This design comes from an exercise in tuning for small area on the open sky130 flow, not from production work.
The RTL was checked by simulation tests, not by an equivalence proof against the original design.
Some runs may be left out. An edit can pass the tests and still lose a function that they never use.
Power figures rest on the tool's default switching activity, not on a simulated workload.

==> run_1/m4.png <==
The bar under the picture is 200 um long. Supply wires on this layer in gray.
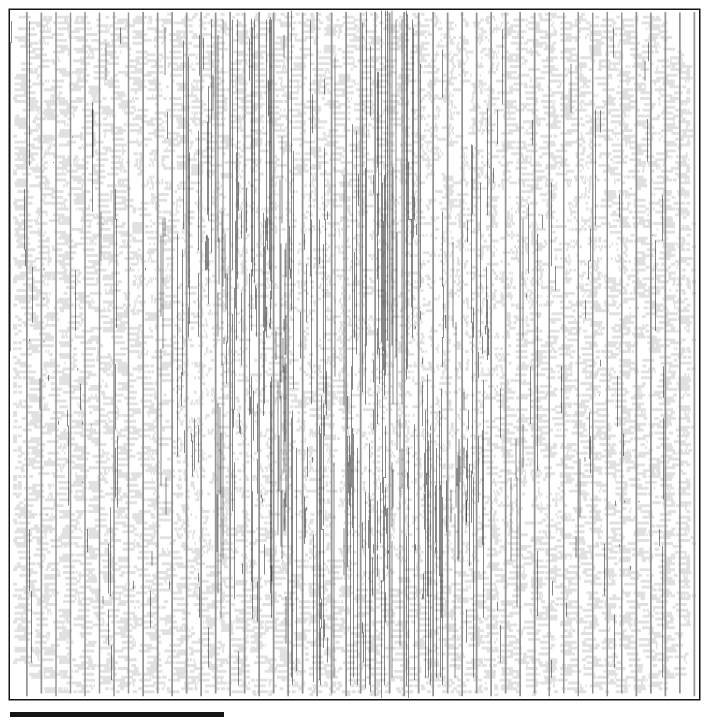
==> run_1/ff_map.png <==
The bar under the picture is 200 um long. Other sequential cells in the stronger gray, the rest of the logic in the fainter gray.
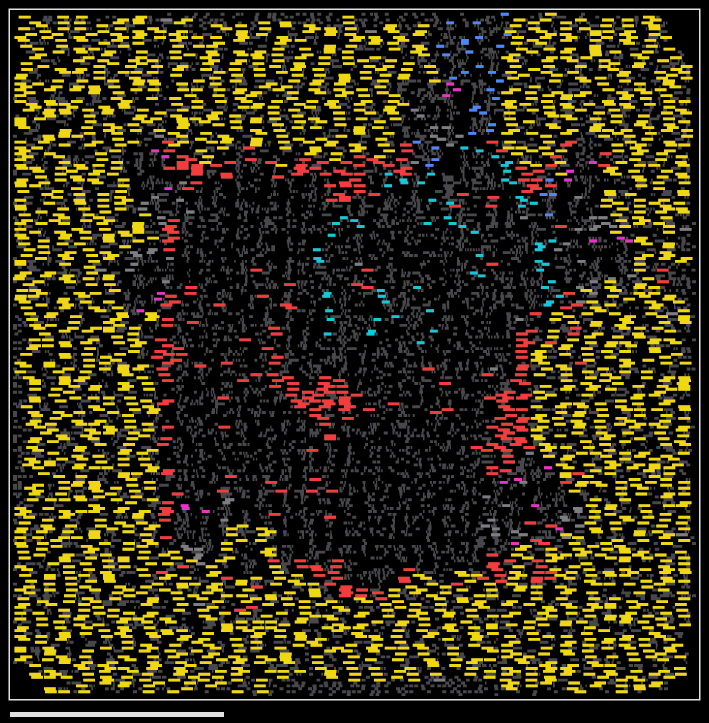
==> run_1/congestion_map.png <==
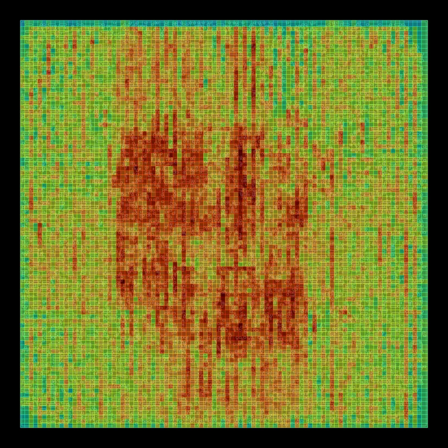
==> run_1/class_map.png <==
The bar under the picture is 200 um long.
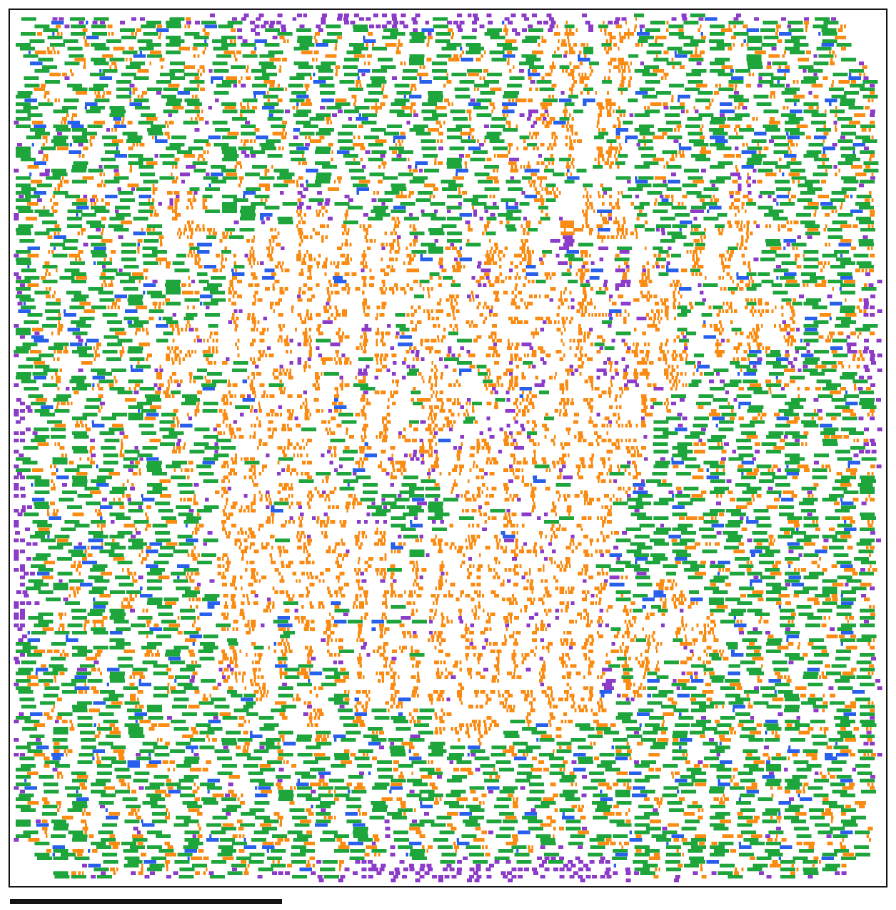
### flow/run.sh
#!/bin/bash
# synth_recipe.tcl (not shown) runs the flow's synth.tcl, then flattens the netlist and writes it again
# the make line also repeats each setting of config.mk as NAME=value (left out here)
make -C /OpenROAD-flow-scripts/flow DESIGN_CONFIG=/design/flow/config.mk WORK_HOME=/design/flow/orfs CLKGATE_MAP_FILE= SYNTH_SCRIPT=/design/flow/synth_recipe.tcl finish
### flow/config.mk
export PLATFORM = sky130hd
export DESIGN_NAME = Xbar
export DESIGN_NICKNAME = Xbar
export VERILOG_FILES = /design/flow/design.v
export SDC_FILE = /design/flow/constraint.sdc
export NUM_CORES = 4
export LEC_CHECK = 0
export CAP_MARGIN = 20
export CELL_PAD_IN_SITES_DETAIL_PLACEMENT = 1
export CELL_PAD_IN_SITES_GLOBAL_PLACEMENT = 2
export CORE_MARGIN = 2
export CORE_UTILIZATION = 30
export PLACE_DENSITY = 0.45
export SLEW_MARGIN = 20
### flow/constraint.sdc
create_clock -name core_clock -period 8.0 [get_ports {CLK}]
set_input_delay 1.6000 -clock core_clock [delete_from_list [all_inputs] [get_ports {CLK}]]
set_output_delay 1.6000 -clock core_clock [all_outputs]
set_load 0.01 [all_outputs]
### flow/design.v
module SizedFIFO(CLK, RST_N, D_IN, ENQ, FULL_N, D_OUT, DEQ, EMPTY_N, CLR);
   parameter               p1width = 1;  
   parameter               p2depth = 3;
   parameter               p3cntr_width = 1;  
   parameter               guarded = 1;
   localparam              p2depth2 = p2depth -2 ;
   input                   CLK;
   input                   RST_N;
   input                   CLR;
   input [p1width - 1 : 0] D_IN;
   input                   ENQ;
   input                   DEQ;
   output                  FULL_N;
   output                  EMPTY_N;
   output [p1width - 1 : 0] D_OUT;
   reg                      not_ring_full;
   reg                      ring_empty;
   reg [p3cntr_width-1 : 0] head;
   wire [p3cntr_width-1 : 0] next_head;
   reg [p3cntr_width-1 : 0]  tail;
   wire [p3cntr_width-1 : 0] next_tail;
   reg [p1width - 1 : 0]     arr[0: ((p2depth >= 2) ? (p2depth2) : 0)];
   reg [p1width - 1 : 0]     D_OUT;
   reg                       hasodata;
   wire [p3cntr_width-1:0]   depthLess2 = p2depth2[p3cntr_width-1:0] ;
   wire [p3cntr_width-1 : 0] incr_tail;
   wire [p3cntr_width-1 : 0] incr_head;
   assign                    incr_tail = tail + 1'b1 ;
   assign                    incr_head = head + 1'b1 ;
   assign    next_head = (head == depthLess2 ) ? {p3cntr_width{1'b0}} : incr_head ;
   assign    next_tail = (tail == depthLess2 ) ? {p3cntr_width{1'b0}} : incr_tail ;
   assign    EMPTY_N = hasodata;
   assign    FULL_N  = not_ring_full;
   always @(posedge CLK   )
     begin
        if (!RST_N)
          begin
             head <=  {p3cntr_width {1'b0}} ;
             tail <=  {p3cntr_width {1'b0}} ;
             ring_empty <=  1'b1;
             not_ring_full <=  1'b1;
             hasodata <=  1'b0;
          end  
        else
         begin
            if (!CLR && ENQ && ((DEQ && !ring_empty) || (!DEQ && hasodata && not_ring_full)))
              begin
                 arr[tail] <=  D_IN;
              end
            if (CLR)
              begin
                 head <=  {p3cntr_width {1'b0}} ;
                 tail <=  {p3cntr_width {1'b0}} ;
                 ring_empty <=  1'b1;
                 not_ring_full <=  1'b1;
                 hasodata <=  1'b0;
              end  
            else if (DEQ && ENQ )
              begin
                 if (ring_empty)
                   begin
                      D_OUT <=  D_IN;
                   end
                 else
                   begin
                      tail <=  next_tail;
                      D_OUT <=  arr[head];
                      head <=  next_head;
                   end
              end  
            else if ( DEQ )
              begin
                 if (ring_empty)
                   begin
                      hasodata <=  1'b0;
                   end
                 else
                   begin
                      D_OUT <=  arr[head];
                      head <=  next_head;
                      not_ring_full <=  1'b1;
                      ring_empty <=  next_head == tail ;
                   end
              end  
            else if (ENQ)
              begin
                 if (! hasodata)
                   begin
                      D_OUT <=  D_IN;
                      hasodata <=  1'b1;
                   end
                 else if ( not_ring_full )  
                   begin
                      tail <=  next_tail;
                      ring_empty <=  1'b0;
                      not_ring_full <=  ! (next_tail == head) ;
                   end
              end  
         end  
     end  
endmodule
module XbarArbiter(CLK, RST_N, raises, grant, valid);
    parameter N=4;
    input CLK;
    input RST_N;
    input [N-1:0] raises;
    output reg [N-1:0] grant;
    output reg valid;
    function [1:0] gen_grant_carry;
	input c, r, p;
	begin
	    gen_grant_carry[1] = ~r & (c | p);
	    gen_grant_carry[0] = r & (c | p);
	end
    endfunction
    reg [N-1:0] token;
    reg [N-1:0] granted_A;
    reg [N-1:0] granted_B;
    reg carry;
    reg [1:0] gc;
    integer i;
    always@(*) begin
	valid = 1'b0;
	grant = 0;
	carry = 0;
	granted_A = 0;
	granted_B = 0;
	for(i=0; i < N; i=i+1) begin
	    gc = gen_grant_carry(carry, raises[i], token[i]);
	    granted_A[i] = gc[0];
	    carry = gc[1];
	end
	for(i=0; i < N; i=i+1) begin
	    gc = gen_grant_carry(carry, raises[i], token[i]);
	    granted_B[i] = gc[0];
	    carry = gc[1];
	end
	for(i=0; i < N; i=i+1) begin
	    if(granted_A[i] | granted_B[i]) begin
		grant = 0;
		grant[i] = 1'b1;
		valid = 1'b1;
	    end
	end
    end
    always@(posedge CLK) begin
	if(RST_N) token <= {token[N-2:0], token[N-1]};
	else token <= 1;
    end
endmodule
module Xbar(CLK, RST_N,
	    i_valid,
	    i_prio,
	    i_tail,
	    i_dst,
	    i_vc,
	    i_data, 
	    o_valid,
	    o_prio,
	    o_tail,
	    o_dst,
	    o_vc,
	    o_data, 
 	    i_cred,
	    i_cred_valid,
	    o_cred_en
	    );
    parameter N		    = 8;
    parameter NUM_VCS	    = 2;
    parameter CUT	    = 2;
    parameter DATA	    = 32;
    parameter BUFFER_DEPTH  = 8;
    parameter LOG_N	    = (
	N <= 1 ? 0: 
	N <= 2 ? 1: 
	N <= 4 ? 2: 
	N <= 8 ? 3: 
	N <= 16 ? 4: 
	N <= 32 ? 5: 
	N <= 64 ? 6: 
	N <= 128 ? 7: 
	N <= 256 ? 8 : 
	N <= 512 ? 9 : 
	N <= 1024 ? 10 : 
	N <= 2048 ? 11 : 
	N <= 4096 ? 12 : 
	N <= 8192 ? 13 : 
	N <= 16384 ? 14 : -1);
    parameter VC	    = (
	NUM_VCS <= 1 ? 0: 
	NUM_VCS <= 2 ? 1: 
	NUM_VCS <= 4 ? 2: 
	NUM_VCS <= 8 ? 3: 
	NUM_VCS <= 16 ? 4: 
	NUM_VCS <= 32 ? 5: 
	NUM_VCS <= 64 ? 6: 
	NUM_VCS <= 128 ? 7: 
	NUM_VCS <= 256 ? 8 : 
	NUM_VCS <= 512 ? 9 : 
	NUM_VCS <= 1024 ? 10 : 
	NUM_VCS <= 2048 ? 11 : 
	NUM_VCS <= 4096 ? 12 : 
	NUM_VCS <= 8192 ? 13 : 
	NUM_VCS <= 16384 ? 14 : -1); 
    parameter DST	    = (
	N <= 1 ? 0: 
	N <= 2 ? 1: 
	N <= 4 ? 2: 
	N <= 8 ? 3: 
	N <= 16 ? 4: 
	N <= 32 ? 5: 
	N <= 64 ? 6: 
	N <= 128 ? 7: 
	N <= 256 ? 8 : 
	N <= 512 ? 9 : 
	N <= 1024 ? 10 : 
	N <= 2048 ? 11 : 
	N <= 4096 ? 12 : 
	N <= 8192 ? 13 : 
	N <= 16384 ? 14 : -1);
    parameter FLIT_WIDTH    = 1+1+DST+VC+DATA;
    parameter CRED_WIDTH    = (
	BUFFER_DEPTH <= 1 ? 0: 
	BUFFER_DEPTH <= 2 ? 1: 
	BUFFER_DEPTH <= 4 ? 2: 
	BUFFER_DEPTH <= 8 ? 3: 
	BUFFER_DEPTH <= 16 ? 4: 
	BUFFER_DEPTH <= 32 ? 5: 
	BUFFER_DEPTH <= 64 ? 6: 
	BUFFER_DEPTH <= 128 ? 7: 
	BUFFER_DEPTH <= 256 ? 8 : 
	BUFFER_DEPTH <= 512 ? 9 : 
	BUFFER_DEPTH <= 1024 ? 10 : 
	BUFFER_DEPTH <= 2048 ? 11 : 
	BUFFER_DEPTH <= 4096 ? 12 : 
	BUFFER_DEPTH <= 8192 ? 13 : 
	BUFFER_DEPTH <= 16384 ? 14 : -1) + 1;
    input CLK, RST_N;
    input [N-1:0]              i_valid;
    input [N-1:0]              i_prio; 
    input [N-1:0]              i_tail;
    input [N*DST-1:0]          i_dst; 
    input [N*VC-1:0]           i_vc;
    input [N*DATA-1:0]         i_data;
    wire [VC-1:0]              i_vc_arr [N-1:0];
    wire [N-1:0]               f_prio;
    wire [N-1:0]               f_tail;
    wire [DST-1:0]             f_dst [N-1:0];
    wire [VC-1:0]              f_vc [N-1:0];
    wire [DATA-1:0]            f_data [N-1:0];
    wire [N-1:0]               f_elig;
    wire [DST*N-1:0]	       f_dst_flat;
    wire [VC*N-1:0]            f_vc_flat;
    wire [DATA*N-1:0]          f_data_flat;
    output reg [N-1:0]         o_valid;
    output reg [N-1:0]         o_prio;
    output reg [N-1:0]         o_tail;
    output [N*DST-1:0]         o_dst;
    output [N*VC-1:0]          o_vc;
    output [N*DATA-1:0]        o_data;
    reg [DST-1:0]              o_dst_arr [N-1:0];
    reg [VC-1:0]               o_vc_arr [N-1:0];
    reg [DATA-1:0]             o_data_arr [N-1:0];
    output [N*VC-1:0]          i_cred;  
    output reg [N-1:0]         i_cred_valid;  
    reg [VC-1:0]               i_cred_arr [N-1:0];
    input [N-1:0]              o_cred_en;
    wire [N-1:0]               grants [N-1:0];
    wire [N-1:0]               grant_valids;
    reg [N-1:0]                deq_en;
    reg [CRED_WIDTH-1:0]       creds_left [N-1:0];
    genvar i, o, k;
    integer in,out;
    generate
	for(o=0; o < N; o=o+1) begin: arbiters
	    wire [N-1:0] raises;
	    for(k=0; k < N; k=k+1) begin: raisewires
		assign raises[k] = (f_dst[k] == o) && f_elig[k];
	    end
	    XbarArbiter#(.N(N)) arbiter(.CLK(CLK), 
					.RST_N(RST_N),
					.raises(raises),
					.valid(grant_valids[o]),
					.grant(grants[o]));  
	end
    endgenerate
    always@(posedge CLK) begin
	if(RST_N) begin
	    for(in=0; in < N; in=in+1) begin
		if(i_valid[in])
		    i_cred_arr[in] <= i_vc_arr[in];
	    end
	end
	else begin
	    for(in=0; in < N; in=in+1) begin
		i_cred_arr[in]<='hx;
	    end
	end
    end
    for(i=0; i < N; i=i+1) begin: assign_arr
	assign i_vc_arr[i] = i_vc[(i+1)*VC-1:i*VC];
        assign i_cred[(i+1)*VC-1:i*VC] = i_cred_arr[i];
        assign o_dst[(i+1)*DST-1:i*DST] = o_dst_arr[i];
	assign o_vc[(i+1)*VC-1:i*VC] = o_vc_arr[i];
	assign o_data[(i+1)*DATA-1:i*DATA] = o_data_arr[i]; 
    end
    always@(*) begin
	for(in=0; in < N; in=in+1) begin: deqwires
	    deq_en[in] = 1'b0;
	    i_cred_valid[in] = 1'b0;
	    for(out=0; out < N; out=out+1) begin: outer
		if(grant_valids[out] && (grants[out][in] == 1'b1) && (creds_left[out] != 0)) begin
		    deq_en[in] = 1'b1;
		    i_cred_valid[in] = 1'b1;
		end
	    end
	end
    end
    for(i=0; i < N; i=i+1) begin
	assign f_dst_flat[(i+1)*DST-1:i*DST] = f_dst[i];
	assign f_vc_flat[(i+1)*VC-1:i*VC] = f_vc[i];
	assign f_data_flat[(i+1)*DATA-1:i*DATA] = f_data[i];
    end
    for(i=0; i < N; i=i+1) begin: steerwires
	always@(grant_valids[i] or grants[i] or creds_left[i] or f_prio or f_tail or f_dst_flat or f_vc_flat or f_data_flat) begin
	    o_valid[i] = 1'b0;
	    o_prio[i] = 'hx;
	    o_tail[i] = 'hx;
	    o_dst_arr[i] = 'hx;
	    o_vc_arr[i] = 'hx;
	    o_data_arr[i] = 'hx;
	    for(in=0; in < N; in=in+1) begin: innersteer
		if(grant_valids[i] && (grants[i][in] == 1'b1) && (creds_left[i] != 0)) begin
		    o_valid[i] = 1'b1;
		    o_prio[i] = f_prio[in];
		    o_tail[i] = f_tail[in];
		    o_dst_arr[i]  = f_dst[in];
		    o_vc_arr[i]   = f_vc[in];
		    o_data_arr[i] = f_data[in];
		end
	    end
	end
    end
    for(o=0; o < N; o=o+1) begin: output_credits
	always@(posedge CLK) begin
	    if(RST_N) begin
		if((o_cred_en[o] == 1'b0) && (o_valid[o] == 1'b1))
		    creds_left[o] <= creds_left[o] - 1;
		else if((o_cred_en[o] == 1'b1) && (o_valid[o] == 1'b0))
		    creds_left[o] <= creds_left[o] + 1;
	    end
	    else begin
		creds_left[o] <= BUFFER_DEPTH;
	    end
	end
    end
    generate
	for(i=0; i < N; i=i+1) begin: ififos
	    SizedFIFO#(.p1width(FLIT_WIDTH), .p2depth(BUFFER_DEPTH), .p3cntr_width((
	BUFFER_DEPTH <= 1 ? 0: 
	BUFFER_DEPTH <= 2 ? 1: 
	BUFFER_DEPTH <= 4 ? 2: 
	BUFFER_DEPTH <= 8 ? 3: 
	BUFFER_DEPTH <= 16 ? 4: 
	BUFFER_DEPTH <= 32 ? 5: 
	BUFFER_DEPTH <= 64 ? 6: 
	BUFFER_DEPTH <= 128 ? 7: 
	BUFFER_DEPTH <= 256 ? 8 : 
	BUFFER_DEPTH <= 512 ? 9 : 
	BUFFER_DEPTH <= 1024 ? 10 : 
	BUFFER_DEPTH <= 2048 ? 11 : 
	BUFFER_DEPTH <= 4096 ? 12 : 
	BUFFER_DEPTH <= 8192 ? 13 : 
	BUFFER_DEPTH <= 16384 ? 14 : -1))) inQ
		       (.CLK(CLK), 
			.RST_N(RST_N), 
			.D_IN({i_prio[i], i_tail[i], i_dst[(i+1)*DST-1:i*DST], i_vc[(i+1)*VC-1:i*VC], i_data[(i+1)*DATA-1:i*DATA]}),
			.ENQ(i_valid[i]),
			.D_OUT({f_prio[i], f_tail[i], f_dst[i], f_vc[i], f_data[i]}),
			.DEQ(deq_en[i]),
			.EMPTY_N(f_elig[i]),
			.FULL_N(),  
			.CLR(1'b0)  
		      );
	end
    endgenerate
endmodule
==> reports/summary.txt, run 1 <==
number of standard cells in the layout, taps in and fillers out - 15451
Final TNS setup - 0 ns
multiplexer area fraction after synthesis - 14.8%
most used cell, CP - sky130_fd_sc_hd__buf_4
total die area - 0.415 mm^2
Power, Total - 38.2 mW
Max Cap Viol - 0
parity-gate share of the synthesized area counting xor and xnor cells - 0.214%
count of input and output buffers - 649
starting utilization of the core area - 30.1%
smallest hold slack - 0.445 ns
Max Fclk - 127 MHz
Commonest cells post-synth - sky130_fd_sc_hd__edfxtp_1, sky130_fd_sc_hd__nand2_1, sky130_fd_sc_hd__mux2i_1, sky130_fd_sc_hd__clkbuf_1, sky130_fd_sc_hd__o21ai_0
Clock Latency Late Sink - 0.97 ns
count of clock tree sinks - 2632
buffer type at the clock tree root - sky130_fd_sc_hd__clkbuf_16
max-slew violation total from the final report - 0
share of synthesized cell area in and, or, nand and nor gates - 6.75%
commonest register cell after synthesis - sky130_fd_sc_hd__edfxtp_1
total non-filler cell area in the finished layout - 0.148 mm^2
total cell area at the placement stage - 0.138 mm^2
main combinational cell family by area after synthesis - multiplexers
worst relative slew slack - 16.8%
placed instance count - 14826
synthesis warning total - 13
leading cell type by number of instances after synthesis - sky130_fd_sc_hd__edfxtp_1
number of antenna violations at the first check in global routing - 85
IR drop worst, VDD - 181 uV
die height - 644 um
result of the run - no timing/DRC/antenna violations
remaining design rule violation count - 0
post-DR vias/cell - 5.61
Final Hold Violating Endpoints - 0
Syn Area/Cell - 13.4 um^2
cell type with the largest total area after synthesis - sky130_fd_sc_hd__edfxtp_1
netlist area before placement - 0.123 mm^2
fill cell total of the finished layout - 42066
Detail Placement HPWL - 403000 um
floorplan row count - 235
met3 track demand over resource - 4.53%
Setup-failing EPs final - 0
First DRT Iteration DRCs - 8870
number of synthesized flops with an enable pin - 2440
cell types occupying the most area after synthesis - sky130_fd_sc_hd__edfxtp_1, sky130_fd_sc_hd__mux2i_1, sky130_fd_sc_hd__mux4_2, sky130_fd_sc_hd__dfxtp_1, sky130_fd_sc_hd__o21ai_0
startpoint of the worst setup timing path - ififos[1].inQ.D_OUT[34]
number of nets with antenna violations after detailed routing - 0
power density cells - 258 mW/mm^2
iteration count of the initial detailed-routing pass - 12
leftover overflow at the end of global routing - 0
global-route wire length before repair - 788000 um
critical path peak fanout - 29
startpoint kind of the worst setup timing path - flip-flop
average wire per cell in the routed design - 38.0 um
Required @ worst endpoint - 6.40 ns
delay of the slowest critical-path stage - 0.82 ns
Bufs on Longest Clock Path - 4
RePlAce Congestion - 0.932
reg2reg start - ififos[4].inQ.D_OUT[34]
Worst Skew - 0.0663 ns
#FFs+latches synth - 2632
clock period minus worst slack - 7.88 ns
Total Wirelength - 587000 um
share of synthesized cell area in full adder, half adder and majority cells - 0.405%
Critical-path top delay cell - sky130_fd_sc_hd__nor4bb_2
endpoint type of the worst setup path - output port
critical path's top delay family - buffers and inverters
cells after synthesis - 9217
HP Start - arbiters[7].arbiter.token[7]
CP Data Arrival Time - 6.28 ns
number of levels in the clock H-tree - 5
distinct cell type count after synthesis - 95
total via count in the routed design - 86709
I/O pins - 650
proportion of synthesized chip area in sequential cells - 62.7%
number of buffers added by the clock tree synthesis step - 321
ratio of cells with drive above 1 in the final layout - 18.0%
clock tree from TritonCTS - done
area overhead of the layout relative to synthesis - 20.3%
number of global-route vias before repair - 87410
proportion of register bits with asynchronous set or reset after synthesis - 0%
overall global routing resource usage - 27.6%
final worst path period share - 98.5%
Notes on m4.png above:
share of all routed wire: 5.7%
nets with wire on the layer: 276
main direction: vertical

Notes on ff_map.png above:
| color | netlist name | placed flops |
|---|---|---|
| cyan | arbiters.arbiter.token | 64 |
| blue | creds_left | 32 |
| red | ififos.inQ.D_OUT | 304 |
| yellow | ififos.inQ.arr | 2128 |
| magenta | ififos.inQ.tail | 24 |
not colored: 80

Notes on congestion_map.png above:
Util after Layout: 36.2%
most heavily used metal layer in global routing: met2
Global Route met2 Usage: 44.6%
met1 demand-to-capacity share in global routing: 35.9%

Notes on class_map.png above:
| color | class | cells |
|---|---|---|
| purple | remaining buffers and delay cells | 1149 |
| green | sequential cells | 2632 |
| orange | remaining logic cells | 5624 |
| blue | clock drivers and dummy loads | 569 |

[run 1: per-layer routing]
metal	part of all wire [%]	vias up
li1	-	36875
met1	42	45739
met2	46	3120
met3	5.6	927
met4	5.7	48
met5	0.053	-
[run 1: layout by cell type (no fill, tap or decap), types with 79 or more instances in the layout]
master	count
sky130_fd_sc_hd__a211oi_1	135
sky130_fd_sc_hd__a21oi_1	379
sky130_fd_sc_hd__a222oi_1	194
sky130_fd_sc_hd__a22oi_1	113
sky130_fd_sc_hd__buf_4	463
sky130_fd_sc_hd__clkbuf_16	328
sky130_fd_sc_hd__clkdlybuf4s50_1	635
sky130_fd_sc_hd__dfxtp_1	165
sky130_fd_sc_hd__edfxtp_1	2440
sky130_fd_sc_hd__inv_1	132
sky130_fd_sc_hd__mux2_2	312
sky130_fd_sc_hd__mux2i_1	788
sky130_fd_sc_hd__mux4_2	304
sky130_fd_sc_hd__nand2_1	812
sky130_fd_sc_hd__nor2_1	493
sky130_fd_sc_hd__o211ai_1	139
sky130_fd_sc_hd__o21ai_0	712
sky130_fd_sc_hd__o22ai_1	79
[run 1: what timing repair did]
action	CTS	global route
endpoints found under the setup margin	237	106
buffers inserted	28	1
pin swaps	5	3
resized for setup	21	18
hold buffers	0	0
[run 1: registers in the layout (all words and copies together), names as in the netlist, named ones only]
name                      cells
ififos.inQ.arr             2128
arbiters.arbiter.token       64
ififos.inQ.hasodata           8
ififos.inQ.not_ring_full      8
ififos.inQ.tail              24
i_cred_arr                    8
ififos.inQ.D_OUT            304
ififos.inQ.ring_empty         8
creds_left                   32
ififos.inQ.head              24
[run 1: area by class of cell]
type	instances	area share, %
diodes	26	0.0439
clock buffers	409	5.77
clock inverters	160	0.911
inverters	134	0.343
multi-input cells	5490	28.9
flip-flops and latches	2632	52.1
well taps	5451	4.61
repair buffers	1149	7.32
[run 1: report_power, final]
group | switching [mW] | leakage [nW] | internal [mW] | total (mW)
Clock | 6.04 | 4.81 | 8.05 | 14.1
Sequential | 0.978 | 23.6 | 15.5 | 16.5
Combinational | 4.77 | 19.6 | 2.88 | 7.65
[run 1: final timing paths]
kind / to / slack, ns / cells after the start
worst min register to register: arbiters[7].arbiter.token[0] / 0.45 / 1
worst max-delay path: o_data[92] / 0.12 / 14
worst min-delay path: arbiters[7].arbiter.token[0] / 0.45 / 1
worst max register to register: ififos[5].inQ.arr[2][7] / 1.18 / 13
==> run_1/layers.png <==
Two of the layers only.
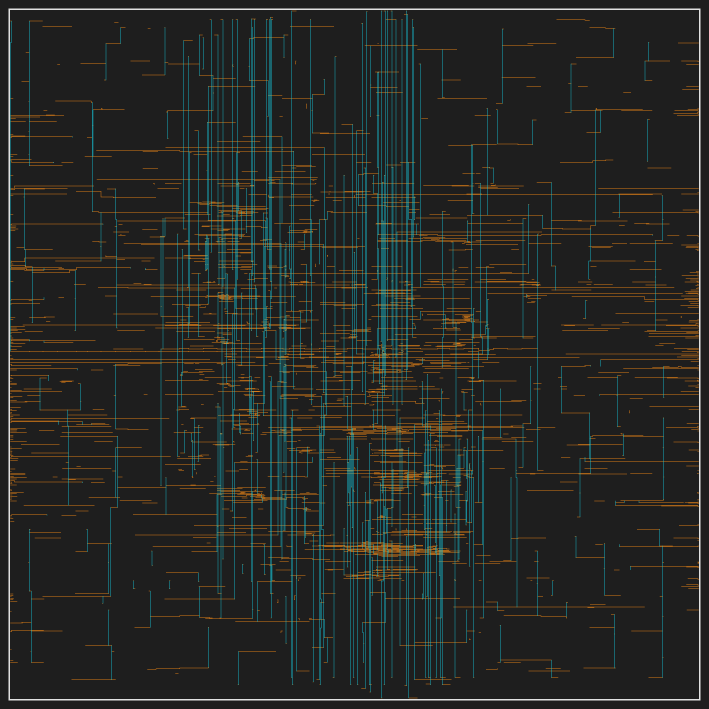

## Run 2: files that changed since run 1, shown whole
==> flow/design.v <==
module SizedFIFO(CLK, RST_N, D_IN, ENQ, D_OUT, DEQ, EMPTY_N);
   parameter p1width = 37;
   input                   CLK;
   input                   RST_N;
   input [p1width-1:0]     D_IN;
   input                   ENQ;
   input                   DEQ;
   output [p1width-1:0]    D_OUT;
   output                  EMPTY_N;
   reg [p1width-1:0]       head;      
   reg                     hv;        
   reg [p1width-1:0]       arr [0:6];
   reg [2:0]               wp;        
   reg [2:0]               rp;        
   reg                     re;        
   wire [2:0] wp_inc = (wp == 3'd6) ? 3'd0 : wp + 3'd1;
   wire [2:0] rp_inc = (rp == 3'd6) ? 3'd0 : rp + 3'd1;
   wire to_head   = ENQ && (!hv || (DEQ && re));
   wire to_ring   = ENQ && !to_head;
   wire from_ring = DEQ && !re;
   integer j;
   always @(posedge CLK) begin
      for (j = 0; j < 7; j = j + 1)
        if (to_ring && wp == j)
          arr[j] <= D_IN;
   end
   reg [p1width-1:0] nxt;
   always @(*) begin
      nxt = {p1width{1'b0}};
      for (j = 0; j < 7; j = j + 1)
        nxt = nxt | ({p1width{rp == j}} & arr[j]);
   end
   always @(posedge CLK) begin
      if (to_head)
        head <= D_IN;
      else if (from_ring)
        head <= nxt;
   end
   always @(posedge CLK) begin
      if (!RST_N) begin
         wp <= 3'd0;
         rp <= 3'd0;
         re <= 1'b1;
         hv <= 1'b0;
      end
      else begin
         if (to_ring)
           wp <= wp_inc;
         if (from_ring)
           rp <= rp_inc;
         if (to_ring)
           re <= 1'b0;
         else if (from_ring)
           re <= (rp_inc == wp);
         if (ENQ)
           hv <= 1'b1;
         else if (DEQ)
           hv <= !re;
      end
   end
   assign D_OUT = head;
   assign EMPTY_N = hv;
endmodule
module Xbar(CLK, RST_N,
            i_valid, i_prio, i_tail, i_dst, i_vc, i_data,
            o_valid, o_prio, o_tail, o_dst, o_vc, o_data,
            i_cred, i_cred_valid,
            o_cred_en);
    parameter N    = 8;
    parameter DST  = 3;
    parameter DATA = 32;
    localparam QW  = 1+1+DST+DATA;    
    input CLK, RST_N;
    input  [N-1:0]      i_valid;
    input  [N-1:0]      i_prio;
    input  [N-1:0]      i_tail;
    input  [N*DST-1:0]  i_dst;
    input  [N-1:0]      i_vc;
    input  [N*DATA-1:0] i_data;
    output reg [N-1:0]      o_valid;
    output reg [N-1:0]      o_prio;
    output reg [N-1:0]      o_tail;
    output     [N*DST-1:0]  o_dst;
    output reg [N-1:0]      o_vc;
    output reg [N*DATA-1:0] o_data;
    output     [N-1:0]      i_cred;
    output reg [N-1:0]      i_cred_valid;
    input  [N-1:0]      o_cred_en;
    reg [N-2:0] ge_r;
    wire [N-1:0] ge = {1'b1, ge_r};
    always @(posedge CLK)
        if (!RST_N) ge_r <= {(N-1){1'b1}};
        else        ge_r <= {ge_r[N-3:0], 1'b0} | {(N-1){~ge_r[N-2]}};
    reg [N-1:0] vc_r;
    integer in, out;
    always @(posedge CLK)
        for (in = 0; in < N; in = in + 1)
            if (i_valid[in]) vc_r[in] <= i_vc[in];
    assign i_cred = vc_r;
    reg [3:0] used [0:N-1];
    wire [N-1:0] cred_ok;
    wire [N-1:0]    f_prio, f_tail, f_elig;
    wire [DST-1:0]  f_dst  [0:N-1];
    wire [DATA-1:0] f_data [0:N-1];
    genvar i, o;
    generate
        for (i = 0; i < N; i = i + 1) begin: ififos
            SizedFIFO #(.p1width(QW)) inQ
                (.CLK(CLK), .RST_N(RST_N),
                 .D_IN({i_prio[i], i_tail[i], i_dst[i*DST +: DST], i_data[i*DATA +: DATA]}),
                 .ENQ(i_valid[i]),
                 .D_OUT({f_prio[i], f_tail[i], f_dst[i], f_data[i]}),
                 .DEQ(i_cred_valid[i]),
                 .EMPTY_N(f_elig[i]));
        end
        for (o = 0; o < N; o = o + 1) begin: odst
            assign o_dst[o*DST +: DST] = o;
            assign cred_ok[o] = (used[o] != 4'd8);
        end
    endgenerate
    reg [N-1:0] req   [0:N-1];
    reg [N-1:0] req_hi;
    reg [N-1:0] grant [0:N-1];
    reg         seen, seen_hi;
    always @(*) begin
        for (out = 0; out < N; out = out + 1) begin
            for (in = 0; in < N; in = in + 1)
                req[out][in] = f_elig[in] && (f_dst[in] == out);
            req_hi = req[out] & ge;
            seen = 1'b0;
            seen_hi = 1'b0;
            for (in = 0; in < N; in = in + 1) begin
                grant[out][in] = req_hi[in] ? !seen_hi
                                            : (req[out][in] && !seen && (req_hi == 0));
                seen = seen | req[out][in];
                seen_hi = seen_hi | req_hi[in];
            end
        end
    end
    always @(*) begin
        for (in = 0; in < N; in = in + 1) begin
            i_cred_valid[in] = 1'b0;
            for (out = 0; out < N; out = out + 1)
                if (grant[out][in] && cred_ok[out]) i_cred_valid[in] = 1'b1;
        end
        for (out = 0; out < N; out = out + 1) begin
            o_valid[out] = cred_ok[out] && (grant[out] != 0);
            o_prio[out]  = |(grant[out] & f_prio);
            o_tail[out]  = |(grant[out] & f_tail);
            o_vc[out]    = |(grant[out] & vc_r);
            o_data[out*DATA +: DATA] = 0;
            for (in = 0; in < N; in = in + 1)
                o_data[out*DATA +: DATA] = o_data[out*DATA +: DATA]
                                         | ({DATA{grant[out][in]}} & f_data[in]);
        end
    end
    always @(posedge CLK)
        for (out = 0; out < N; out = out + 1)
            if (!RST_N)
                used[out] <= 4'd0;
            else if (o_valid[out] && !o_cred_en[out])
                used[out] <= used[out] + 4'd1;
            else if (!o_valid[out] && o_cred_en[out])
                used[out] <= used[out] - 4'd1;
endmodule
==> flow/config.mk <==
export PLATFORM = sky130hd
export DESIGN_NAME = Xbar
export DESIGN_NICKNAME = Xbar
export VERILOG_FILES = /design/flow/design.v
export SDC_FILE = /design/flow/constraint.sdc
export NUM_CORES = 4
export LEC_CHECK = 0
export ABC_AREA = 1
export CAP_MARGIN = 20
export CELL_PAD_IN_SITES_DETAIL_PLACEMENT = 1
export CELL_PAD_IN_SITES_GLOBAL_PLACEMENT = 2
export CORE_MARGIN = 2
export CORE_UTILIZATION = 40
export CTS_BUF_LIST = sky130_fd_sc_hd__clkbuf_8
export CTS_CLUSTER_DIAMETER = 45
export CTS_CLUSTER_SIZE = 14
export PLACE_DENSITY = 0.5
export SETUP_SLACK_MARGIN = 0.05
export SLEW_MARGIN = 20
==> run_2/layers.png <==
Two of the layers only.
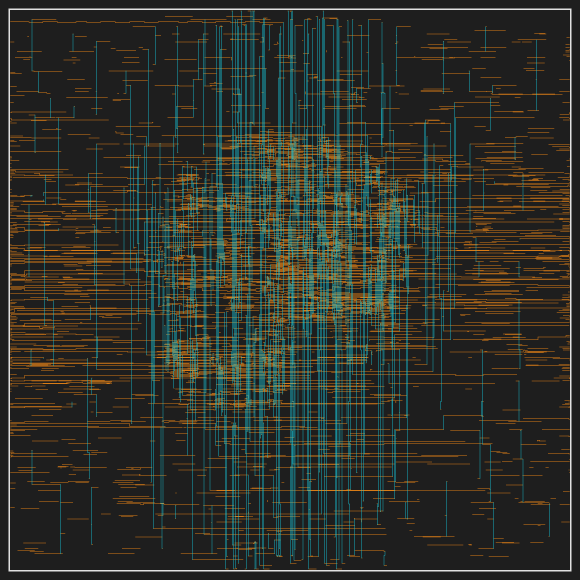
| color | layer | wire length |
|---|---|---|
| cyan | M4 | 42.3 mm |
| orange | M3 | 57.1 mm |

==> run_2/ff_map.png <==
The bar under the picture is 200 um long. Other sequential cells in the stronger gray, the rest of the logic in the fainter gray.
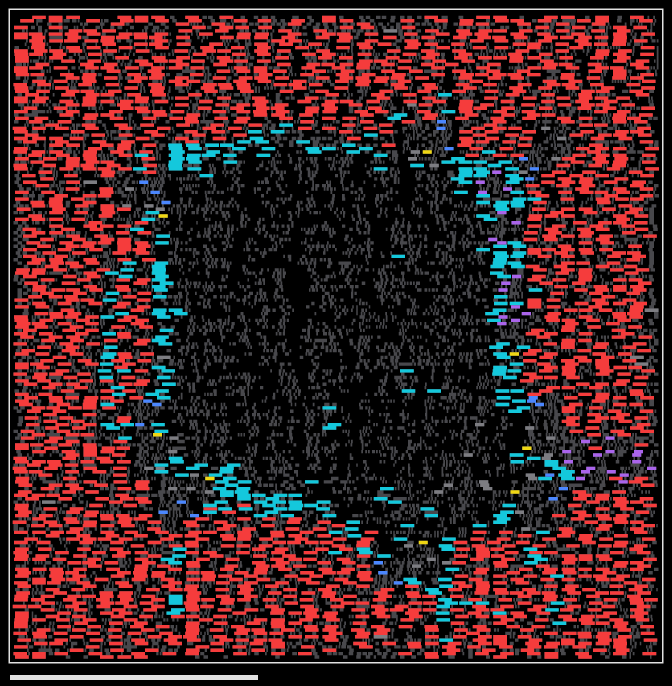
| color | netlist name | placed flops |
|---|---|---|
| blue | ififos.inQ.rp | 24 |
| cyan | ififos.inQ.head | 296 |
| yellow | ififos.inQ.hv | 8 |
| red | ififos.inQ.arr | 2072 |
| purple | used | 32 |
not colored: 47

==> run_2/class_map.png <==
The bar under the picture is 200 um long.
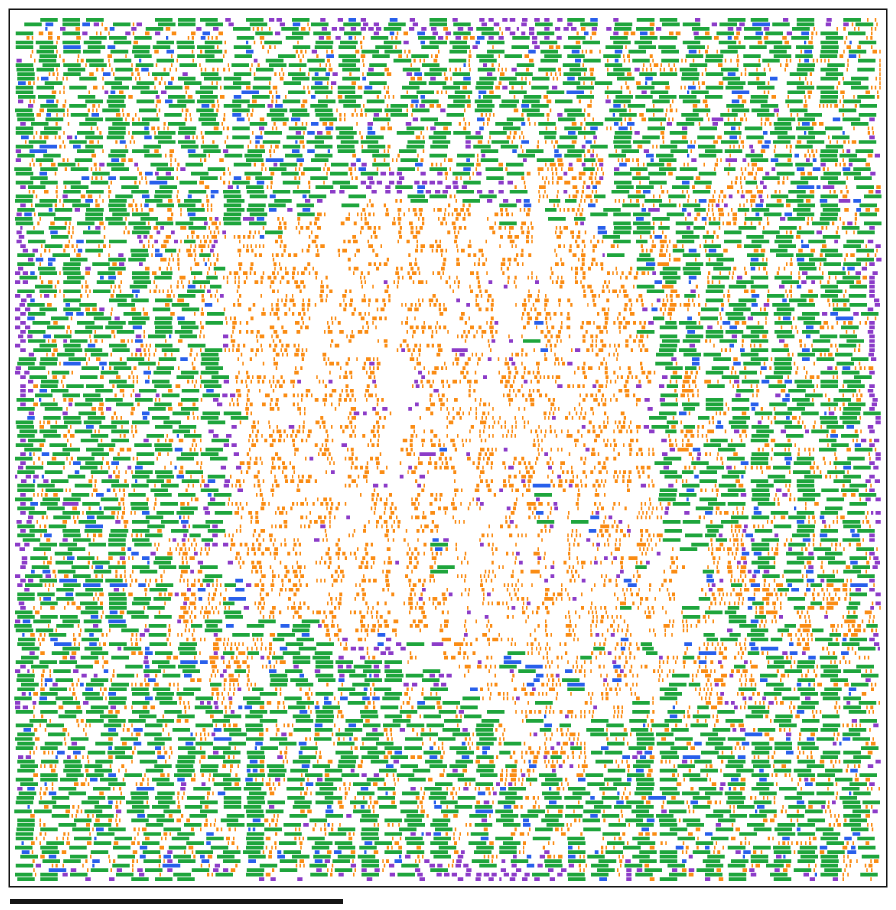
| color | class | cells |
|---|---|---|
| green | sequential cells | 2479 |
| blue | clock drivers and dummy loads | 611 |
| orange | remaining logic cells | 6598 |
| purple | remaining buffers and delay cells | 893 |

==> run 2 against run 1 <==
Against the previous run:
- synthesized cell count is 4.6% higher
- global-route usage is 10 points higher
- register-to-register slack improved by 0.47 ns
- die area shrank 33%
- critical path type unchanged
- critical endpoint unchanged
- largest cell class unchanged
==> reports/summary.txt, run 2 <==
Final Net Count - 10675
Max Cap Viol - 0 (unchanged)
number of buffers added by the clock tree synthesis step - 333 (+3.7%)
Crit Path Class - flip-flop to output port
pre-CTS setup slack - 1.75 ns
area overhead of the layout relative to synthesis - 17.0%
First DRT Iteration DRCs - 10526 (+19%)
max-slew violation total from the final report - 0 (unchanged)
Total Wirelength - 539000 um (-8.3%)
ratio of cells with drive above 1 in the final layout - 10.1% (-7.9 points)
Detail Placement HPWL - 355000 um (-12%)
most frequent standard cell in the layout excluding fill and tap cells - sky130_fd_sc_hd__nand2_1
leading cell type by number of instances after synthesis - sky130_fd_sc_hd__nand2_1
length of routed met3 wiring - 57100 um (+74%)
Final TNS setup - 0 ns (unchanged)
proportion of synthesized chip area in sequential cells - 67.1% (+4.5 points)
Tightest Hold Check Type - flip-flop to flip-flop
result of the run - no timing/DRC/antenna violations
clock period minus worst slack - 7.96 ns (+0.0814 ns)
number of standard cells in the layout, taps in and fillers out - 14172 (-8.3%)
remaining design rule violation count - 0 (unchanged)
setup fix buffers added after clock tree synthesis - 0 (-100%)
largest registers - ififos.inQ.arr: 2072 flops, ififos.inQ.head: 296 flops, used: 32 flops
number of hold buffers added after CTS - 0 (unchanged)
uppermost signal routing layer after detailed routing - met5
number of synthesized flops with an enable pin - 2376 (-2.6%)
power density cells - 307 mW/mm^2 (+19%)
number of flip-flops in the largest register - 2072 (-2.6%)
endpoint type of the worst setup path - output port
number of antenna violations at the first check in global routing - 53 (-38%)
IR drop worst, VDD - 216 uV (+19%)
Required @ worst endpoint - 6.40 ns (about the same)
count of input and output buffers - 625 (-3.7%)
met3 track demand over resource - 11.8% (+7.2 points)
worst relative slew slack - 12.7% (-4.1 points)
met1 demand-to-capacity share in global routing - 48.7% (+13 points)
cell types occupying the most area after synthesis - sky130_fd_sc_hd__edfxtp_1, sky130_fd_sc_hd__nand2_1, sky130_fd_sc_hd__a221oi_1, sky130_fd_sc_hd__nand3_1, sky130_fd_sc_hd__o22ai_1
Util after Layout - 47.2% (+11 points)
distinct cell type count after synthesis - 49 (-48%)
iteration count of the initial detailed-routing pass - 6 (-6)
netlist area before placement - 0.109 mm^2 (-11%)
final worst path period share - 99.5% (+1.0 points)
startpoint kind of the worst setup timing path - flip-flop
smallest hold slack - 0.482 ns (+0.0362 ns)
Bufs on Longest Clock Path - 4 (unchanged)
total non-filler cell area in the finished layout - 0.128 mm^2 (-14%)
Sequential Area - 0.0734 mm^2
cells after synthesis - 9642 (+4.6%)
starting utilization of the core area - 40.3% (+10 points)
post-DR vias/cell - 6.27 (+12%)
cell leakage power - 45.4 nW
most heavily used metal layer in global routing - met2
global-route wire length before repair - 731000 um (-7.3%)
most frequent cells in the layout - sky130_fd_sc_hd__nand2_1, sky130_fd_sc_hd__edfxtp_1, sky130_fd_sc_hd__clkdlybuf4s50_1
number of global-route vias before repair - 87106 (-0.35%)
average wire per cell in the routed design - 38.0 um (about the same)
core area - 0.271 mm^2
smallest setup slack after layout - 0.0409 ns
clock tree from TritonCTS - done
cell type with the largest total area after synthesis - sky130_fd_sc_hd__edfxtp_1
Syn Area/Cell - 11.3 um^2 (-15%)
total via count in the routed design - 88833 (+2.4%)
Power, Total - 39.3 mW (+2.9%)
area of the multi-input gates - 0.0319 mm^2
Synth top area share - 65.3%
actual transition at the worst max-transition pin - 1.31 ns
met2 wire length - 229000 um (-16%)
Worst Skew - 0.0664 ns (+0.000128 ns)
total cell area at the placement stage - 0.120 mm^2 (-13%)
#FFs+latches synth - 2479 (-5.8%)
overall global routing resource usage - 37.9% (+10 points)
number of levels in the clock H-tree - 5 (unchanged)
die height - 527 um (-18%)
I/O pins - 650 (unchanged)
die width - 527 um
largest net degree at the start of global routing - 44
synthesis warning total - 6 (-7)
count of cells resized by post-cts repair - 0 (-100%)
unrepaired setup endpoints after global routing - false
Max Fclk - 126 MHz (-1.0%)
Final Hold Violating Endpoints - 0 (unchanged)
critical path peak fanout - 19 (-34%)
commonest register cell after synthesis - sky130_fd_sc_hd__edfxtp_1
most flop-heavy register - ififos.inQ.arr
fill cell total of the finished layout - 28637 (-32%)
leftover overflow at the end of global routing - 0 (unchanged)
clock transition at the register clock pins on the worst setup and hold paths after CTS - 0.07 ns
Commonest cells post-synth - sky130_fd_sc_hd__nand2_1, sky130_fd_sc_hd__edfxtp_1, sky130_fd_sc_hd__nand3_1, sky130_fd_sc_hd__inv_1, sky130_fd_sc_hd__clkbuf_1
Global Route met2 Usage - 55.4% (+11 points)
number of nets with antenna violations after detailed routing - 0 (unchanged)
placed instance count - 13539 (-8.7%)
Clock Latency Late Sink - 1.08 ns (+0.11 ns)
wire length on met1 - 210000 um (-15%)
RePlAce Congestion - 1.03 (+10%)
floorplan row count - 191 (-19%)
count of clock tree sinks - 2479 (-5.8%)
total die area - 0.278 mm^2 (-33%)
buffer type at the clock tree root - sky130_fd_sc_hd__clkbuf_8
proportion of register bits with asynchronous set or reset after synthesis - 0% (unchanged)
Setup-failing EPs final - 0 (unchanged)
CP Data Arrival Time - 6.36 ns (+0.08 ns)
run 2: cell types whose count changed after synthesis, sizes merged, moves of 255 or more:
cell    previous run  this run
nand4             16       271
clkbuf           765       403
mux2i            788         0
mux2             312         0
inv              132       555
a221oi             4       350
nand3             49       587
o22ai             80       362
nand2            817      2714
mux4             304         0
o21ai            754       139
run 2: final cells by class:
class | instances | area share, %
flip-flops and latches | 2479 | 57.4
repair buffers | 893 | 6.55
clock inverters | 272 | 2.26
inverters | 576 | 1.69
clock buffers | 339 | 3.65
well taps | 3570 | 3.49
multi-input cells | 6022 | 24.9
diodes | 21 | 0.0411
run 2: kinds of logic (layout without fill, tap and decap cells):
kind of cell,after synthesis,in the layout,share of synthesized area (%)
compound gates,1860,1860,12.0
xor+xnor,41,41,0.328
fa+ha+maj,48,48,0.604
buf+inv,1163,2080,4.37
flops,2479,2479,67.1
other cells,2,45,0.00687
simple gates,4049,4049,15.6
run 2: path summary, 6_finish.rpt:
check                           end                    from  slack, ns  depth (start not counted)
min reg2reg              used[1][3]              used[1][3]       0.48                          2
max reg2reg  ififos[1].inQ.head[24]        ififos[3].inQ.hv       1.65                         17
min                      used[1][3]              used[1][3]       0.48                          2
max                      o_data[92]  ififos[1].inQ.head[32]       0.04                         14
run 2: critical path: stages (launching register included):
cell,delay (ns)
sky130_fd_sc_hd__edfxtp_1,0.64
sky130_fd_sc_hd__inv_1,0.11
sky130_fd_sc_hd__nand2_1,0.13
sky130_fd_sc_hd__nor2_1,0.09
sky130_fd_sc_hd__nand2_1,0.07
sky130_fd_sc_hd__nand2_1,0.14
sky130_fd_sc_hd__nor2_4,0.25
sky130_fd_sc_hd__nand2_2,0.18
sky130_fd_sc_hd__o21ai_2,0.57
sky130_fd_sc_hd__clkinv_1,1.16
sky130_fd_sc_hd__buf_4,0.65
sky130_fd_sc_hd__o21ai_0,0.21
sky130_fd_sc_hd__nor2_1,0.07
sky130_fd_sc_hd__o2111ai_1,0.31
sky130_fd_sc_hd__clkdlybuf4s50_1,0.68
run 2: power by group:
part / switching [mW] / total, mW / leakage [nW] / internal (mW)
Sequential: 1.86 / 17.1 / 22.5 / 15.2
Combinational: 8.00 / 11.2 / 19.1 / 3.21
Clock: 5.60 / 11.0 / 3.84 / 5.39
==> run_2/congestion_map.png <==
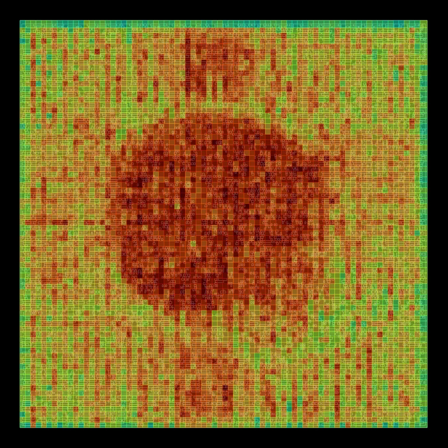

==> run 3: a larger rewrite; changed files in full <==
==> flow/design.v <==
module SizedFIFO(CLK, RST_N, D_IN, ENQ, D_OUT, DEQ, EMPTY_N);
   parameter p1width = 37;
   input                   CLK;
   input                   RST_N;
   input [p1width-1:0]     D_IN;
   input                   ENQ;
   input                   DEQ;
   output [p1width-1:0]    D_OUT;
   output                  EMPTY_N;
   reg [p1width-1:0]       head;      
   reg                     hv;        
   reg [7*p1width-1:0]     ring;      
   reg [2:0]               wp;        
   reg [2:0]               rp;        
   reg                     re;        
   wire [2:0] wp_inc = (wp == 3'd6) ? 3'd0 : wp + 3'd1;
   wire [2:0] rp_inc = (rp == 3'd6) ? 3'd0 : rp + 3'd1;
   wire to_head   = ENQ && (!hv || (DEQ && re));
   wire to_ring   = ENQ && !to_head;
   wire from_ring = DEQ && !re;
   integer j;
   wire [6:0] we;
   genvar g;
   for (g = 0; g < 7; g = g + 1) begin: wsel
      assign we[g] = to_ring && (wp == g);
   end
   always @(posedge CLK) begin
      for (j = 0; j < 7; j = j + 1)
        if (we[j])
          ring[j*p1width +: p1width] <= D_IN;
   end
   wire hold = !to_head && !from_ring;
   wire [8:0] hsel;
   for (g = 0; g < 7; g = g + 1) begin: hs
      assign hsel[g] = from_ring && !to_head && (rp == g);
   end
   assign hsel[7] = to_head;
   assign hsel[8] = hold;
   wire [p1width-1:0] nxt;
   genvar b;
   for (b = 0; b < p1width; b = b + 1) begin: hmux
      AoMux9 m(.s(hsel),
               .d({head[b], D_IN[b], ring[6*p1width+b], ring[5*p1width+b],
                   ring[4*p1width+b], ring[3*p1width+b], ring[2*p1width+b],
                   ring[p1width+b], ring[b]}),
               .y(nxt[b]));
   end
   always @(posedge CLK)
      head <= nxt;
   always @(posedge CLK) begin
      if (!RST_N) begin
         wp <= 3'd0;
         rp <= 3'd0;
         re <= 1'b1;
         hv <= 1'b0;
      end
      else begin
         if (to_ring)
           wp <= wp_inc;
         if (from_ring)
           rp <= rp_inc;
         if (to_ring)
           re <= 1'b0;
         else if (from_ring)
           re <= (rp_inc == wp);
         if (ENQ)
           hv <= 1'b1;
         else if (DEQ)
           hv <= !re;
      end
   end
   assign D_OUT = head;
   assign EMPTY_N = hv;
endmodule
module Aoi222(a0, b0, a1, b1, a2, b2, y);
   input  a0, b0, a1, b1, a2, b2;
   output y;
   assign y = ~((a0 & b0) | (a1 & b1) | (a2 & b2));
endmodule
module Aoi22(a0, b0, a1, b1, y);
   input  a0, b0, a1, b1;
   output y;
   assign y = ~((a0 & b0) | (a1 & b1));
endmodule
module Nand3(a, b, c, y);
   input  a, b, c;
   output y;
   assign y = ~(a & b & c);
endmodule
module AoMux9(s, d, y);
   input  [8:0] s, d;
   output       y;
   wire n0, n1, n2;
   Aoi222 g0(.a0(s[0]), .b0(d[0]), .a1(s[1]), .b1(d[1]), .a2(s[2]), .b2(d[2]), .y(n0));
   Aoi222 g1(.a0(s[3]), .b0(d[3]), .a1(s[4]), .b1(d[4]), .a2(s[5]), .b2(d[5]), .y(n1));
   Aoi222 g2(.a0(s[6]), .b0(d[6]), .a1(s[7]), .b1(d[7]), .a2(s[8]), .b2(d[8]), .y(n2));
   Nand3  g3(.a(n0), .b(n1), .c(n2), .y(y));
endmodule
module AoMux8(s, d, y);
   input  [7:0] s, d;
   output       y;
   wire n0, n1, n2;
   Aoi222 g0(.a0(s[0]), .b0(d[0]), .a1(s[1]), .b1(d[1]), .a2(s[2]), .b2(d[2]), .y(n0));
   Aoi222 g1(.a0(s[3]), .b0(d[3]), .a1(s[4]), .b1(d[4]), .a2(s[5]), .b2(d[5]), .y(n1));
   Aoi22  g2(.a0(s[6]), .b0(d[6]), .a1(s[7]), .b1(d[7]), .y(n2));
   Nand3  g3(.a(n0), .b(n1), .c(n2), .y(y));
endmodule
module Xbar(CLK, RST_N,
            i_valid, i_prio, i_tail, i_dst, i_vc, i_data,
            o_valid, o_prio, o_tail, o_dst, o_vc, o_data,
            i_cred, i_cred_valid,
            o_cred_en);
    parameter N    = 8;
    parameter DST  = 3;
    parameter DATA = 32;
    localparam QW  = 1+1+DST+DATA;    
    input CLK, RST_N;
    input  [N-1:0]      i_valid;
    input  [N-1:0]      i_prio;
    input  [N-1:0]      i_tail;
    input  [N*DST-1:0]  i_dst;
    input  [N-1:0]      i_vc;
    input  [N*DATA-1:0] i_data;
    output reg [N-1:0]      o_valid;
    output reg [N-1:0]      o_prio;
    output reg [N-1:0]      o_tail;
    output     [N*DST-1:0]  o_dst;
    output reg [N-1:0]      o_vc;
    output     [N*DATA-1:0] o_data;
    output     [N-1:0]      i_cred;
    output reg [N-1:0]      i_cred_valid;
    input  [N-1:0]      o_cred_en;
    reg [N-2:0] ge_r;
    wire [N-1:0] ge = {1'b1, ge_r};
    always @(posedge CLK)
        if (!RST_N) ge_r <= {(N-1){1'b1}};
        else        ge_r <= {ge_r[N-3:0], 1'b0} | {(N-1){~ge_r[N-2]}};
    reg [N-1:0] vc_r;
    integer in, out;
    always @(posedge CLK)
        for (in = 0; in < N; in = in + 1)
            if (i_valid[in]) vc_r[in] <= i_vc[in];
    assign i_cred = vc_r;
    reg [3:0] used [0:N-1];
    wire [N-1:0] cred_ok;
    wire [N-1:0]    f_prio, f_tail, f_elig;
    wire [DST-1:0]  f_dst  [0:N-1];
    wire [DATA-1:0] f_data [0:N-1];
    genvar i, o;
    generate
        for (i = 0; i < N; i = i + 1) begin: ififos
            SizedFIFO #(.p1width(QW)) inQ
                (.CLK(CLK), .RST_N(RST_N),
                 .D_IN({i_prio[i], i_tail[i], i_dst[i*DST +: DST], i_data[i*DATA +: DATA]}),
                 .ENQ(i_valid[i]),
                 .D_OUT({f_prio[i], f_tail[i], f_dst[i], f_data[i]}),
                 .DEQ(i_cred_valid[i]),
                 .EMPTY_N(f_elig[i]));
        end
        for (o = 0; o < N; o = o + 1) begin: odst
            assign o_dst[o*DST +: DST] = o;
            assign cred_ok[o] = (used[o] != 4'd8);
        end
    endgenerate
    reg [N-1:0] req   [0:N-1];
    reg [N-1:0] req_hi;
    reg [N-1:0] grant [0:N-1];
    reg         seen, seen_hi;
    always @(*) begin
        for (out = 0; out < N; out = out + 1) begin
            for (in = 0; in < N; in = in + 1)
                req[out][in] = f_elig[in] && (f_dst[in] == out);
            req_hi = req[out] & ge;
            seen = 1'b0;
            seen_hi = 1'b0;
            for (in = 0; in < N; in = in + 1) begin
                grant[out][in] = req_hi[in] ? !seen_hi
                                            : (req[out][in] && !seen && (req_hi == 0));
                seen = seen | req[out][in];
                seen_hi = seen_hi | req_hi[in];
            end
        end
    end
    always @(*) begin
        for (in = 0; in < N; in = in + 1) begin
            i_cred_valid[in] = 1'b0;
            for (out = 0; out < N; out = out + 1)
                if (grant[out][in] && cred_ok[out]) i_cred_valid[in] = 1'b1;
        end
        for (out = 0; out < N; out = out + 1) begin
            o_valid[out] = cred_ok[out] && (grant[out] != 0);
        end
    end
    wire [DATA+2:0] hd [0:N-1];      
    generate
        for (i = 0; i < N; i = i + 1) begin: hdw
            assign hd[i] = {vc_r[i], f_prio[i], f_tail[i], f_data[i]};
        end
        for (o = 0; o < N; o = o + 1) begin: xo
            wire [DATA+2:0] y;
            for (i = 0; i < DATA+3; i = i + 1) begin: xb
                AoMux8 m(.s(grant[o]),
                         .d({hd[7][i], hd[6][i], hd[5][i], hd[4][i],
                             hd[3][i], hd[2][i], hd[1][i], hd[0][i]}),
                         .y(y[i]));
            end
            assign o_data[o*DATA +: DATA] = y[DATA-1:0];
            always @(*) begin
                o_tail[o] = y[DATA];
                o_prio[o] = y[DATA+1];
                o_vc[o]   = y[DATA+2];
            end
        end
    endgenerate
    always @(posedge CLK)
        for (out = 0; out < N; out = out + 1)
            if (!RST_N)
                used[out] <= 4'd0;
            else if (o_valid[out] && !o_cred_en[out])
                used[out] <= used[out] + 4'd1;
            else if (!o_valid[out] && o_cred_en[out])
                used[out] <= used[out] - 4'd1;
endmodule
==> flow/config.mk <==
export PLATFORM = sky130hd
export DESIGN_NAME = Xbar
export DESIGN_NICKNAME = Xbar
export VERILOG_FILES = /design/flow/design.v
export SDC_FILE = /design/flow/constraint.sdc
export NUM_CORES = 4
export LEC_CHECK = 0
export CAP_MARGIN = 20
export CELL_PAD_IN_SITES_DETAIL_PLACEMENT = 1
export CELL_PAD_IN_SITES_GLOBAL_PLACEMENT = 2
export CORE_MARGIN = 2
export CORE_UTILIZATION = 40
export CTS_BUF_LIST = sky130_fd_sc_hd__clkbuf_8
export CTS_CLUSTER_DIAMETER = 45
export CTS_CLUSTER_SIZE = 14
export PLACE_DENSITY = 0.5
export SETUP_SLACK_MARGIN = 0.05
export SLEW_MARGIN = 20
export SYNTH_HIERARCHICAL = 1
export SYNTH_MINIMUM_KEEP_SIZE = 0
==> run_3/congestion_map.png <==
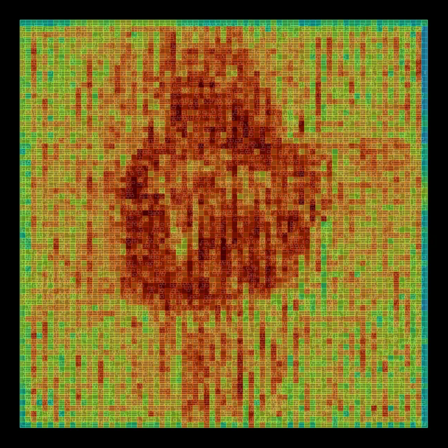
average wire per cell in the routed design: 43.9 um
met3 track demand over resource: 9.96%

==> run_3/layers.png <==
Two of the layers only.
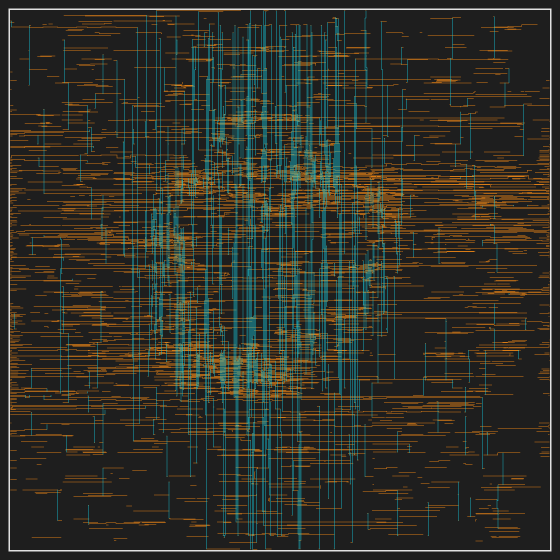
| color | layer | wire length |
|---|---|---|
| orange | M3 | 55.4 mm |
| cyan | M4 | 32.8 mm |

==> run_3/m4.png <==
The bar under the picture is 200 um long. Supply wires on this layer in gray.
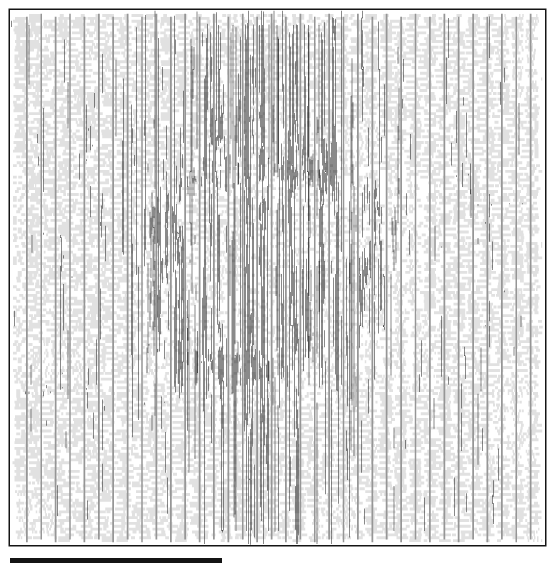
longest straight run: 315 um
main direction: vertical
share of all routed wire: 6.9%

==> run 3 against run 2 <==
Against the previous run:
- register-to-register slack got worse by 0.24 ns
- via count decreased by 11%
- die area decreased by 8.4%
- combinational power decreased by 5%
- highest routed layer unchanged
- largest cell class unchanged
- critical endpoint is now o_data[126]
- count of clock-buffer cells in the layout increased by 12
- synthesized cell count decreased by 36%
- non-clock buffer count decreased by 11
- worst setup slack improved by 0.26 ns
==> reports/summary.txt, run 3 <==
area overhead of the layout relative to synthesis - 20.7%
HP Start - ififos[5].inQ.ring[161]
most frequent cells in the layout - sky130_fd_sc_hd__edfxtp_1, sky130_fd_sc_hd__a222oi_1, sky130_fd_sc_hd__nand3_1
cell depth of the worst flop-to-flop path - 14 (-3)
clock transition at the register clock pins on the worst setup and hold paths after CTS - 0.09 ns (+0.02 ns)
Final Net Count - 7655 (-28%)
parity-gate share of the synthesized area counting xor and xnor cells - 0.210% (-0.12 points)
placed instance count - 10282 (-24%)
netlist area before placement - 0.100 mm^2 (-8.4%)
share of synthesized cell area in full adder, half adder and majority cells - 0.660% (+0.056 points)
Max Fclk - 130 MHz (+3.4%)
#FFs+latches synth - 2479 (unchanged)
count of clock tree sinks - 2479 (unchanged)
count of cells resized by post-cts repair - 0 (unchanged)
number of flip-flops in the largest register - 2072 (unchanged)
Register-to-Register Setup Slack - 1.41 ns (-0.24 ns)
setup fix buffers added after clock tree synthesis - 0 (unchanged)
total die area - 0.254 mm^2 (-8.4%)
number of global-route vias before repair - 76759 (-12%)
met1 demand-to-capacity share in global routing - 47.9% (-0.81 points)
Setup-failing EPs final - 0 (unchanged)
Worst Skew - 0.137 ns (+0.0709 ns)
First DRT Iteration DRCs - 16578 (+57%)
Power, Total - 42.0 mW (+6.9%)
leading cell type by number of instances after synthesis - sky130_fd_sc_hd__edfxtp_1
multiplexer area fraction after synthesis - 0.0800% (+0.080 points)
Final TNS setup - 0 ns (unchanged)
remaining design rule violation count - 0 (unchanged)
post-DR vias/cell - 7.22 (+15%)
most flop-heavy register - ififos.inQ.ring
area of the multi-input gates - 0.0300 mm^2 (-5.8%)
Global Route met2 Usage - 53.4% (-1.9 points)
final worst path period share - 96.2% (-3.3 points)
endpoint of the most critical register-to-register path - ififos[2].inQ.ring[54]
actual transition at the worst max-transition pin - 1.33 ns (+0.0199 ns)
clock period minus worst slack - 7.70 ns (-0.261 ns)
I/O pins - 650 (unchanged)
largest net degree at the start of global routing - 58 (+32%)
distinct cell type count after synthesis - 94 (+92%)
power density cells - 348 mW/mm^2 (+13%)
result of the run - no timing/DRC/antenna violations
complex-gate fraction of the synthesized area - 20.6% (+8.6 points)
total non-filler cell area in the finished layout - 0.121 mm^2 (-5.5%)
count of input and output buffers - 625 (unchanged)
max-slew violation total from the final report - 0 (unchanged)
Synth top area share - 62.4% (-2.9 points)
number of hold buffers added after CTS - 0 (unchanged)
commonest register cell after synthesis - sky130_fd_sc_hd__edfxtp_1
cell type with the largest total area after synthesis - sky130_fd_sc_hd__edfxtp_1
CP Data Arrival Time - 6.10 ns (-0.26 ns)
core area - 0.249 mm^2 (-8.2%)
startpoint of the worst setup timing path - ififos[2].inQ.hv
Total Wirelength - 478000 um (-11%)
Util after Layout - 48.6% (+1.4 points)
Required @ worst endpoint - 6.40 ns (about the same)
die height - 504 um (-4.3%)
fill cell total of the finished layout - 23950 (-16%)
number of buffers added by the clock tree synthesis step - 330 (-0.90%)
ratio of cells with drive above 1 in the final layout - 17.9% (+7.8 points)
Syn Area/Cell - 16.3 um^2 (+43%)
synthesis warning total - 14 (+8)
largest registers - ififos.inQ.ring: 2072 flops, ififos.inQ.head: 296 flops, used: 32 flops
Clock Latency Late Sink - 1.14 ns (+0.06 ns)
number of synthesized flops with an enable pin - 2080 (-12%)
critical path peak fanout - 18 (-1)
## run 3: cell type report
class                      count  area share, %
sequential                  2479           58.3
multi-input combinational   3529           24.8
timing repair buffer         882           6.86
clock buffer                 351           4.00
tap                         3330           3.45
clock inverter               243           2.33
inverter                      63          0.196
antenna                       27         0.0559
## run 3: how the worst max path moves through the flow
stage,endpoint,slack (ns),cells after the start
floorplan,ififos[7].inQ.head[0],0.08,14
global placement,i_cred_valid[6],1.71,10
global route,o_data[14],0.19,10
detailed placement,o_data[124],1.56,11
finish,o_data[126],0.30,11
CTS,o_data[5],0.40,10
## run 3: worst max-delay path, stage by stage (launching register included)
cell and delay [ns]:
sky130_fd_sc_hd__dfxtp_1 0.61, sky130_fd_sc_hd__and4b_1 0.48, sky130_fd_sc_hd__nand2_1 0.16, sky130_fd_sc_hd__nand4bb_1 0.27
sky130_fd_sc_hd__nand3b_4 0.36, sky130_fd_sc_hd__o41ai_1 0.38, sky130_fd_sc_hd__nand3_1 0.30, sky130_fd_sc_hd__inv_1 0.82
sky130_fd_sc_hd__buf_4 0.51, sky130_fd_sc_hd__a222oi_1 0.18, sky130_fd_sc_hd__nand3_1 0.28, sky130_fd_sc_hd__clkdlybuf4s50_1 0.62
## run 3: power breakdown
group	internal [mW]	leakage (nW)	switching (mW)
Sequential	15.2	22.1	5.18
Combinational	3.91	12.3	6.67
Clock	5.67	3.89	5.42
Total	24.7	38.3	17.3
## run 3: modules after synthesis (local to each module, per instance), excerpt
module	copies in the design	cells	flops+latches	area (um^2)
Nand3	576	1	0	5.00
Xbar	1	773	47	6050
Aoi222	1448	1	0	10.0
Aoi22	280	1	0	12.5
## run 3: cell families (layout without fill, tap and decap cells)
| kind of cell | Yosys count | in the layout |
|---|---|---|
| buffers and inverters | 171 | 1539 |
| DFF | 2479 | 2479 |
| muxes | 8 | 8 |
| AOI/OAI and AO/OA | 2100 | 2100 |
| and+or+nand+nor | 1325 | 1325 |
| xor gates and xnor gates | 24 | 24 |
| other | 2 | 51 |
| adders and majority gates | 48 | 48 |
## run 3: per-layer routing
metal / wire (um) / part of all wire [%]
met1: 184000 / 38
met2: 206000 / 43
met3: 55400 / 12
met4: 32800 / 6.9
met5: 290 / 0.061
==> run_3/ff_map.png <==
The bar under the picture is 200 um long. Other sequential cells in the stronger gray, the rest of the logic in the fainter gray.
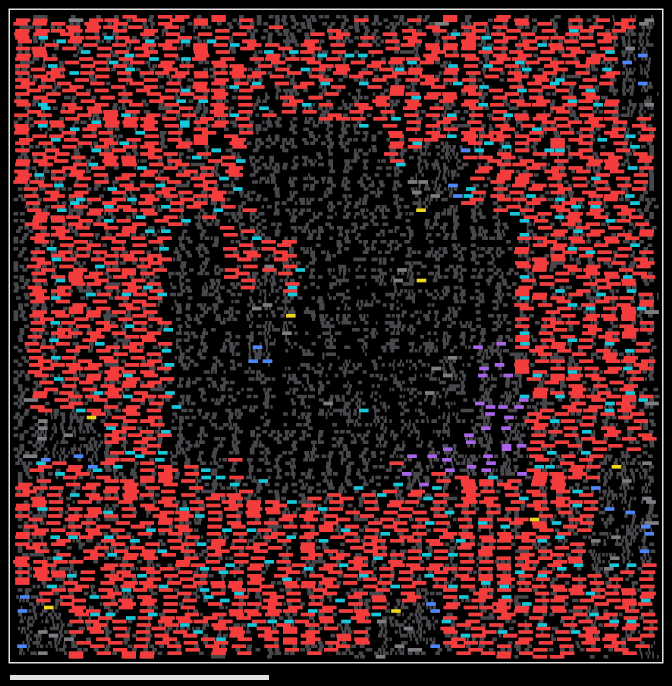

--- run 4 (diff from run 3) ---
==> flow/flow/run.sh (new file) <==
#!/bin/bash
# Own layout flow: the standard ORFS flow with these changes.
#  1. Synthesis maps with an area-recovering ABC script (flow/abc_area.script,
#     selected by ABC_AREA=1 in config.mk) instead of ORFS's copy of it.
#  2. Port buffers are the smallest buffer (buf_1); repair_design upsizes
#     them where needed.
#  3. Clock tree: clkbuf_8 (clkbuf_16 at the root), sink clusters of up to
#     14 flip-flops, no dummy loads.
# Each step's full output goes to its own log in this folder; ORFS's own
# per-step logs stay under orfs/logs.
set -euo pipefail
W=$PWD
rm -rf "$W/own_scripts"
cp -r "$FLOW_HOME/scripts" "$W/own_scripts"
cp "$W/flow/abc_area.script" "$W/own_scripts/abc_area.script"
SCRIPTS_DIR="$W/own_scripts" bash standard.sh synth > "$W/own_synth.log" 2>&1
export BUFFER_PORTS_ARGS="-buffer_cell sky130_fd_sc_hd__buf_1"
export CTS_ARGS="-sink_clustering_enable -repair_clock_nets -buf_list sky130_fd_sc_hd__clkbuf_8 -root_buf sky130_fd_sc_hd__clkbuf_16 -sink_clustering_size 14 -sink_clustering_max_diameter 45 -dont_use_dummy_load"
bash standard.sh > "$W/own_layout.log" 2>&1
==> flow/flow/abc_area.script (new file) <==
strash
&get -n
&dch -f
&nf -R 1000
&put
topo
==> flow/standard.sh (new file) <==
#!/bin/bash
# synth_recipe.tcl (not shown) runs the flow's synth.tcl, then flattens the netlist and writes it again
# the make line also repeats each setting of config.mk as NAME=value (left out here)
make -C /OpenROAD-flow-scripts/flow DESIGN_CONFIG=/design/flow/config.mk WORK_HOME=/design/flow/orfs CLKGATE_MAP_FILE= SYNTH_SCRIPT=/design/flow/synth_recipe.tcl "${@:-finish}"
==> flow/config.mk (replaced) <==
export PLATFORM = sky130hd
export DESIGN_NAME = Xbar
export DESIGN_NICKNAME = Xbar
export VERILOG_FILES = /design/flow/design.v
export SDC_FILE = /design/flow/constraint.sdc
export NUM_CORES = 4
export LEC_CHECK = 0
export ABC_AREA = 1
export CAP_MARGIN = 15
export CELL_PAD_IN_SITES_DETAIL_PLACEMENT = 1
export CELL_PAD_IN_SITES_GLOBAL_PLACEMENT = 2
export CORE_MARGIN = 2
export CORE_UTILIZATION = 42
export PLACE_DENSITY = 0.52
export SETUP_SLACK_MARGIN = 0.05
export SLEW_MARGIN = 15
export SYNTH_HIERARCHICAL = 1
export SYNTH_MINIMUM_KEEP_SIZE = 0
removed: flow/run.sh
==> run_4/ff_map.png <==
The bar under the picture is 100 um long. Other sequential cells in the stronger gray, the rest of the logic in the fainter gray.
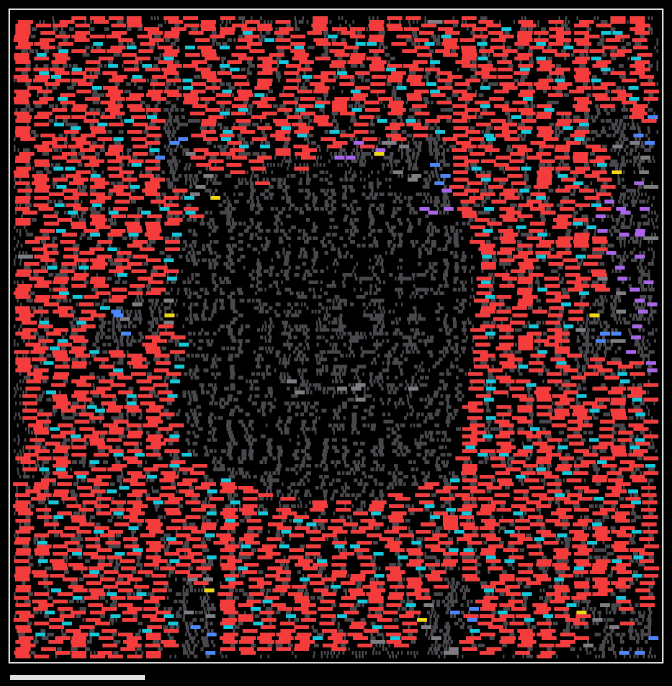
| color | netlist name | placed flops |
|---|---|---|
| yellow | ififos.inQ.hv | 8 |
| purple | used | 32 |
| blue | ififos.inQ.rp | 24 |
| red | ififos.inQ.ring | 2072 |
| cyan | ififos.inQ.head | 296 |
not colored: 47

==> run_4/class_map.png <==
The bar under the picture is 100 um long.
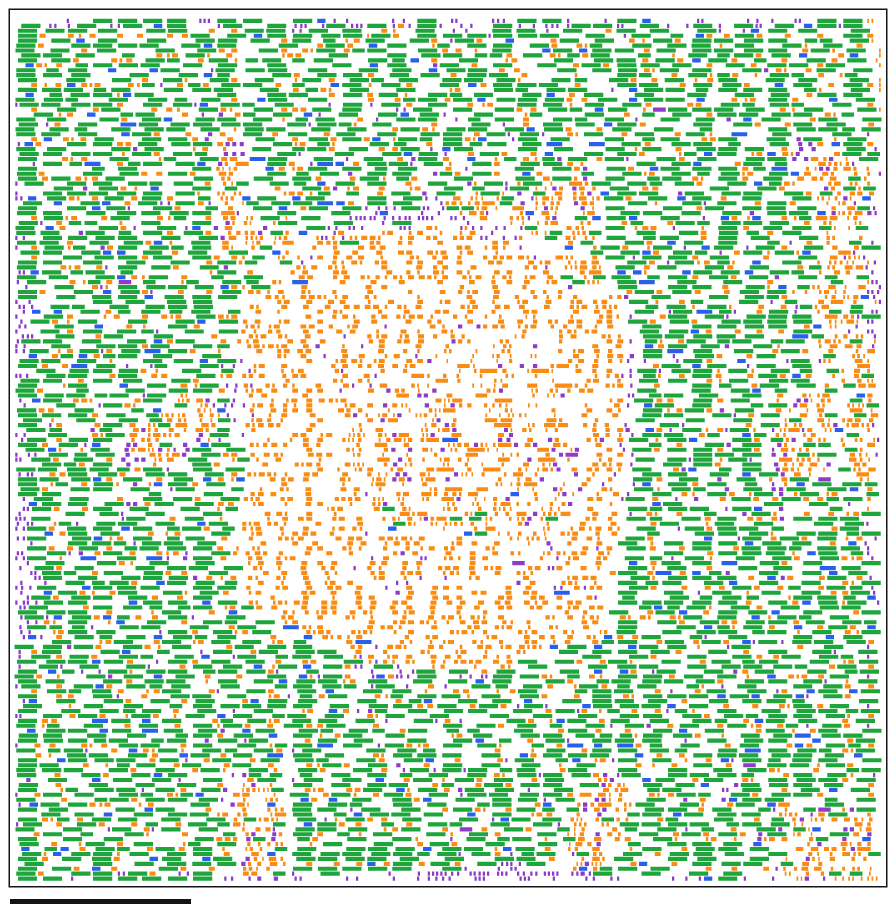
| color | class | cells |
|---|---|---|
| orange | remaining logic cells | 3436 |
| purple | remaining buffers and delay cells | 865 |
| blue | clock-net drivers | 314 |
| green | sequential cells | 2479 |

==> run 4 against run 3 <==
Against the previous run:
- the layout now fails its checks (negative setup slack)
- first-iteration DRC count is 4.7% higher
- synthesized cell count is 3.9% lower
- register-to-register slack worse by 0.92 ns
- via count is 4.2% lower
- die area is 8.1% lower
- worst setup slack worse by 0.30 ns
- count of clock-buffer cells in the layout is 37 lower
- design area is 8.5% lower
- critical path type unchanged
- critical endpoint is now o_data[204]
- largest cell class unchanged
==> reports/summary.txt, run 4 <==
result of the run - failed layout checks
Layout Check Failures - negative setup slack
Syn Area/Cell - 16.3 um^2 (+0.30%)
commonest register cell after synthesis - sky130_fd_sc_hd__edfxtp_1
Required @ worst endpoint - 6.40 ns (about the same)
clock period minus worst slack - 8.00 ns (+0.304 ns)
leading cell type by number of instances after synthesis - sky130_fd_sc_hd__edfxtp_1
Setup-failing EPs final - 1 (+1)
Total Wirelength - 453000 um (-5.4%)
count of cells resized by post-cts repair - 0 (unchanged)
cell type with the largest total area after synthesis - sky130_fd_sc_hd__edfxtp_1
critical path peak fanout - 23 (+5)
Final Net Count - 7466 (-2.5%)
most flop-heavy register - ififos.inQ.ring
delay of the slowest critical-path stage - 0.87 ns (+0.05 ns)
ratio of cells with drive above 1 in the final layout - 10.3% (-7.5 points)
setup fix buffers added after clock tree synthesis - 0 (unchanged)
floorplan row count - 175
Max Fclk - 125 MHz (-3.8%)
clock transition at the register clock pins on the worst setup and hold paths after CTS - 0.08 ns (about the same)
synthesis warning total - 14 (unchanged)
post-DR vias/cell - 7.45 (+3.2%)
worst-path cell chain - nor2b_1, nand4_1, nand4_1, nand2b_1, nand2b_1, nand3b_1, o22ai_4, buf_4, a222oi_1, nand3_1, buf_1
Final TNS setup - -0.00173 ns (-0.00173 ns)
power density cells - 362 mW/mm^2 (+4.3%)
count of clock tree sinks - 2479 (unchanged)
Clock Latency Late Sink - 0.91 ns (-0.23 ns)
area overhead of the layout relative to synthesis - 14.5%
most frequent cells in the layout - sky130_fd_sc_hd__edfxtp_1, sky130_fd_sc_hd__a222oi_1, sky130_fd_sc_hd__nand3_1
number of buffers added by the clock tree synthesis step - 314 (-4.8%)
number of flip-flops in the largest register - 2072 (unchanged)
remaining design rule violation count - 0 (unchanged)
smallest setup slack after layout - -0.00173 ns
Critical-path top delay cell - sky130_fd_sc_hd__nor2b_1
netlist area before placement - 0.0965 mm^2 (-3.6%)
final worst path period share - 100% (+3.8 points)
Worst Skew - 0.122 ns (-0.0151 ns)
largest net degree at the start of global routing - 57 (-1.7%)
number of global-route vias before repair - 74384 (-3.1%)
count of input and output buffers - 625 (unchanged)
total non-filler cell area in the finished layout - 0.111 mm^2 (-8.5%)
total die area - 0.234 mm^2 (-8.1%)
clock tree from TritonCTS - done
distinct cell type count after synthesis - 43 (-54%)
actual transition at the worst max-transition pin - 1.32 ns (-0.00571 ns)
placed instance count - 9789 (-4.8%)
Power, Total - 40.1 mW (-4.6%)
First DRT Iteration DRCs - 17349 (+4.7%)
largest registers - ififos.inQ.ring: 2072 flops, ififos.inQ.head: 296 flops, used: 32 flops
CP Data Arrival Time - 6.40 ns (+0.30 ns)
cell depth of the worst flop-to-flop path - 19 (+5)
Synth top area share - 64.7% (+2.3 points)
==> run_4/congestion_map.png <==
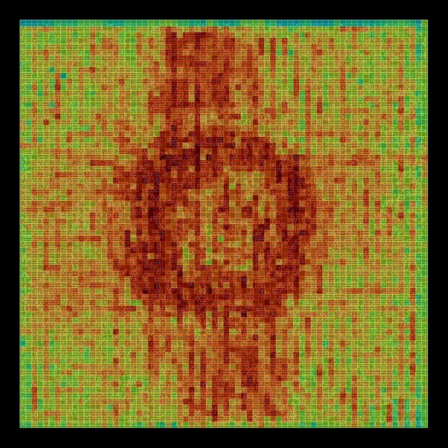
Global Route met2 Usage: 54.0%
met3 track demand over resource: 13.4%
overall global routing resource usage: 37.5%
average wire per cell in the routed design: 44.7 um

## run 4: changes by cell type after synthesis, sizes merged, moves of 19 or more
| cell | delta |
|---|---|
| inv | -61 |
| or2 | +19 |
| clkbuf | -30 |
| and2 | -22 |
| nand2b | +25 |
| o21a | -19 |
| buf | -54 |
| clkinv | +72 |
| or3 | -28 |
| nor4 | +25 |
| and3 | -41 |
| o21ai | +23 |
| nor4b | -19 |
## run 4: power breakdown
part	switching, mW	internal, mW	total (mW)
Sequential	4.53	15.3	19.8
Clock	4.32	3.86	8.18
Combinational	8.78	3.28	12.1
Total	17.6	22.4	40.1
## run 4: final timing paths
| check | from | endpoint | slack, ns |
|---|---|---|---|
| setup / recovery | ififos[3].inQ.head[33] | o_data[204] | -0.002 |
| setup reg to reg | ge_r[0] | ififos[4].inQ.head[16] | 0.49 |
| hold / removal | ififos[2].inQ.ring[168] | ififos[2].inQ.head[20] | 0.43 |
| hold reg to reg | ififos[2].inQ.ring[168] | ififos[2].inQ.head[20] | 0.43 |
## run 4: kinds of logic after synthesis
kind of cell | count (synthesis) | share of synthesized area, %
flip-flops | 2479 | 73.0
AO/OA/AOI/OAI | 2009 | 19.0
AND/OR/NAND/NOR | 1249 | 6.57
buffers and inverters | 98 | 0.474
adder cells (fa/ha/maj) | 48 | 0.684
XOR/XNOR | 32 | 0.290
other | 2 | 0.00778
## run 4: layer usage
metal	track usage [%]	share of wire (%)	up-vias
li1	-	-	29914
met1	48.2	37	38834
met2	54.0	42	5367
met3	13.4	13	1263
met4	23.1	7.6	66
met5	0.0612	0.091	-
## run 4: final cells by class
class / instances / area, um^2
repair buffers: 865 / 4250
well taps: 3009 / 3760
diodes: 22 / 55.1
flip-flops and latches: 2479 / 70400
multi-input cells: 3362 / 27100
clock buffers: 314 / 4690
inverters: 74 / 278
fillers: 22031 / 117000
## run 4: critical path: cells and delay by family (launching register included)
| family | cells | cell delay, ns |
|---|---|---|
| and+or+nand+nor | 7 | 3.19 |
| AOI/OAI and AO/OA | 2 | 0.88 |
| DFF | 1 | 0.73 |
| buffers and inverters | 2 | 0.68 |
## run 4: modules after synthesis, one instance, submodules excluded, a selection
module | cells | copies in the design
Nand3 | 1 | 576
Aoi222 | 1 | 1448
Aoi22 | 1 | 280
Xbar | 677 | 1
==> run_4/layers.png <==
Two of the layers only.
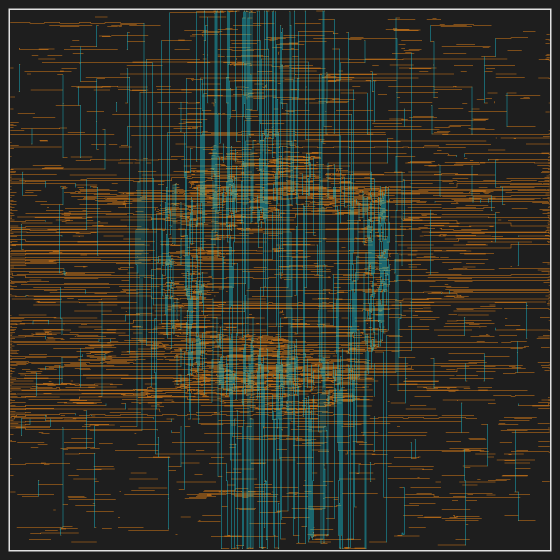

--- run 5 (diff from run 4) ---
--- a/flow/config.mk
+++ b/flow/config.mk
@@ -10,9 +10,9 @@
 export CELL_PAD_IN_SITES_DETAIL_PLACEMENT = 1
 export CELL_PAD_IN_SITES_GLOBAL_PLACEMENT = 2
 export CORE_MARGIN = 2
-export CORE_UTILIZATION = 42
-export PLACE_DENSITY = 0.52
-export SETUP_SLACK_MARGIN = 0.05
+export CORE_UTILIZATION = 36
+export PLACE_DENSITY = 0.46
+export SETUP_SLACK_MARGIN = 0.6
 export SLEW_MARGIN = 15
 export SYNTH_HIERARCHICAL = 1
 export SYNTH_MINIMUM_KEEP_SIZE = 0
==> run_5/layers.png <==
Two of the layers only.
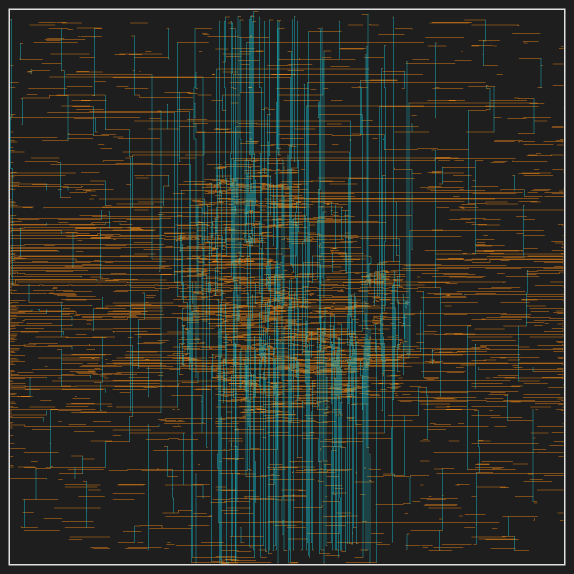
| color | layer | wire length |
|---|---|---|
| orange | M3 | 51.3 mm |
| cyan | M4 | 36.7 mm |

==> run_5/ff_map.png <==
The bar under the picture is 200 um long. Other sequential cells in the stronger gray, the rest of the logic in the fainter gray.
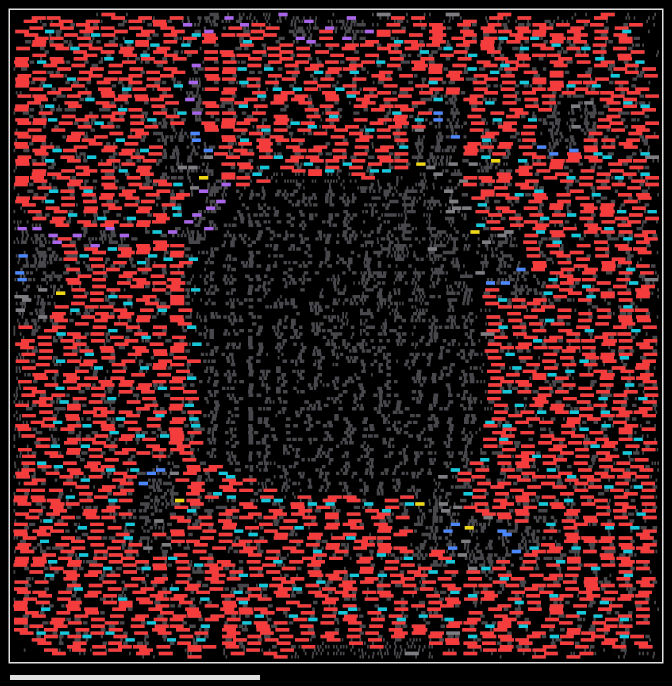
| color | netlist name | placed flops |
|---|---|---|
| cyan | ififos.inQ.head | 296 |
| blue | ififos.inQ.rp | 24 |
| red | ififos.inQ.ring | 2072 |
| yellow | ififos.inQ.hv | 8 |
| purple | used | 32 |
not colored: 47

==> run_5/congestion_map.png <==
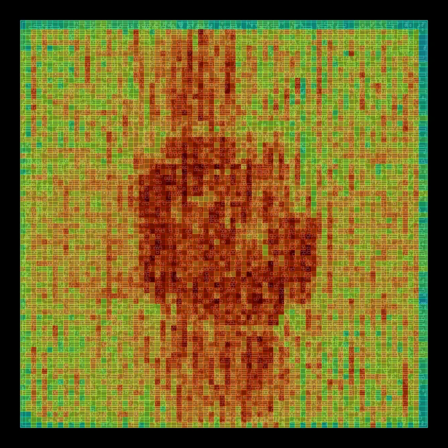
average wire per cell in the routed design: 44.2 um
Global Route met2 Usage: 49.9%
overall global routing resource usage: 33.6%
Util after Layout: 41.9%

==> run 5 against run 4 <==
Against the previous run:
- now clean on timing, DRC and antenna
- first-iteration DRC count is 7.4% lower
- maximum frequency up 7.3%
- clock power up 4.6%
- die area is 17% higher
- cell count grew 6.1%
- combinational power about the same
- critical endpoint is now o_data[214]
- largest power group unchanged
==> reports/summary.txt, run 5 <==
length of routed met3 wiring - 51300 um (-12%)
met2 wire length - 203000 um (+6.5%)
clock buffers - 339 (+8.0%)
Leading power group - registers
critical path peak fanout - 21 (-8.7%)
internal cell power - 22.8 mW (+1.5%)
multi-input logic cell count - 3362 (unchanged)
final worst path period share - 93.2% (-6.8 points)
leading cell type by number of instances after synthesis - sky130_fd_sc_hd__edfxtp_1
multi-input combinational area share - 24.3% (-0.23 points)
number of flip-flops in the largest register - 2072 (unchanged)
Final TNS setup - 0 ns (+0.00173 ns)
Power, Total - 40.9 mW (+2.1%)
wire length on met1 - 183000 um (+8.0%)
CP Data Arrival Time - 5.85 ns (-0.55 ns)
cell depth of the worst flop-to-flop path - 18 (-1)
floorplan row count - 190 (+8.6%)
Tap Count - 3552 (+18%)
Sw Share - 44.3% (+0.33 points)
clock period minus worst slack - 7.45 ns (-0.547 ns)
number of global-route vias before repair - 74320 (-0.086%)
ratio of cells with drive above 1 in the final layout - 11.4% (+1.0 points)
data-path buffer share of cell area in the final layout - 4.21% (+0.36 points)
clock transition at the register clock pins on the worst setup and hold paths after CTS - 0.07 ns (about the same)
count of clock tree sinks - 2479 (unchanged)
largest registers - ififos.inQ.ring: 2072 flops, ififos.inQ.head: 296 flops, used: 32 flops
Clock Latency Late Sink - 1.00 ns (+0.09 ns)
fraction of area in registers - 62.8% (-0.92 points)
uppermost signal routing layer after detailed routing - met5
Clk pwr share - 20.9% (+0.5 points)
result of the run - no timing/DRC/antenna violations
Worst setup endpoint - o_data[214]
power in sequential cells - 19.9 mW (about the same)
endpoint of the most critical register-to-register path - ififos[2].inQ.head[18]
most flop-heavy register - ififos.inQ.ring
startpoint of the worst setup timing path - ififos[0].inQ.hv
area of the multi-input gates - 0.0272 mm^2 (+0.51%)
Comb group - 12.4 mW (about the same)
clock tree from TritonCTS - done
Setup-failing EPs final - 0 (-1)
Largest area class, layout - registers
Required @ worst endpoint - 6.40 ns (about the same)
total non-filler cell area in the finished layout - 0.112 mm^2 (+1.5%)
Non-CTS buffers - 914 (+5.7%)
cell type with the largest total area after synthesis - sky130_fd_sc_hd__edfxtp_1
run 5: cell count changes in the layout (fill, tap and decap cells not counted), sizes merged:
| cell | delta |
|---|---|
| buf | +47 |
| diode | -4 |
| clkbuf | +27 |
| clkinv | -1 |
| inv | +1 |
run 5: cell families (layout without fill, tap and decap cells):
kind of cell,after synthesis,count (layout),synth area share (%)
flops,2479,2479,73.0
other cells,2,42,0.00778
fa+ha+maj,48,48,0.684
compound gates,2009,2009,19.0
simple gates,1249,1249,6.57
xor+xnor,32,32,0.290
buf+inv,98,1327,0.474
run 5: modules after synthesis, one instance, submodules excluded, a selection:
module | flops+latches | copies in the design | cells inside
Xbar | 47 | 1 | 677
Aoi22 | 0 | 280 | 1
Nand3 | 0 | 576 | 1
Aoi222 | 0 | 1448 | 1
run 5: critical path: stages, from the launching register on:
cell                       delay (ns)
sky130_fd_sc_hd__dfxtp_1         0.40
sky130_fd_sc_hd__nand2_1         0.47
sky130_fd_sc_hd__nor2_1          0.27
sky130_fd_sc_hd__nand2_1         0.20
sky130_fd_sc_hd__nand4_1         0.18
sky130_fd_sc_hd__nand2b_1        0.26
sky130_fd_sc_hd__nand2b_1        0.24
sky130_fd_sc_hd__nand3b_1        0.58
sky130_fd_sc_hd__o22ai_4         0.89
sky130_fd_sc_hd__buf_4           0.55
sky130_fd_sc_hd__a222oi_1        0.17
sky130_fd_sc_hd__nand3_1         0.39
sky130_fd_sc_hd__buf_1           0.29
run 5: repair_timing:
| action | CTS | global route |
|---|---|---|
| pin swaps | 1 | 4 |
| resized for setup | 2 | 5 |
| buffers inserted | 3 | 12 |
| setup endpoints to repair | 65 | 40 |
run 5: per-layer routing:
layer | global-route usage (%) | vias to the layer above
met5 | 0.0176 | -
met4 | 21.5 | 58
met3 | 9.45 | 1145
met2 | 49.9 | 4682
met1 | 43.3 | 39174
li1 | - | 30076
run 5: worst min path at each step:
stage               slack [ns]               startpoint                      to  depth (start not counted)
finish                    0.44  ififos[4].inQ.ring[195]  ififos[4].inQ.head[10]                          2
global placement          0.44               used[0][3]              used[0][3]                          1
global route              0.46               used[2][3]              used[2][3]                          1
CTS                       0.44  ififos[4].inQ.ring[195]  ififos[4].inQ.head[10]                          2
detailed placement        0.44               used[2][3]              used[2][3]                          1
floorplan                 0.41               used[0][3]              used[0][3]                          1
==> run_5/m4.png <==
The bar under the picture is 200 um long. Supply wires on this layer in gray.
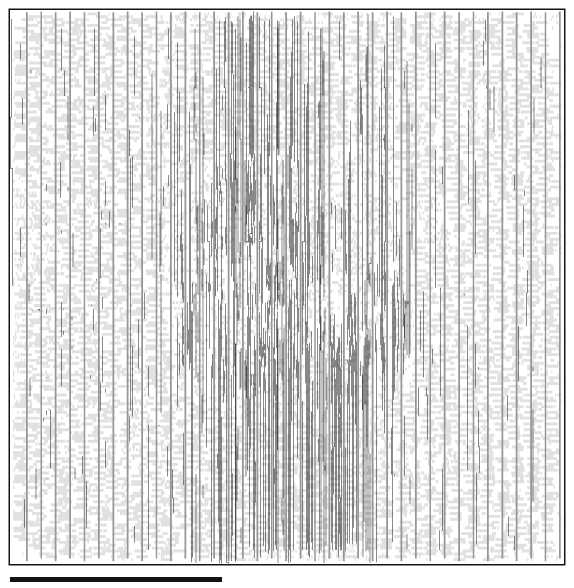

--- run 6 (diff from run 5) ---
==> flow/config.mk (replaced) <==
export PLATFORM = sky130hd
export DESIGN_NAME = Xbar
export DESIGN_NICKNAME = Xbar
export VERILOG_FILES = /design/flow/design.v
export SDC_FILE = /design/flow/constraint.sdc
export NUM_CORES = 4
export LEC_CHECK = 0
export ABC_AREA = 1
export CAP_MARGIN = 30
export CELL_PAD_IN_SITES_DETAIL_PLACEMENT = 1
export CELL_PAD_IN_SITES_GLOBAL_PLACEMENT = 2
export CORE_MARGIN = 2
export CORE_UTILIZATION = 40
export PLACE_DENSITY = 0.5
export SETUP_SLACK_MARGIN = 0.4
export SLEW_MARGIN = 40
export SYNTH_HIERARCHICAL = 1
export SYNTH_MINIMUM_KEEP_SIZE = 0
==> run_6/m4.png <==
The bar under the picture is 100 um long. Supply wires on this layer in gray.
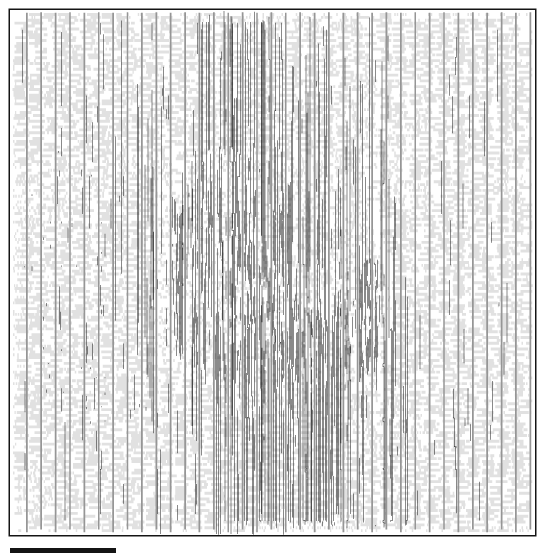
wire length on this layer: 35.4 mm
nets with wire on the layer: 402

==> run_6/congestion_map.png <==
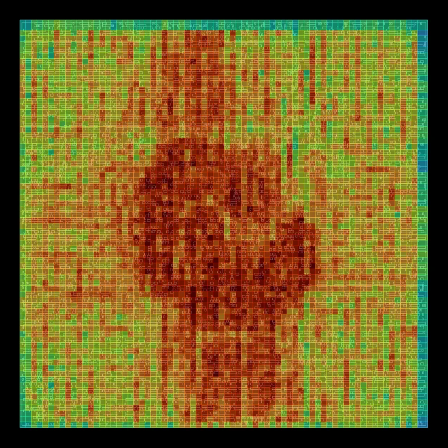
met1 demand-to-capacity share in global routing: 46.0%
overall global routing resource usage: 36.1%

==> run 6 against run 5 <==
Against the previous run:
- global-route usage rose by 2.4 points
- worst hold slack got worse by 0.032 ns
- maximum frequency fell by 1.1%
- first-iteration DRC count rose by 0.19%
- critical path depth is the same
- combinational power is essentially flat
- sequential share of layout area rose by 0.52 points
- cell count decreased by 3.9%
- flip-flop and latch count unchanged
- synthesized cell count unchanged
- clock skew down 0.0021 ns
- register-to-register slack got worse by 0.10 ns
==> reports/summary.txt, run 6 <==
worst-path cell chain - nand2b_1, nor2_1, nand2_1, nand4_1, nand2b_1, nand2b_1, nand3b_1, o31ai_4, buf_4, a222oi_1, nand3_1, buf_1
Setup-failing EPs final - 0 (unchanged)
startpoint of the worst setup timing path - ififos[0].inQ.head[33]
count of cells resized by post-cts repair - 0 (-2)
cell depth of the worst min-delay path - 2 (unchanged)
Critical-path top delay cell - sky130_fd_sc_hd__o31ai_4
critical path's top delay family - simple AND/OR/NAND/NOR gates
Worst path depth - 12 (unchanged)
Worst Skew - 0.126 ns
Sw Share - 44.1% (-0.25 points)
result of the run - no timing/DRC/antenna violations
HP Start - ififos[4].inQ.ring[167]
leading cell type by number of instances after synthesis - sky130_fd_sc_hd__edfxtp_1
final worst path period share - 94.2% (+0.99 points)
Bufs on Longest Clock Path - 4
clock period minus worst slack - 7.53 ns (+0.0795 ns)
Worst setup endpoint - o_data[172]
cell depth of the worst flop-to-flop path - 18 (unchanged)
end point of the most critical hold path - ififos[4].inQ.head[19]
clock transition at the register clock pins on the worst setup and hold paths after CTS - 0.09 ns (+0.02 ns)
Clk pwr share - 20.9% (about the same)
most used cell, CP - sky130_fd_sc_hd__nand2b_1
most flop-heavy register - ififos.inQ.ring
clock tree from TritonCTS - done
floorplan row count - 180 (-5.3%)
global-route wire length before repair - 615000 um
Util after Layout - 46.3% (+4.4 points)
internal cell power - 22.8 mW (about the same)
CP Buf/Inv Count - 2 (unchanged)
delay of the slowest critical-path stage - 0.97 ns (+0.08 ns)
CP Data Arrival Time - 5.93 ns (+0.08 ns)
Final TNS setup - 0 ns (unchanged)
endpoint of the most critical register-to-register path - ififos[2].inQ.head[23]
Required @ worst endpoint - 6.40 ns (about the same)
critical path peak fanout - 14 (-33%)
total non-filler cell area in the finished layout - 0.111 mm^2 (-0.74%)
Max Cap Viol - 0
Power, Total - 40.7 mW (-0.52%)
count of clock tree sinks - 2479 (unchanged)
cell type with the largest total area after synthesis - sky130_fd_sc_hd__edfxtp_1
average wire per cell in the routed design - 44.3 um (+0.27%)
number of global-route vias before repair - 73597 (-0.97%)
==> run_6/class_map.png <==
The bar under the picture is 100 um long.
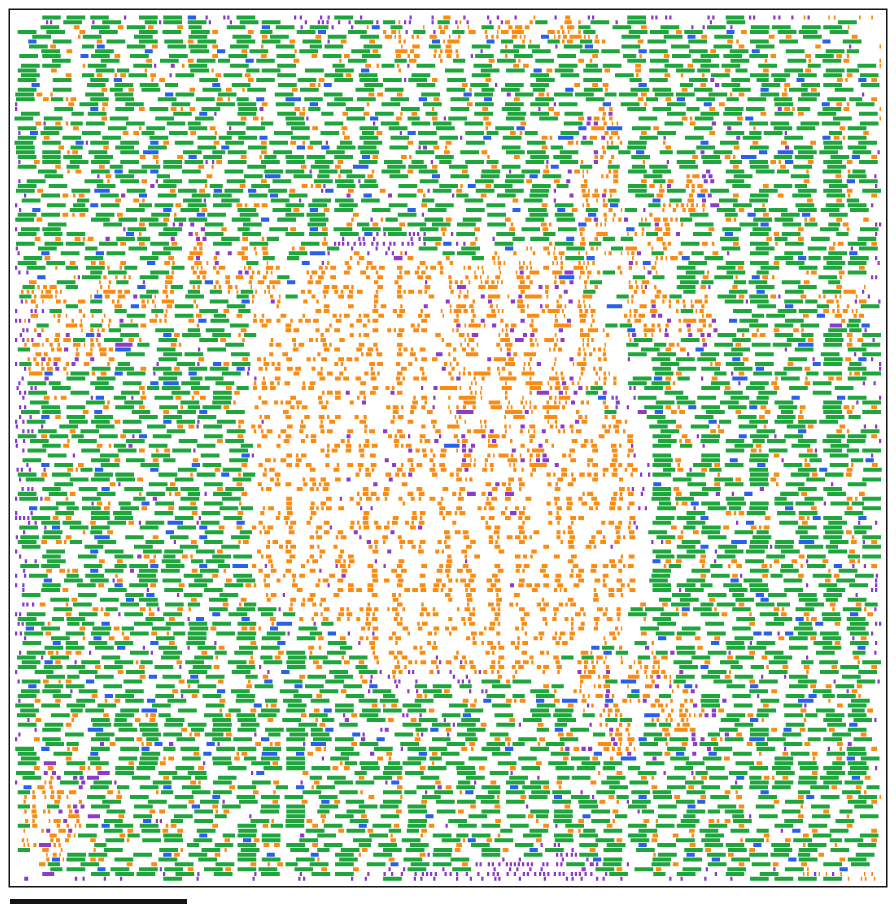
| color | class | cells |
|---|---|---|
| orange | remaining logic cells | 3436 |
| purple | remaining buffers and delay cells | 875 |
| green | sequential cells | 2479 |
| blue | clock-net drivers | 338 |

[run 6: cells by family (layout without fill, tap and decap cells)]
kind of cell / after synthesis / after routing / share of synthesized area [%]
other cells: 2 / 35 / 0.00778
flops: 2479 / 2479 / 73.0
xor+xnor: 32 / 32 / 0.290
simple gates: 1249 / 1249 / 6.57
buf+inv: 98 / 1287 / 0.474
fa+ha+maj: 48 / 48 / 0.684
compound gates: 2009 / 2009 / 19.0
[run 6: Yosys stat by module (local to each module, per instance), a selection]
module	flops+latches	cells inside
Xbar	47	677
Aoi222	0	1
Nand3	0	1
Aoi22	0	1
[run 6: power by group through the flow]
stage	registers (mW)	clock network, mW	logic, mW
2_1_floorplan	17.0	0	5.45
3_3_place_gp	19.8	0	11.5
3_5_place_dp	19.9	0	11.7
4_1_cts	19.6	8.72	11.7
5_1_grt	19.9	9.16	12.4
6_report	20.0	8.50	12.2
[run 6: metal layers]
metal	global-route usage, %	part of all wire (%)
met5	0.0391	0.10
met4	23.3	7.7
met3	12.4	12
met2	52.4	43
met1	46.0	37
[run 6: final cells by class]
class	count	area, um^2
Sequential cell	2479	70500
Timing Repair Buffer	875	4440
Antenna cell	11	27.5
Inverter	74	279
Multi-Input combinational cell	3362	27100
Tap cell	3185	3990
Fill cell	23493	129000
Clock buffer	338	5020
[run 6: worst reg2reg max path: stages (launching register included)]
cell	delay, ns
sky130_fd_sc_hd__dfxtp_1	0.70
sky130_fd_sc_hd__nand2b_1	0.28
sky130_fd_sc_hd__nor2_1	0.12
sky130_fd_sc_hd__nand2_1	0.18
sky130_fd_sc_hd__nand4_1	0.18
sky130_fd_sc_hd__nand2b_1	0.26
sky130_fd_sc_hd__nand2b_1	0.24
sky130_fd_sc_hd__nand3b_1	0.64
sky130_fd_sc_hd__o31ai_4	0.98
sky130_fd_sc_hd__a222oi_1	0.28
sky130_fd_sc_hd__nand3_1	0.39
sky130_fd_sc_hd__nand2_1	0.22
sky130_fd_sc_hd__a21boi_4	0.66
sky130_fd_sc_hd__nand2b_1	0.43
sky130_fd_sc_hd__or2_0	0.24
sky130_fd_sc_hd__nor2_2	0.05
sky130_fd_sc_hd__buf_4	0.29
sky130_fd_sc_hd__a222oi_1	0.45
sky130_fd_sc_hd__nand3_1	0.13
[run 6: what timing repair did]
item | 4_1_cts | 5_1_grt
endpoints found under the setup margin | 0 | 1
endpoints found under the hold margin | 0 | 0
buffers inserted | 0 | 2
==> run_6/layers.png <==
Two of the layers only.
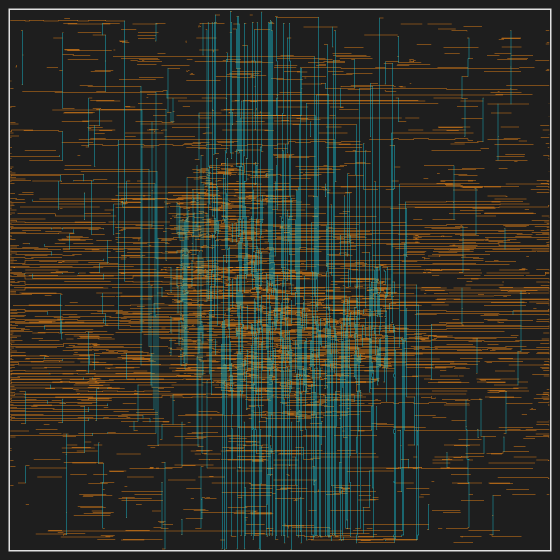

--- run 7 (diff from run 6) ---
==> flow/flow/run.sh (replaced) <==
#!/bin/bash
# Own layout flow: the standard ORFS flow with these changes.
#  1. Synthesis maps with an area-recovering ABC script (flow/abc_area.script,
#     selected by ABC_AREA=1 in config.mk) instead of ORFS's copy of it.
#  2. Port buffers are the smallest buffer (buf_1); repair_design upsizes
#     them where needed.
#  3. Clock tree: clkbuf_8 (clkbuf_16 at the root), sink clusters of up to
#     18 flip-flops, no dummy loads.
# Each step's full output goes to its own log in this folder; ORFS's own
# per-step logs stay under orfs/logs.
set -euo pipefail
W=$PWD
rm -rf "$W/own_scripts"
cp -r "$FLOW_HOME/scripts" "$W/own_scripts"
cp "$W/flow/abc_area.script" "$W/own_scripts/abc_area.script"
SCRIPTS_DIR="$W/own_scripts" bash standard.sh synth > "$W/own_synth.log" 2>&1
export BUFFER_PORTS_ARGS="-buffer_cell sky130_fd_sc_hd__buf_1"
export CTS_ARGS="-sink_clustering_enable -repair_clock_nets -buf_list sky130_fd_sc_hd__clkbuf_8 -root_buf sky130_fd_sc_hd__clkbuf_16 -sink_clustering_size 18 -sink_clustering_max_diameter 60 -dont_use_dummy_load"
bash standard.sh > "$W/own_layout.log" 2>&1
--- a/flow/config.mk
+++ b/flow/config.mk
@@ -6,13 +6,13 @@
 export NUM_CORES = 4
 export LEC_CHECK = 0
 export ABC_AREA = 1
-export CAP_MARGIN = 30
+export CAP_MARGIN = 15
 export CELL_PAD_IN_SITES_DETAIL_PLACEMENT = 1
 export CELL_PAD_IN_SITES_GLOBAL_PLACEMENT = 2
 export CORE_MARGIN = 2
 export CORE_UTILIZATION = 40
 export PLACE_DENSITY = 0.5
 export SETUP_SLACK_MARGIN = 0.4
-export SLEW_MARGIN = 40
+export SLEW_MARGIN = 15
 export SYNTH_HIERARCHICAL = 1
 export SYNTH_MINIMUM_KEEP_SIZE = 0
==> run_7/layers.png <==
Two of the layers only.
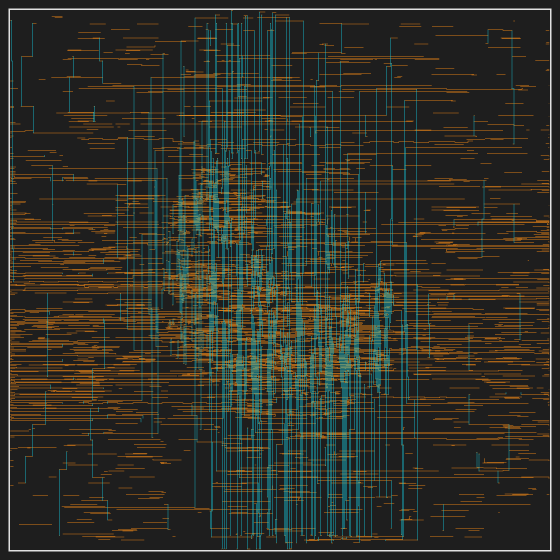
| color | layer | wire length |
|---|---|---|
| cyan | M4 | 34.4 mm |
| orange | M3 | 54.5 mm |

==> run_7/congestion_map.png <==
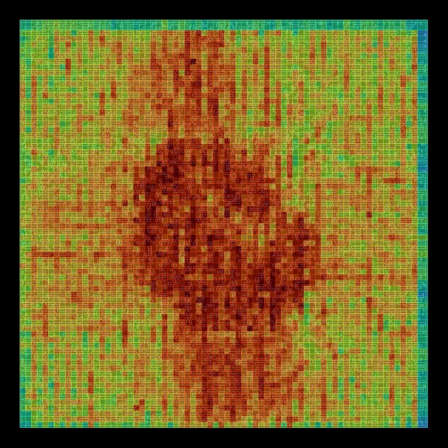
average wire per cell in the routed design: 44.8 um
Global Route met2 Usage: 52.5%

==> run_7/m4.png <==
The bar under the picture is 100 um long. Supply wires on this layer in gray.
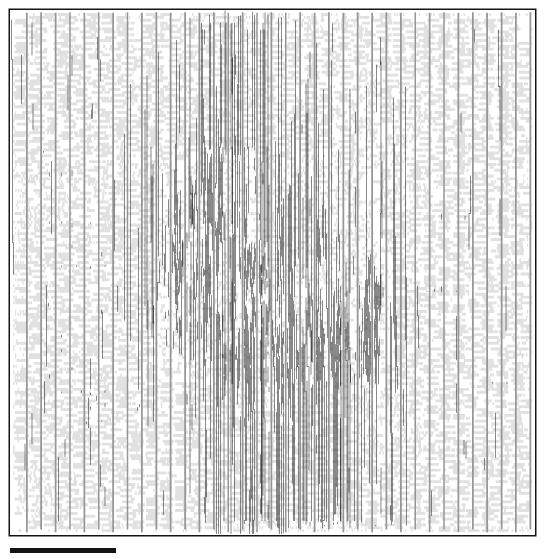
wire length on this layer: 34.4 mm
main direction: vertical

==> run 7 against run 6 <==
Against the previous run:
- die area stayed put
- highest routed layer unchanged
- clock skew grew 0.028 ns
- largest cell class unchanged
- clock power down about 30%
- synthesized cell count stayed put
- largest power group unchanged
- global-route usage shrank 0.23 points
- area after synthesis is the same
==> reports/summary.txt, run 7 <==
count of clock tree sinks - 2479 (unchanged)
parity-gate share of the synthesized area counting xor and xnor cells - 0.290% (unchanged)
leading cell type by number of instances after synthesis - sky130_fd_sc_hd__edfxtp_1
Final TNS setup - 0 ns (unchanged)
Critical-path top delay cell - sky130_fd_sc_hd__o32ai_4
global-route wire length before repair - 611000 um (-0.73%)
Setup-failing EPs final - 0 (unchanged)
most flop-heavy register - ififos.inQ.ring
total non-filler cell area in the finished layout - 0.108 mm^2 (-2.6%)
worst-path cell chain - nand2b_1, nor2_1, nand2_1, nand4_1, nand2b_1, nand2b_1, nand3b_1, o32ai_4, buf_4, a222oi_1, nand3_1, buf_1
Worst Skew - 0.155 ns (+0.0282 ns)
main combinational cell family by area after synthesis - compound AO/OA/AOI/OAI gates
Sw Share - 45.9% (+1.8 points)
Max Cap Viol - 0 (unchanged)
end point of the most critical hold path - ififos[3].inQ.head[5]
cell type with the largest total area after synthesis - sky130_fd_sc_hd__edfxtp_1
CP Buf/Inv Count - 2 (unchanged)
result of the run - no timing/DRC/antenna violations
internal cell power - 20.6 mW (-9.7%)
met3 track demand over resource - 10.8% (-1.6 points)
most heavily used metal layer in global routing - met2
endpoint of the most critical register-to-register path - ififos[2].inQ.head[3]
number of global-route vias before repair - 71784 (-2.5%)
floorplan row count - 180 (unchanged)
power in sequential cells - 19.9 mW (about the same)
clock tree from TritonCTS - done
HP Start - ififos[3].inQ.ring[153]
CP Data Arrival Time - 6.07 ns (+0.14 ns)
remaining design rule violation count - 0
critical path's top delay family - simple AND/OR/NAND/NOR gates
Power Clock - 5.93 mW (-30%)
clock transition at the register clock pins on the worst setup and hold paths after CTS - 0.11 ns (+0.02 ns)
Leading power group - registers
cell depth of the worst min-delay path - 2 (unchanged)
final worst path period share - 95.9% (+1.7 points)
most used cell, CP - sky130_fd_sc_hd__nand2b_1
Comb group - 12.1 mW (about the same)
met1 demand-to-capacity share in global routing - 46.8% (+0.78 points)
Bufs on Longest Clock Path - 3 (-1)
Clk pwr share - 15.6% (-5.3 points)
critical path peak fanout - 17 (+3)
share of synthesized cell area in and, or, nand and nor gates - 6.57% (unchanged)
clock period minus worst slack - 7.67 ns (+0.135 ns)
cell depth of the worst flop-to-flop path - 17 (-1)
Detail Placement HPWL - 297000 um
multiplexer area fraction after synthesis - 0% (unchanged)
share of synthesized cell area in full adder, half adder and majority cells - 0.684% (unchanged)
run 7: cell counts after synthesis:
No cell type changed its count.
run 7: metrics by stage:
step	instances	power, mW	setup WS [ns]	hold slack [ns]	util [%]
after floorplan	5939	22.4	0.401	0.413	-
after global placement	9957	31.3	1.42	0.435	44.1
after detailed placement	9957	31.5	1.15	0.444	44.1
after CTS	10137	37.3	0.513	0.375	45.1
after global routing	10144	38.6	0.402	0.408	45.1
final	10157	38.0	0.331	0.368	45.2
run 7: how the worst max path moves through the flow:
stage	from	end	cells past startpoint
final	ififos[0].inQ.head[33]	o_data[185]	12
after global routing	ififos[0].inQ.head[33]	o_data[185]	12
after CTS	ififos[0].inQ.head[33]	o_valid[5]	12
after detailed placement	ififos[1].inQ.head[34]	ififos[2].inQ.head[23]	17
after global placement	ififos[0].inQ.hv	o_valid[6]	12
after floorplan	ififos[1].inQ.head[34]	ififos[5].inQ.head[0]	12
run 7: worst reg2reg max path: cells and delay by family (launching register included):
| family | cells | cell delay [ns] |
|---|---|---|
| AO/OA/AOI/OAI | 4 | 1.00 |
| buffers and inverters | 1 | 0.59 |
| flip-flops | 1 | 0.71 |
| AND/OR/NAND/NOR | 12 | 4.70 |
run 7: metal layers:
layer	wire [um]	part of all wire (%)	vias up
met5	437	0.096	-
met4	34400	7.6	70
met3	54500	12	1134
met2	195000	43	5055
met1	171000	38	38769
li1	-	-	29622
run 7: cells by family (layout without fill, tap and decap cells):
| logic type | count (synthesis) | after routing |
|---|---|---|
| DFF | 2479 | 2479 |
| AOI/OAI and AO/OA | 2009 | 2009 |
| and+or+nand+nor | 1249 | 1249 |
| buffers and inverters | 98 | 1114 |
| adders and majority gates | 48 | 48 |
| xor gates and xnor gates | 32 | 32 |
| other | 2 | 41 |
run 7: layout make-up:
class	count	area (um^2)	share of cell area, %
repair buffers	860	4200	3.87
multi-input cells	3362	27100	24.9
well taps	3185	3990	3.67
clock buffers	180	2490	2.29
diodes	17	42.5	0.0392
flip-flops and latches	2479	70400	64.9
inverters	74	278	0.256
run 7: Yosys stat by module (local to each module, per instance), a selection:
| module | cells | flops+latches |
|---|---|---|
| Xbar | 677 | 47 |
| Aoi22 | 1 | 0 |
| Nand3 | 1 | 0 |
| Aoi222 | 1 | 0 |
run 7: repair_timing:
action                     4_1_cts  5_1_grt
setup buffers                    0        3
hold buffers                     0        0
gates resized for setup          0        1
hold endpoints to repair         0        0
setup endpoints to repair        0        3

==> separate check: timing with driven ports <==
No port has a modelled driver above. Below, the same layouts with a new extraction and two added sets of constraints.
Step 1 sets driving cells, clkbuf_16 on the clock port and buf_2 on the other inputs (assumed; they add their load-dependent delay and slew).
Step 2 also shifts input and output timing later by t, the mid clock arrival at the registers, as if the neighbouring blocks saw the same clock.
Three values: ideal ports, drivers, drivers and shift; two values: the first two.
| run | t (ns) | setup slack, ns | worst setup path after step 2 | latest minus earliest clock arrival (ns) | slew at the worst register clock pin (ns) |
|---|---|---|---|---|---|
| run 1 | 1.053 | 0.122 / 0.008 / 1.061 | register to output | 0.066 / 0.066 | 0.08 / 0.08 |
| run 2 | 1.164 | 0.041 / -0.065 / 1.099 | register to output | 0.080 / 0.080 | 0.10 / 0.10 |
| run 3 | 1.174 | 0.302 / 0.194 / 1.368 | register to output | 0.138 / 0.138 | 0.10 / 0.10 |
| run 4 | 0.951 | -0.002 / -0.110 / 0.490 | register to register | 0.124 / 0.124 | 0.09 / 0.09 |
| run 5 | 1.044 | 0.546 / 0.439 / 1.234 | register to register | 0.128 / 0.129 | 0.09 / 0.09 |
| run 6 | 0.959 | 0.466 / 0.355 / 1.128 | register to register | 0.126 / 0.127 | 0.10 / 0.10 |
| run 7 | 0.897 | 0.331 / 0.223 / 0.889 | register to register | 0.154 / 0.155 | 0.12 / 0.12 |
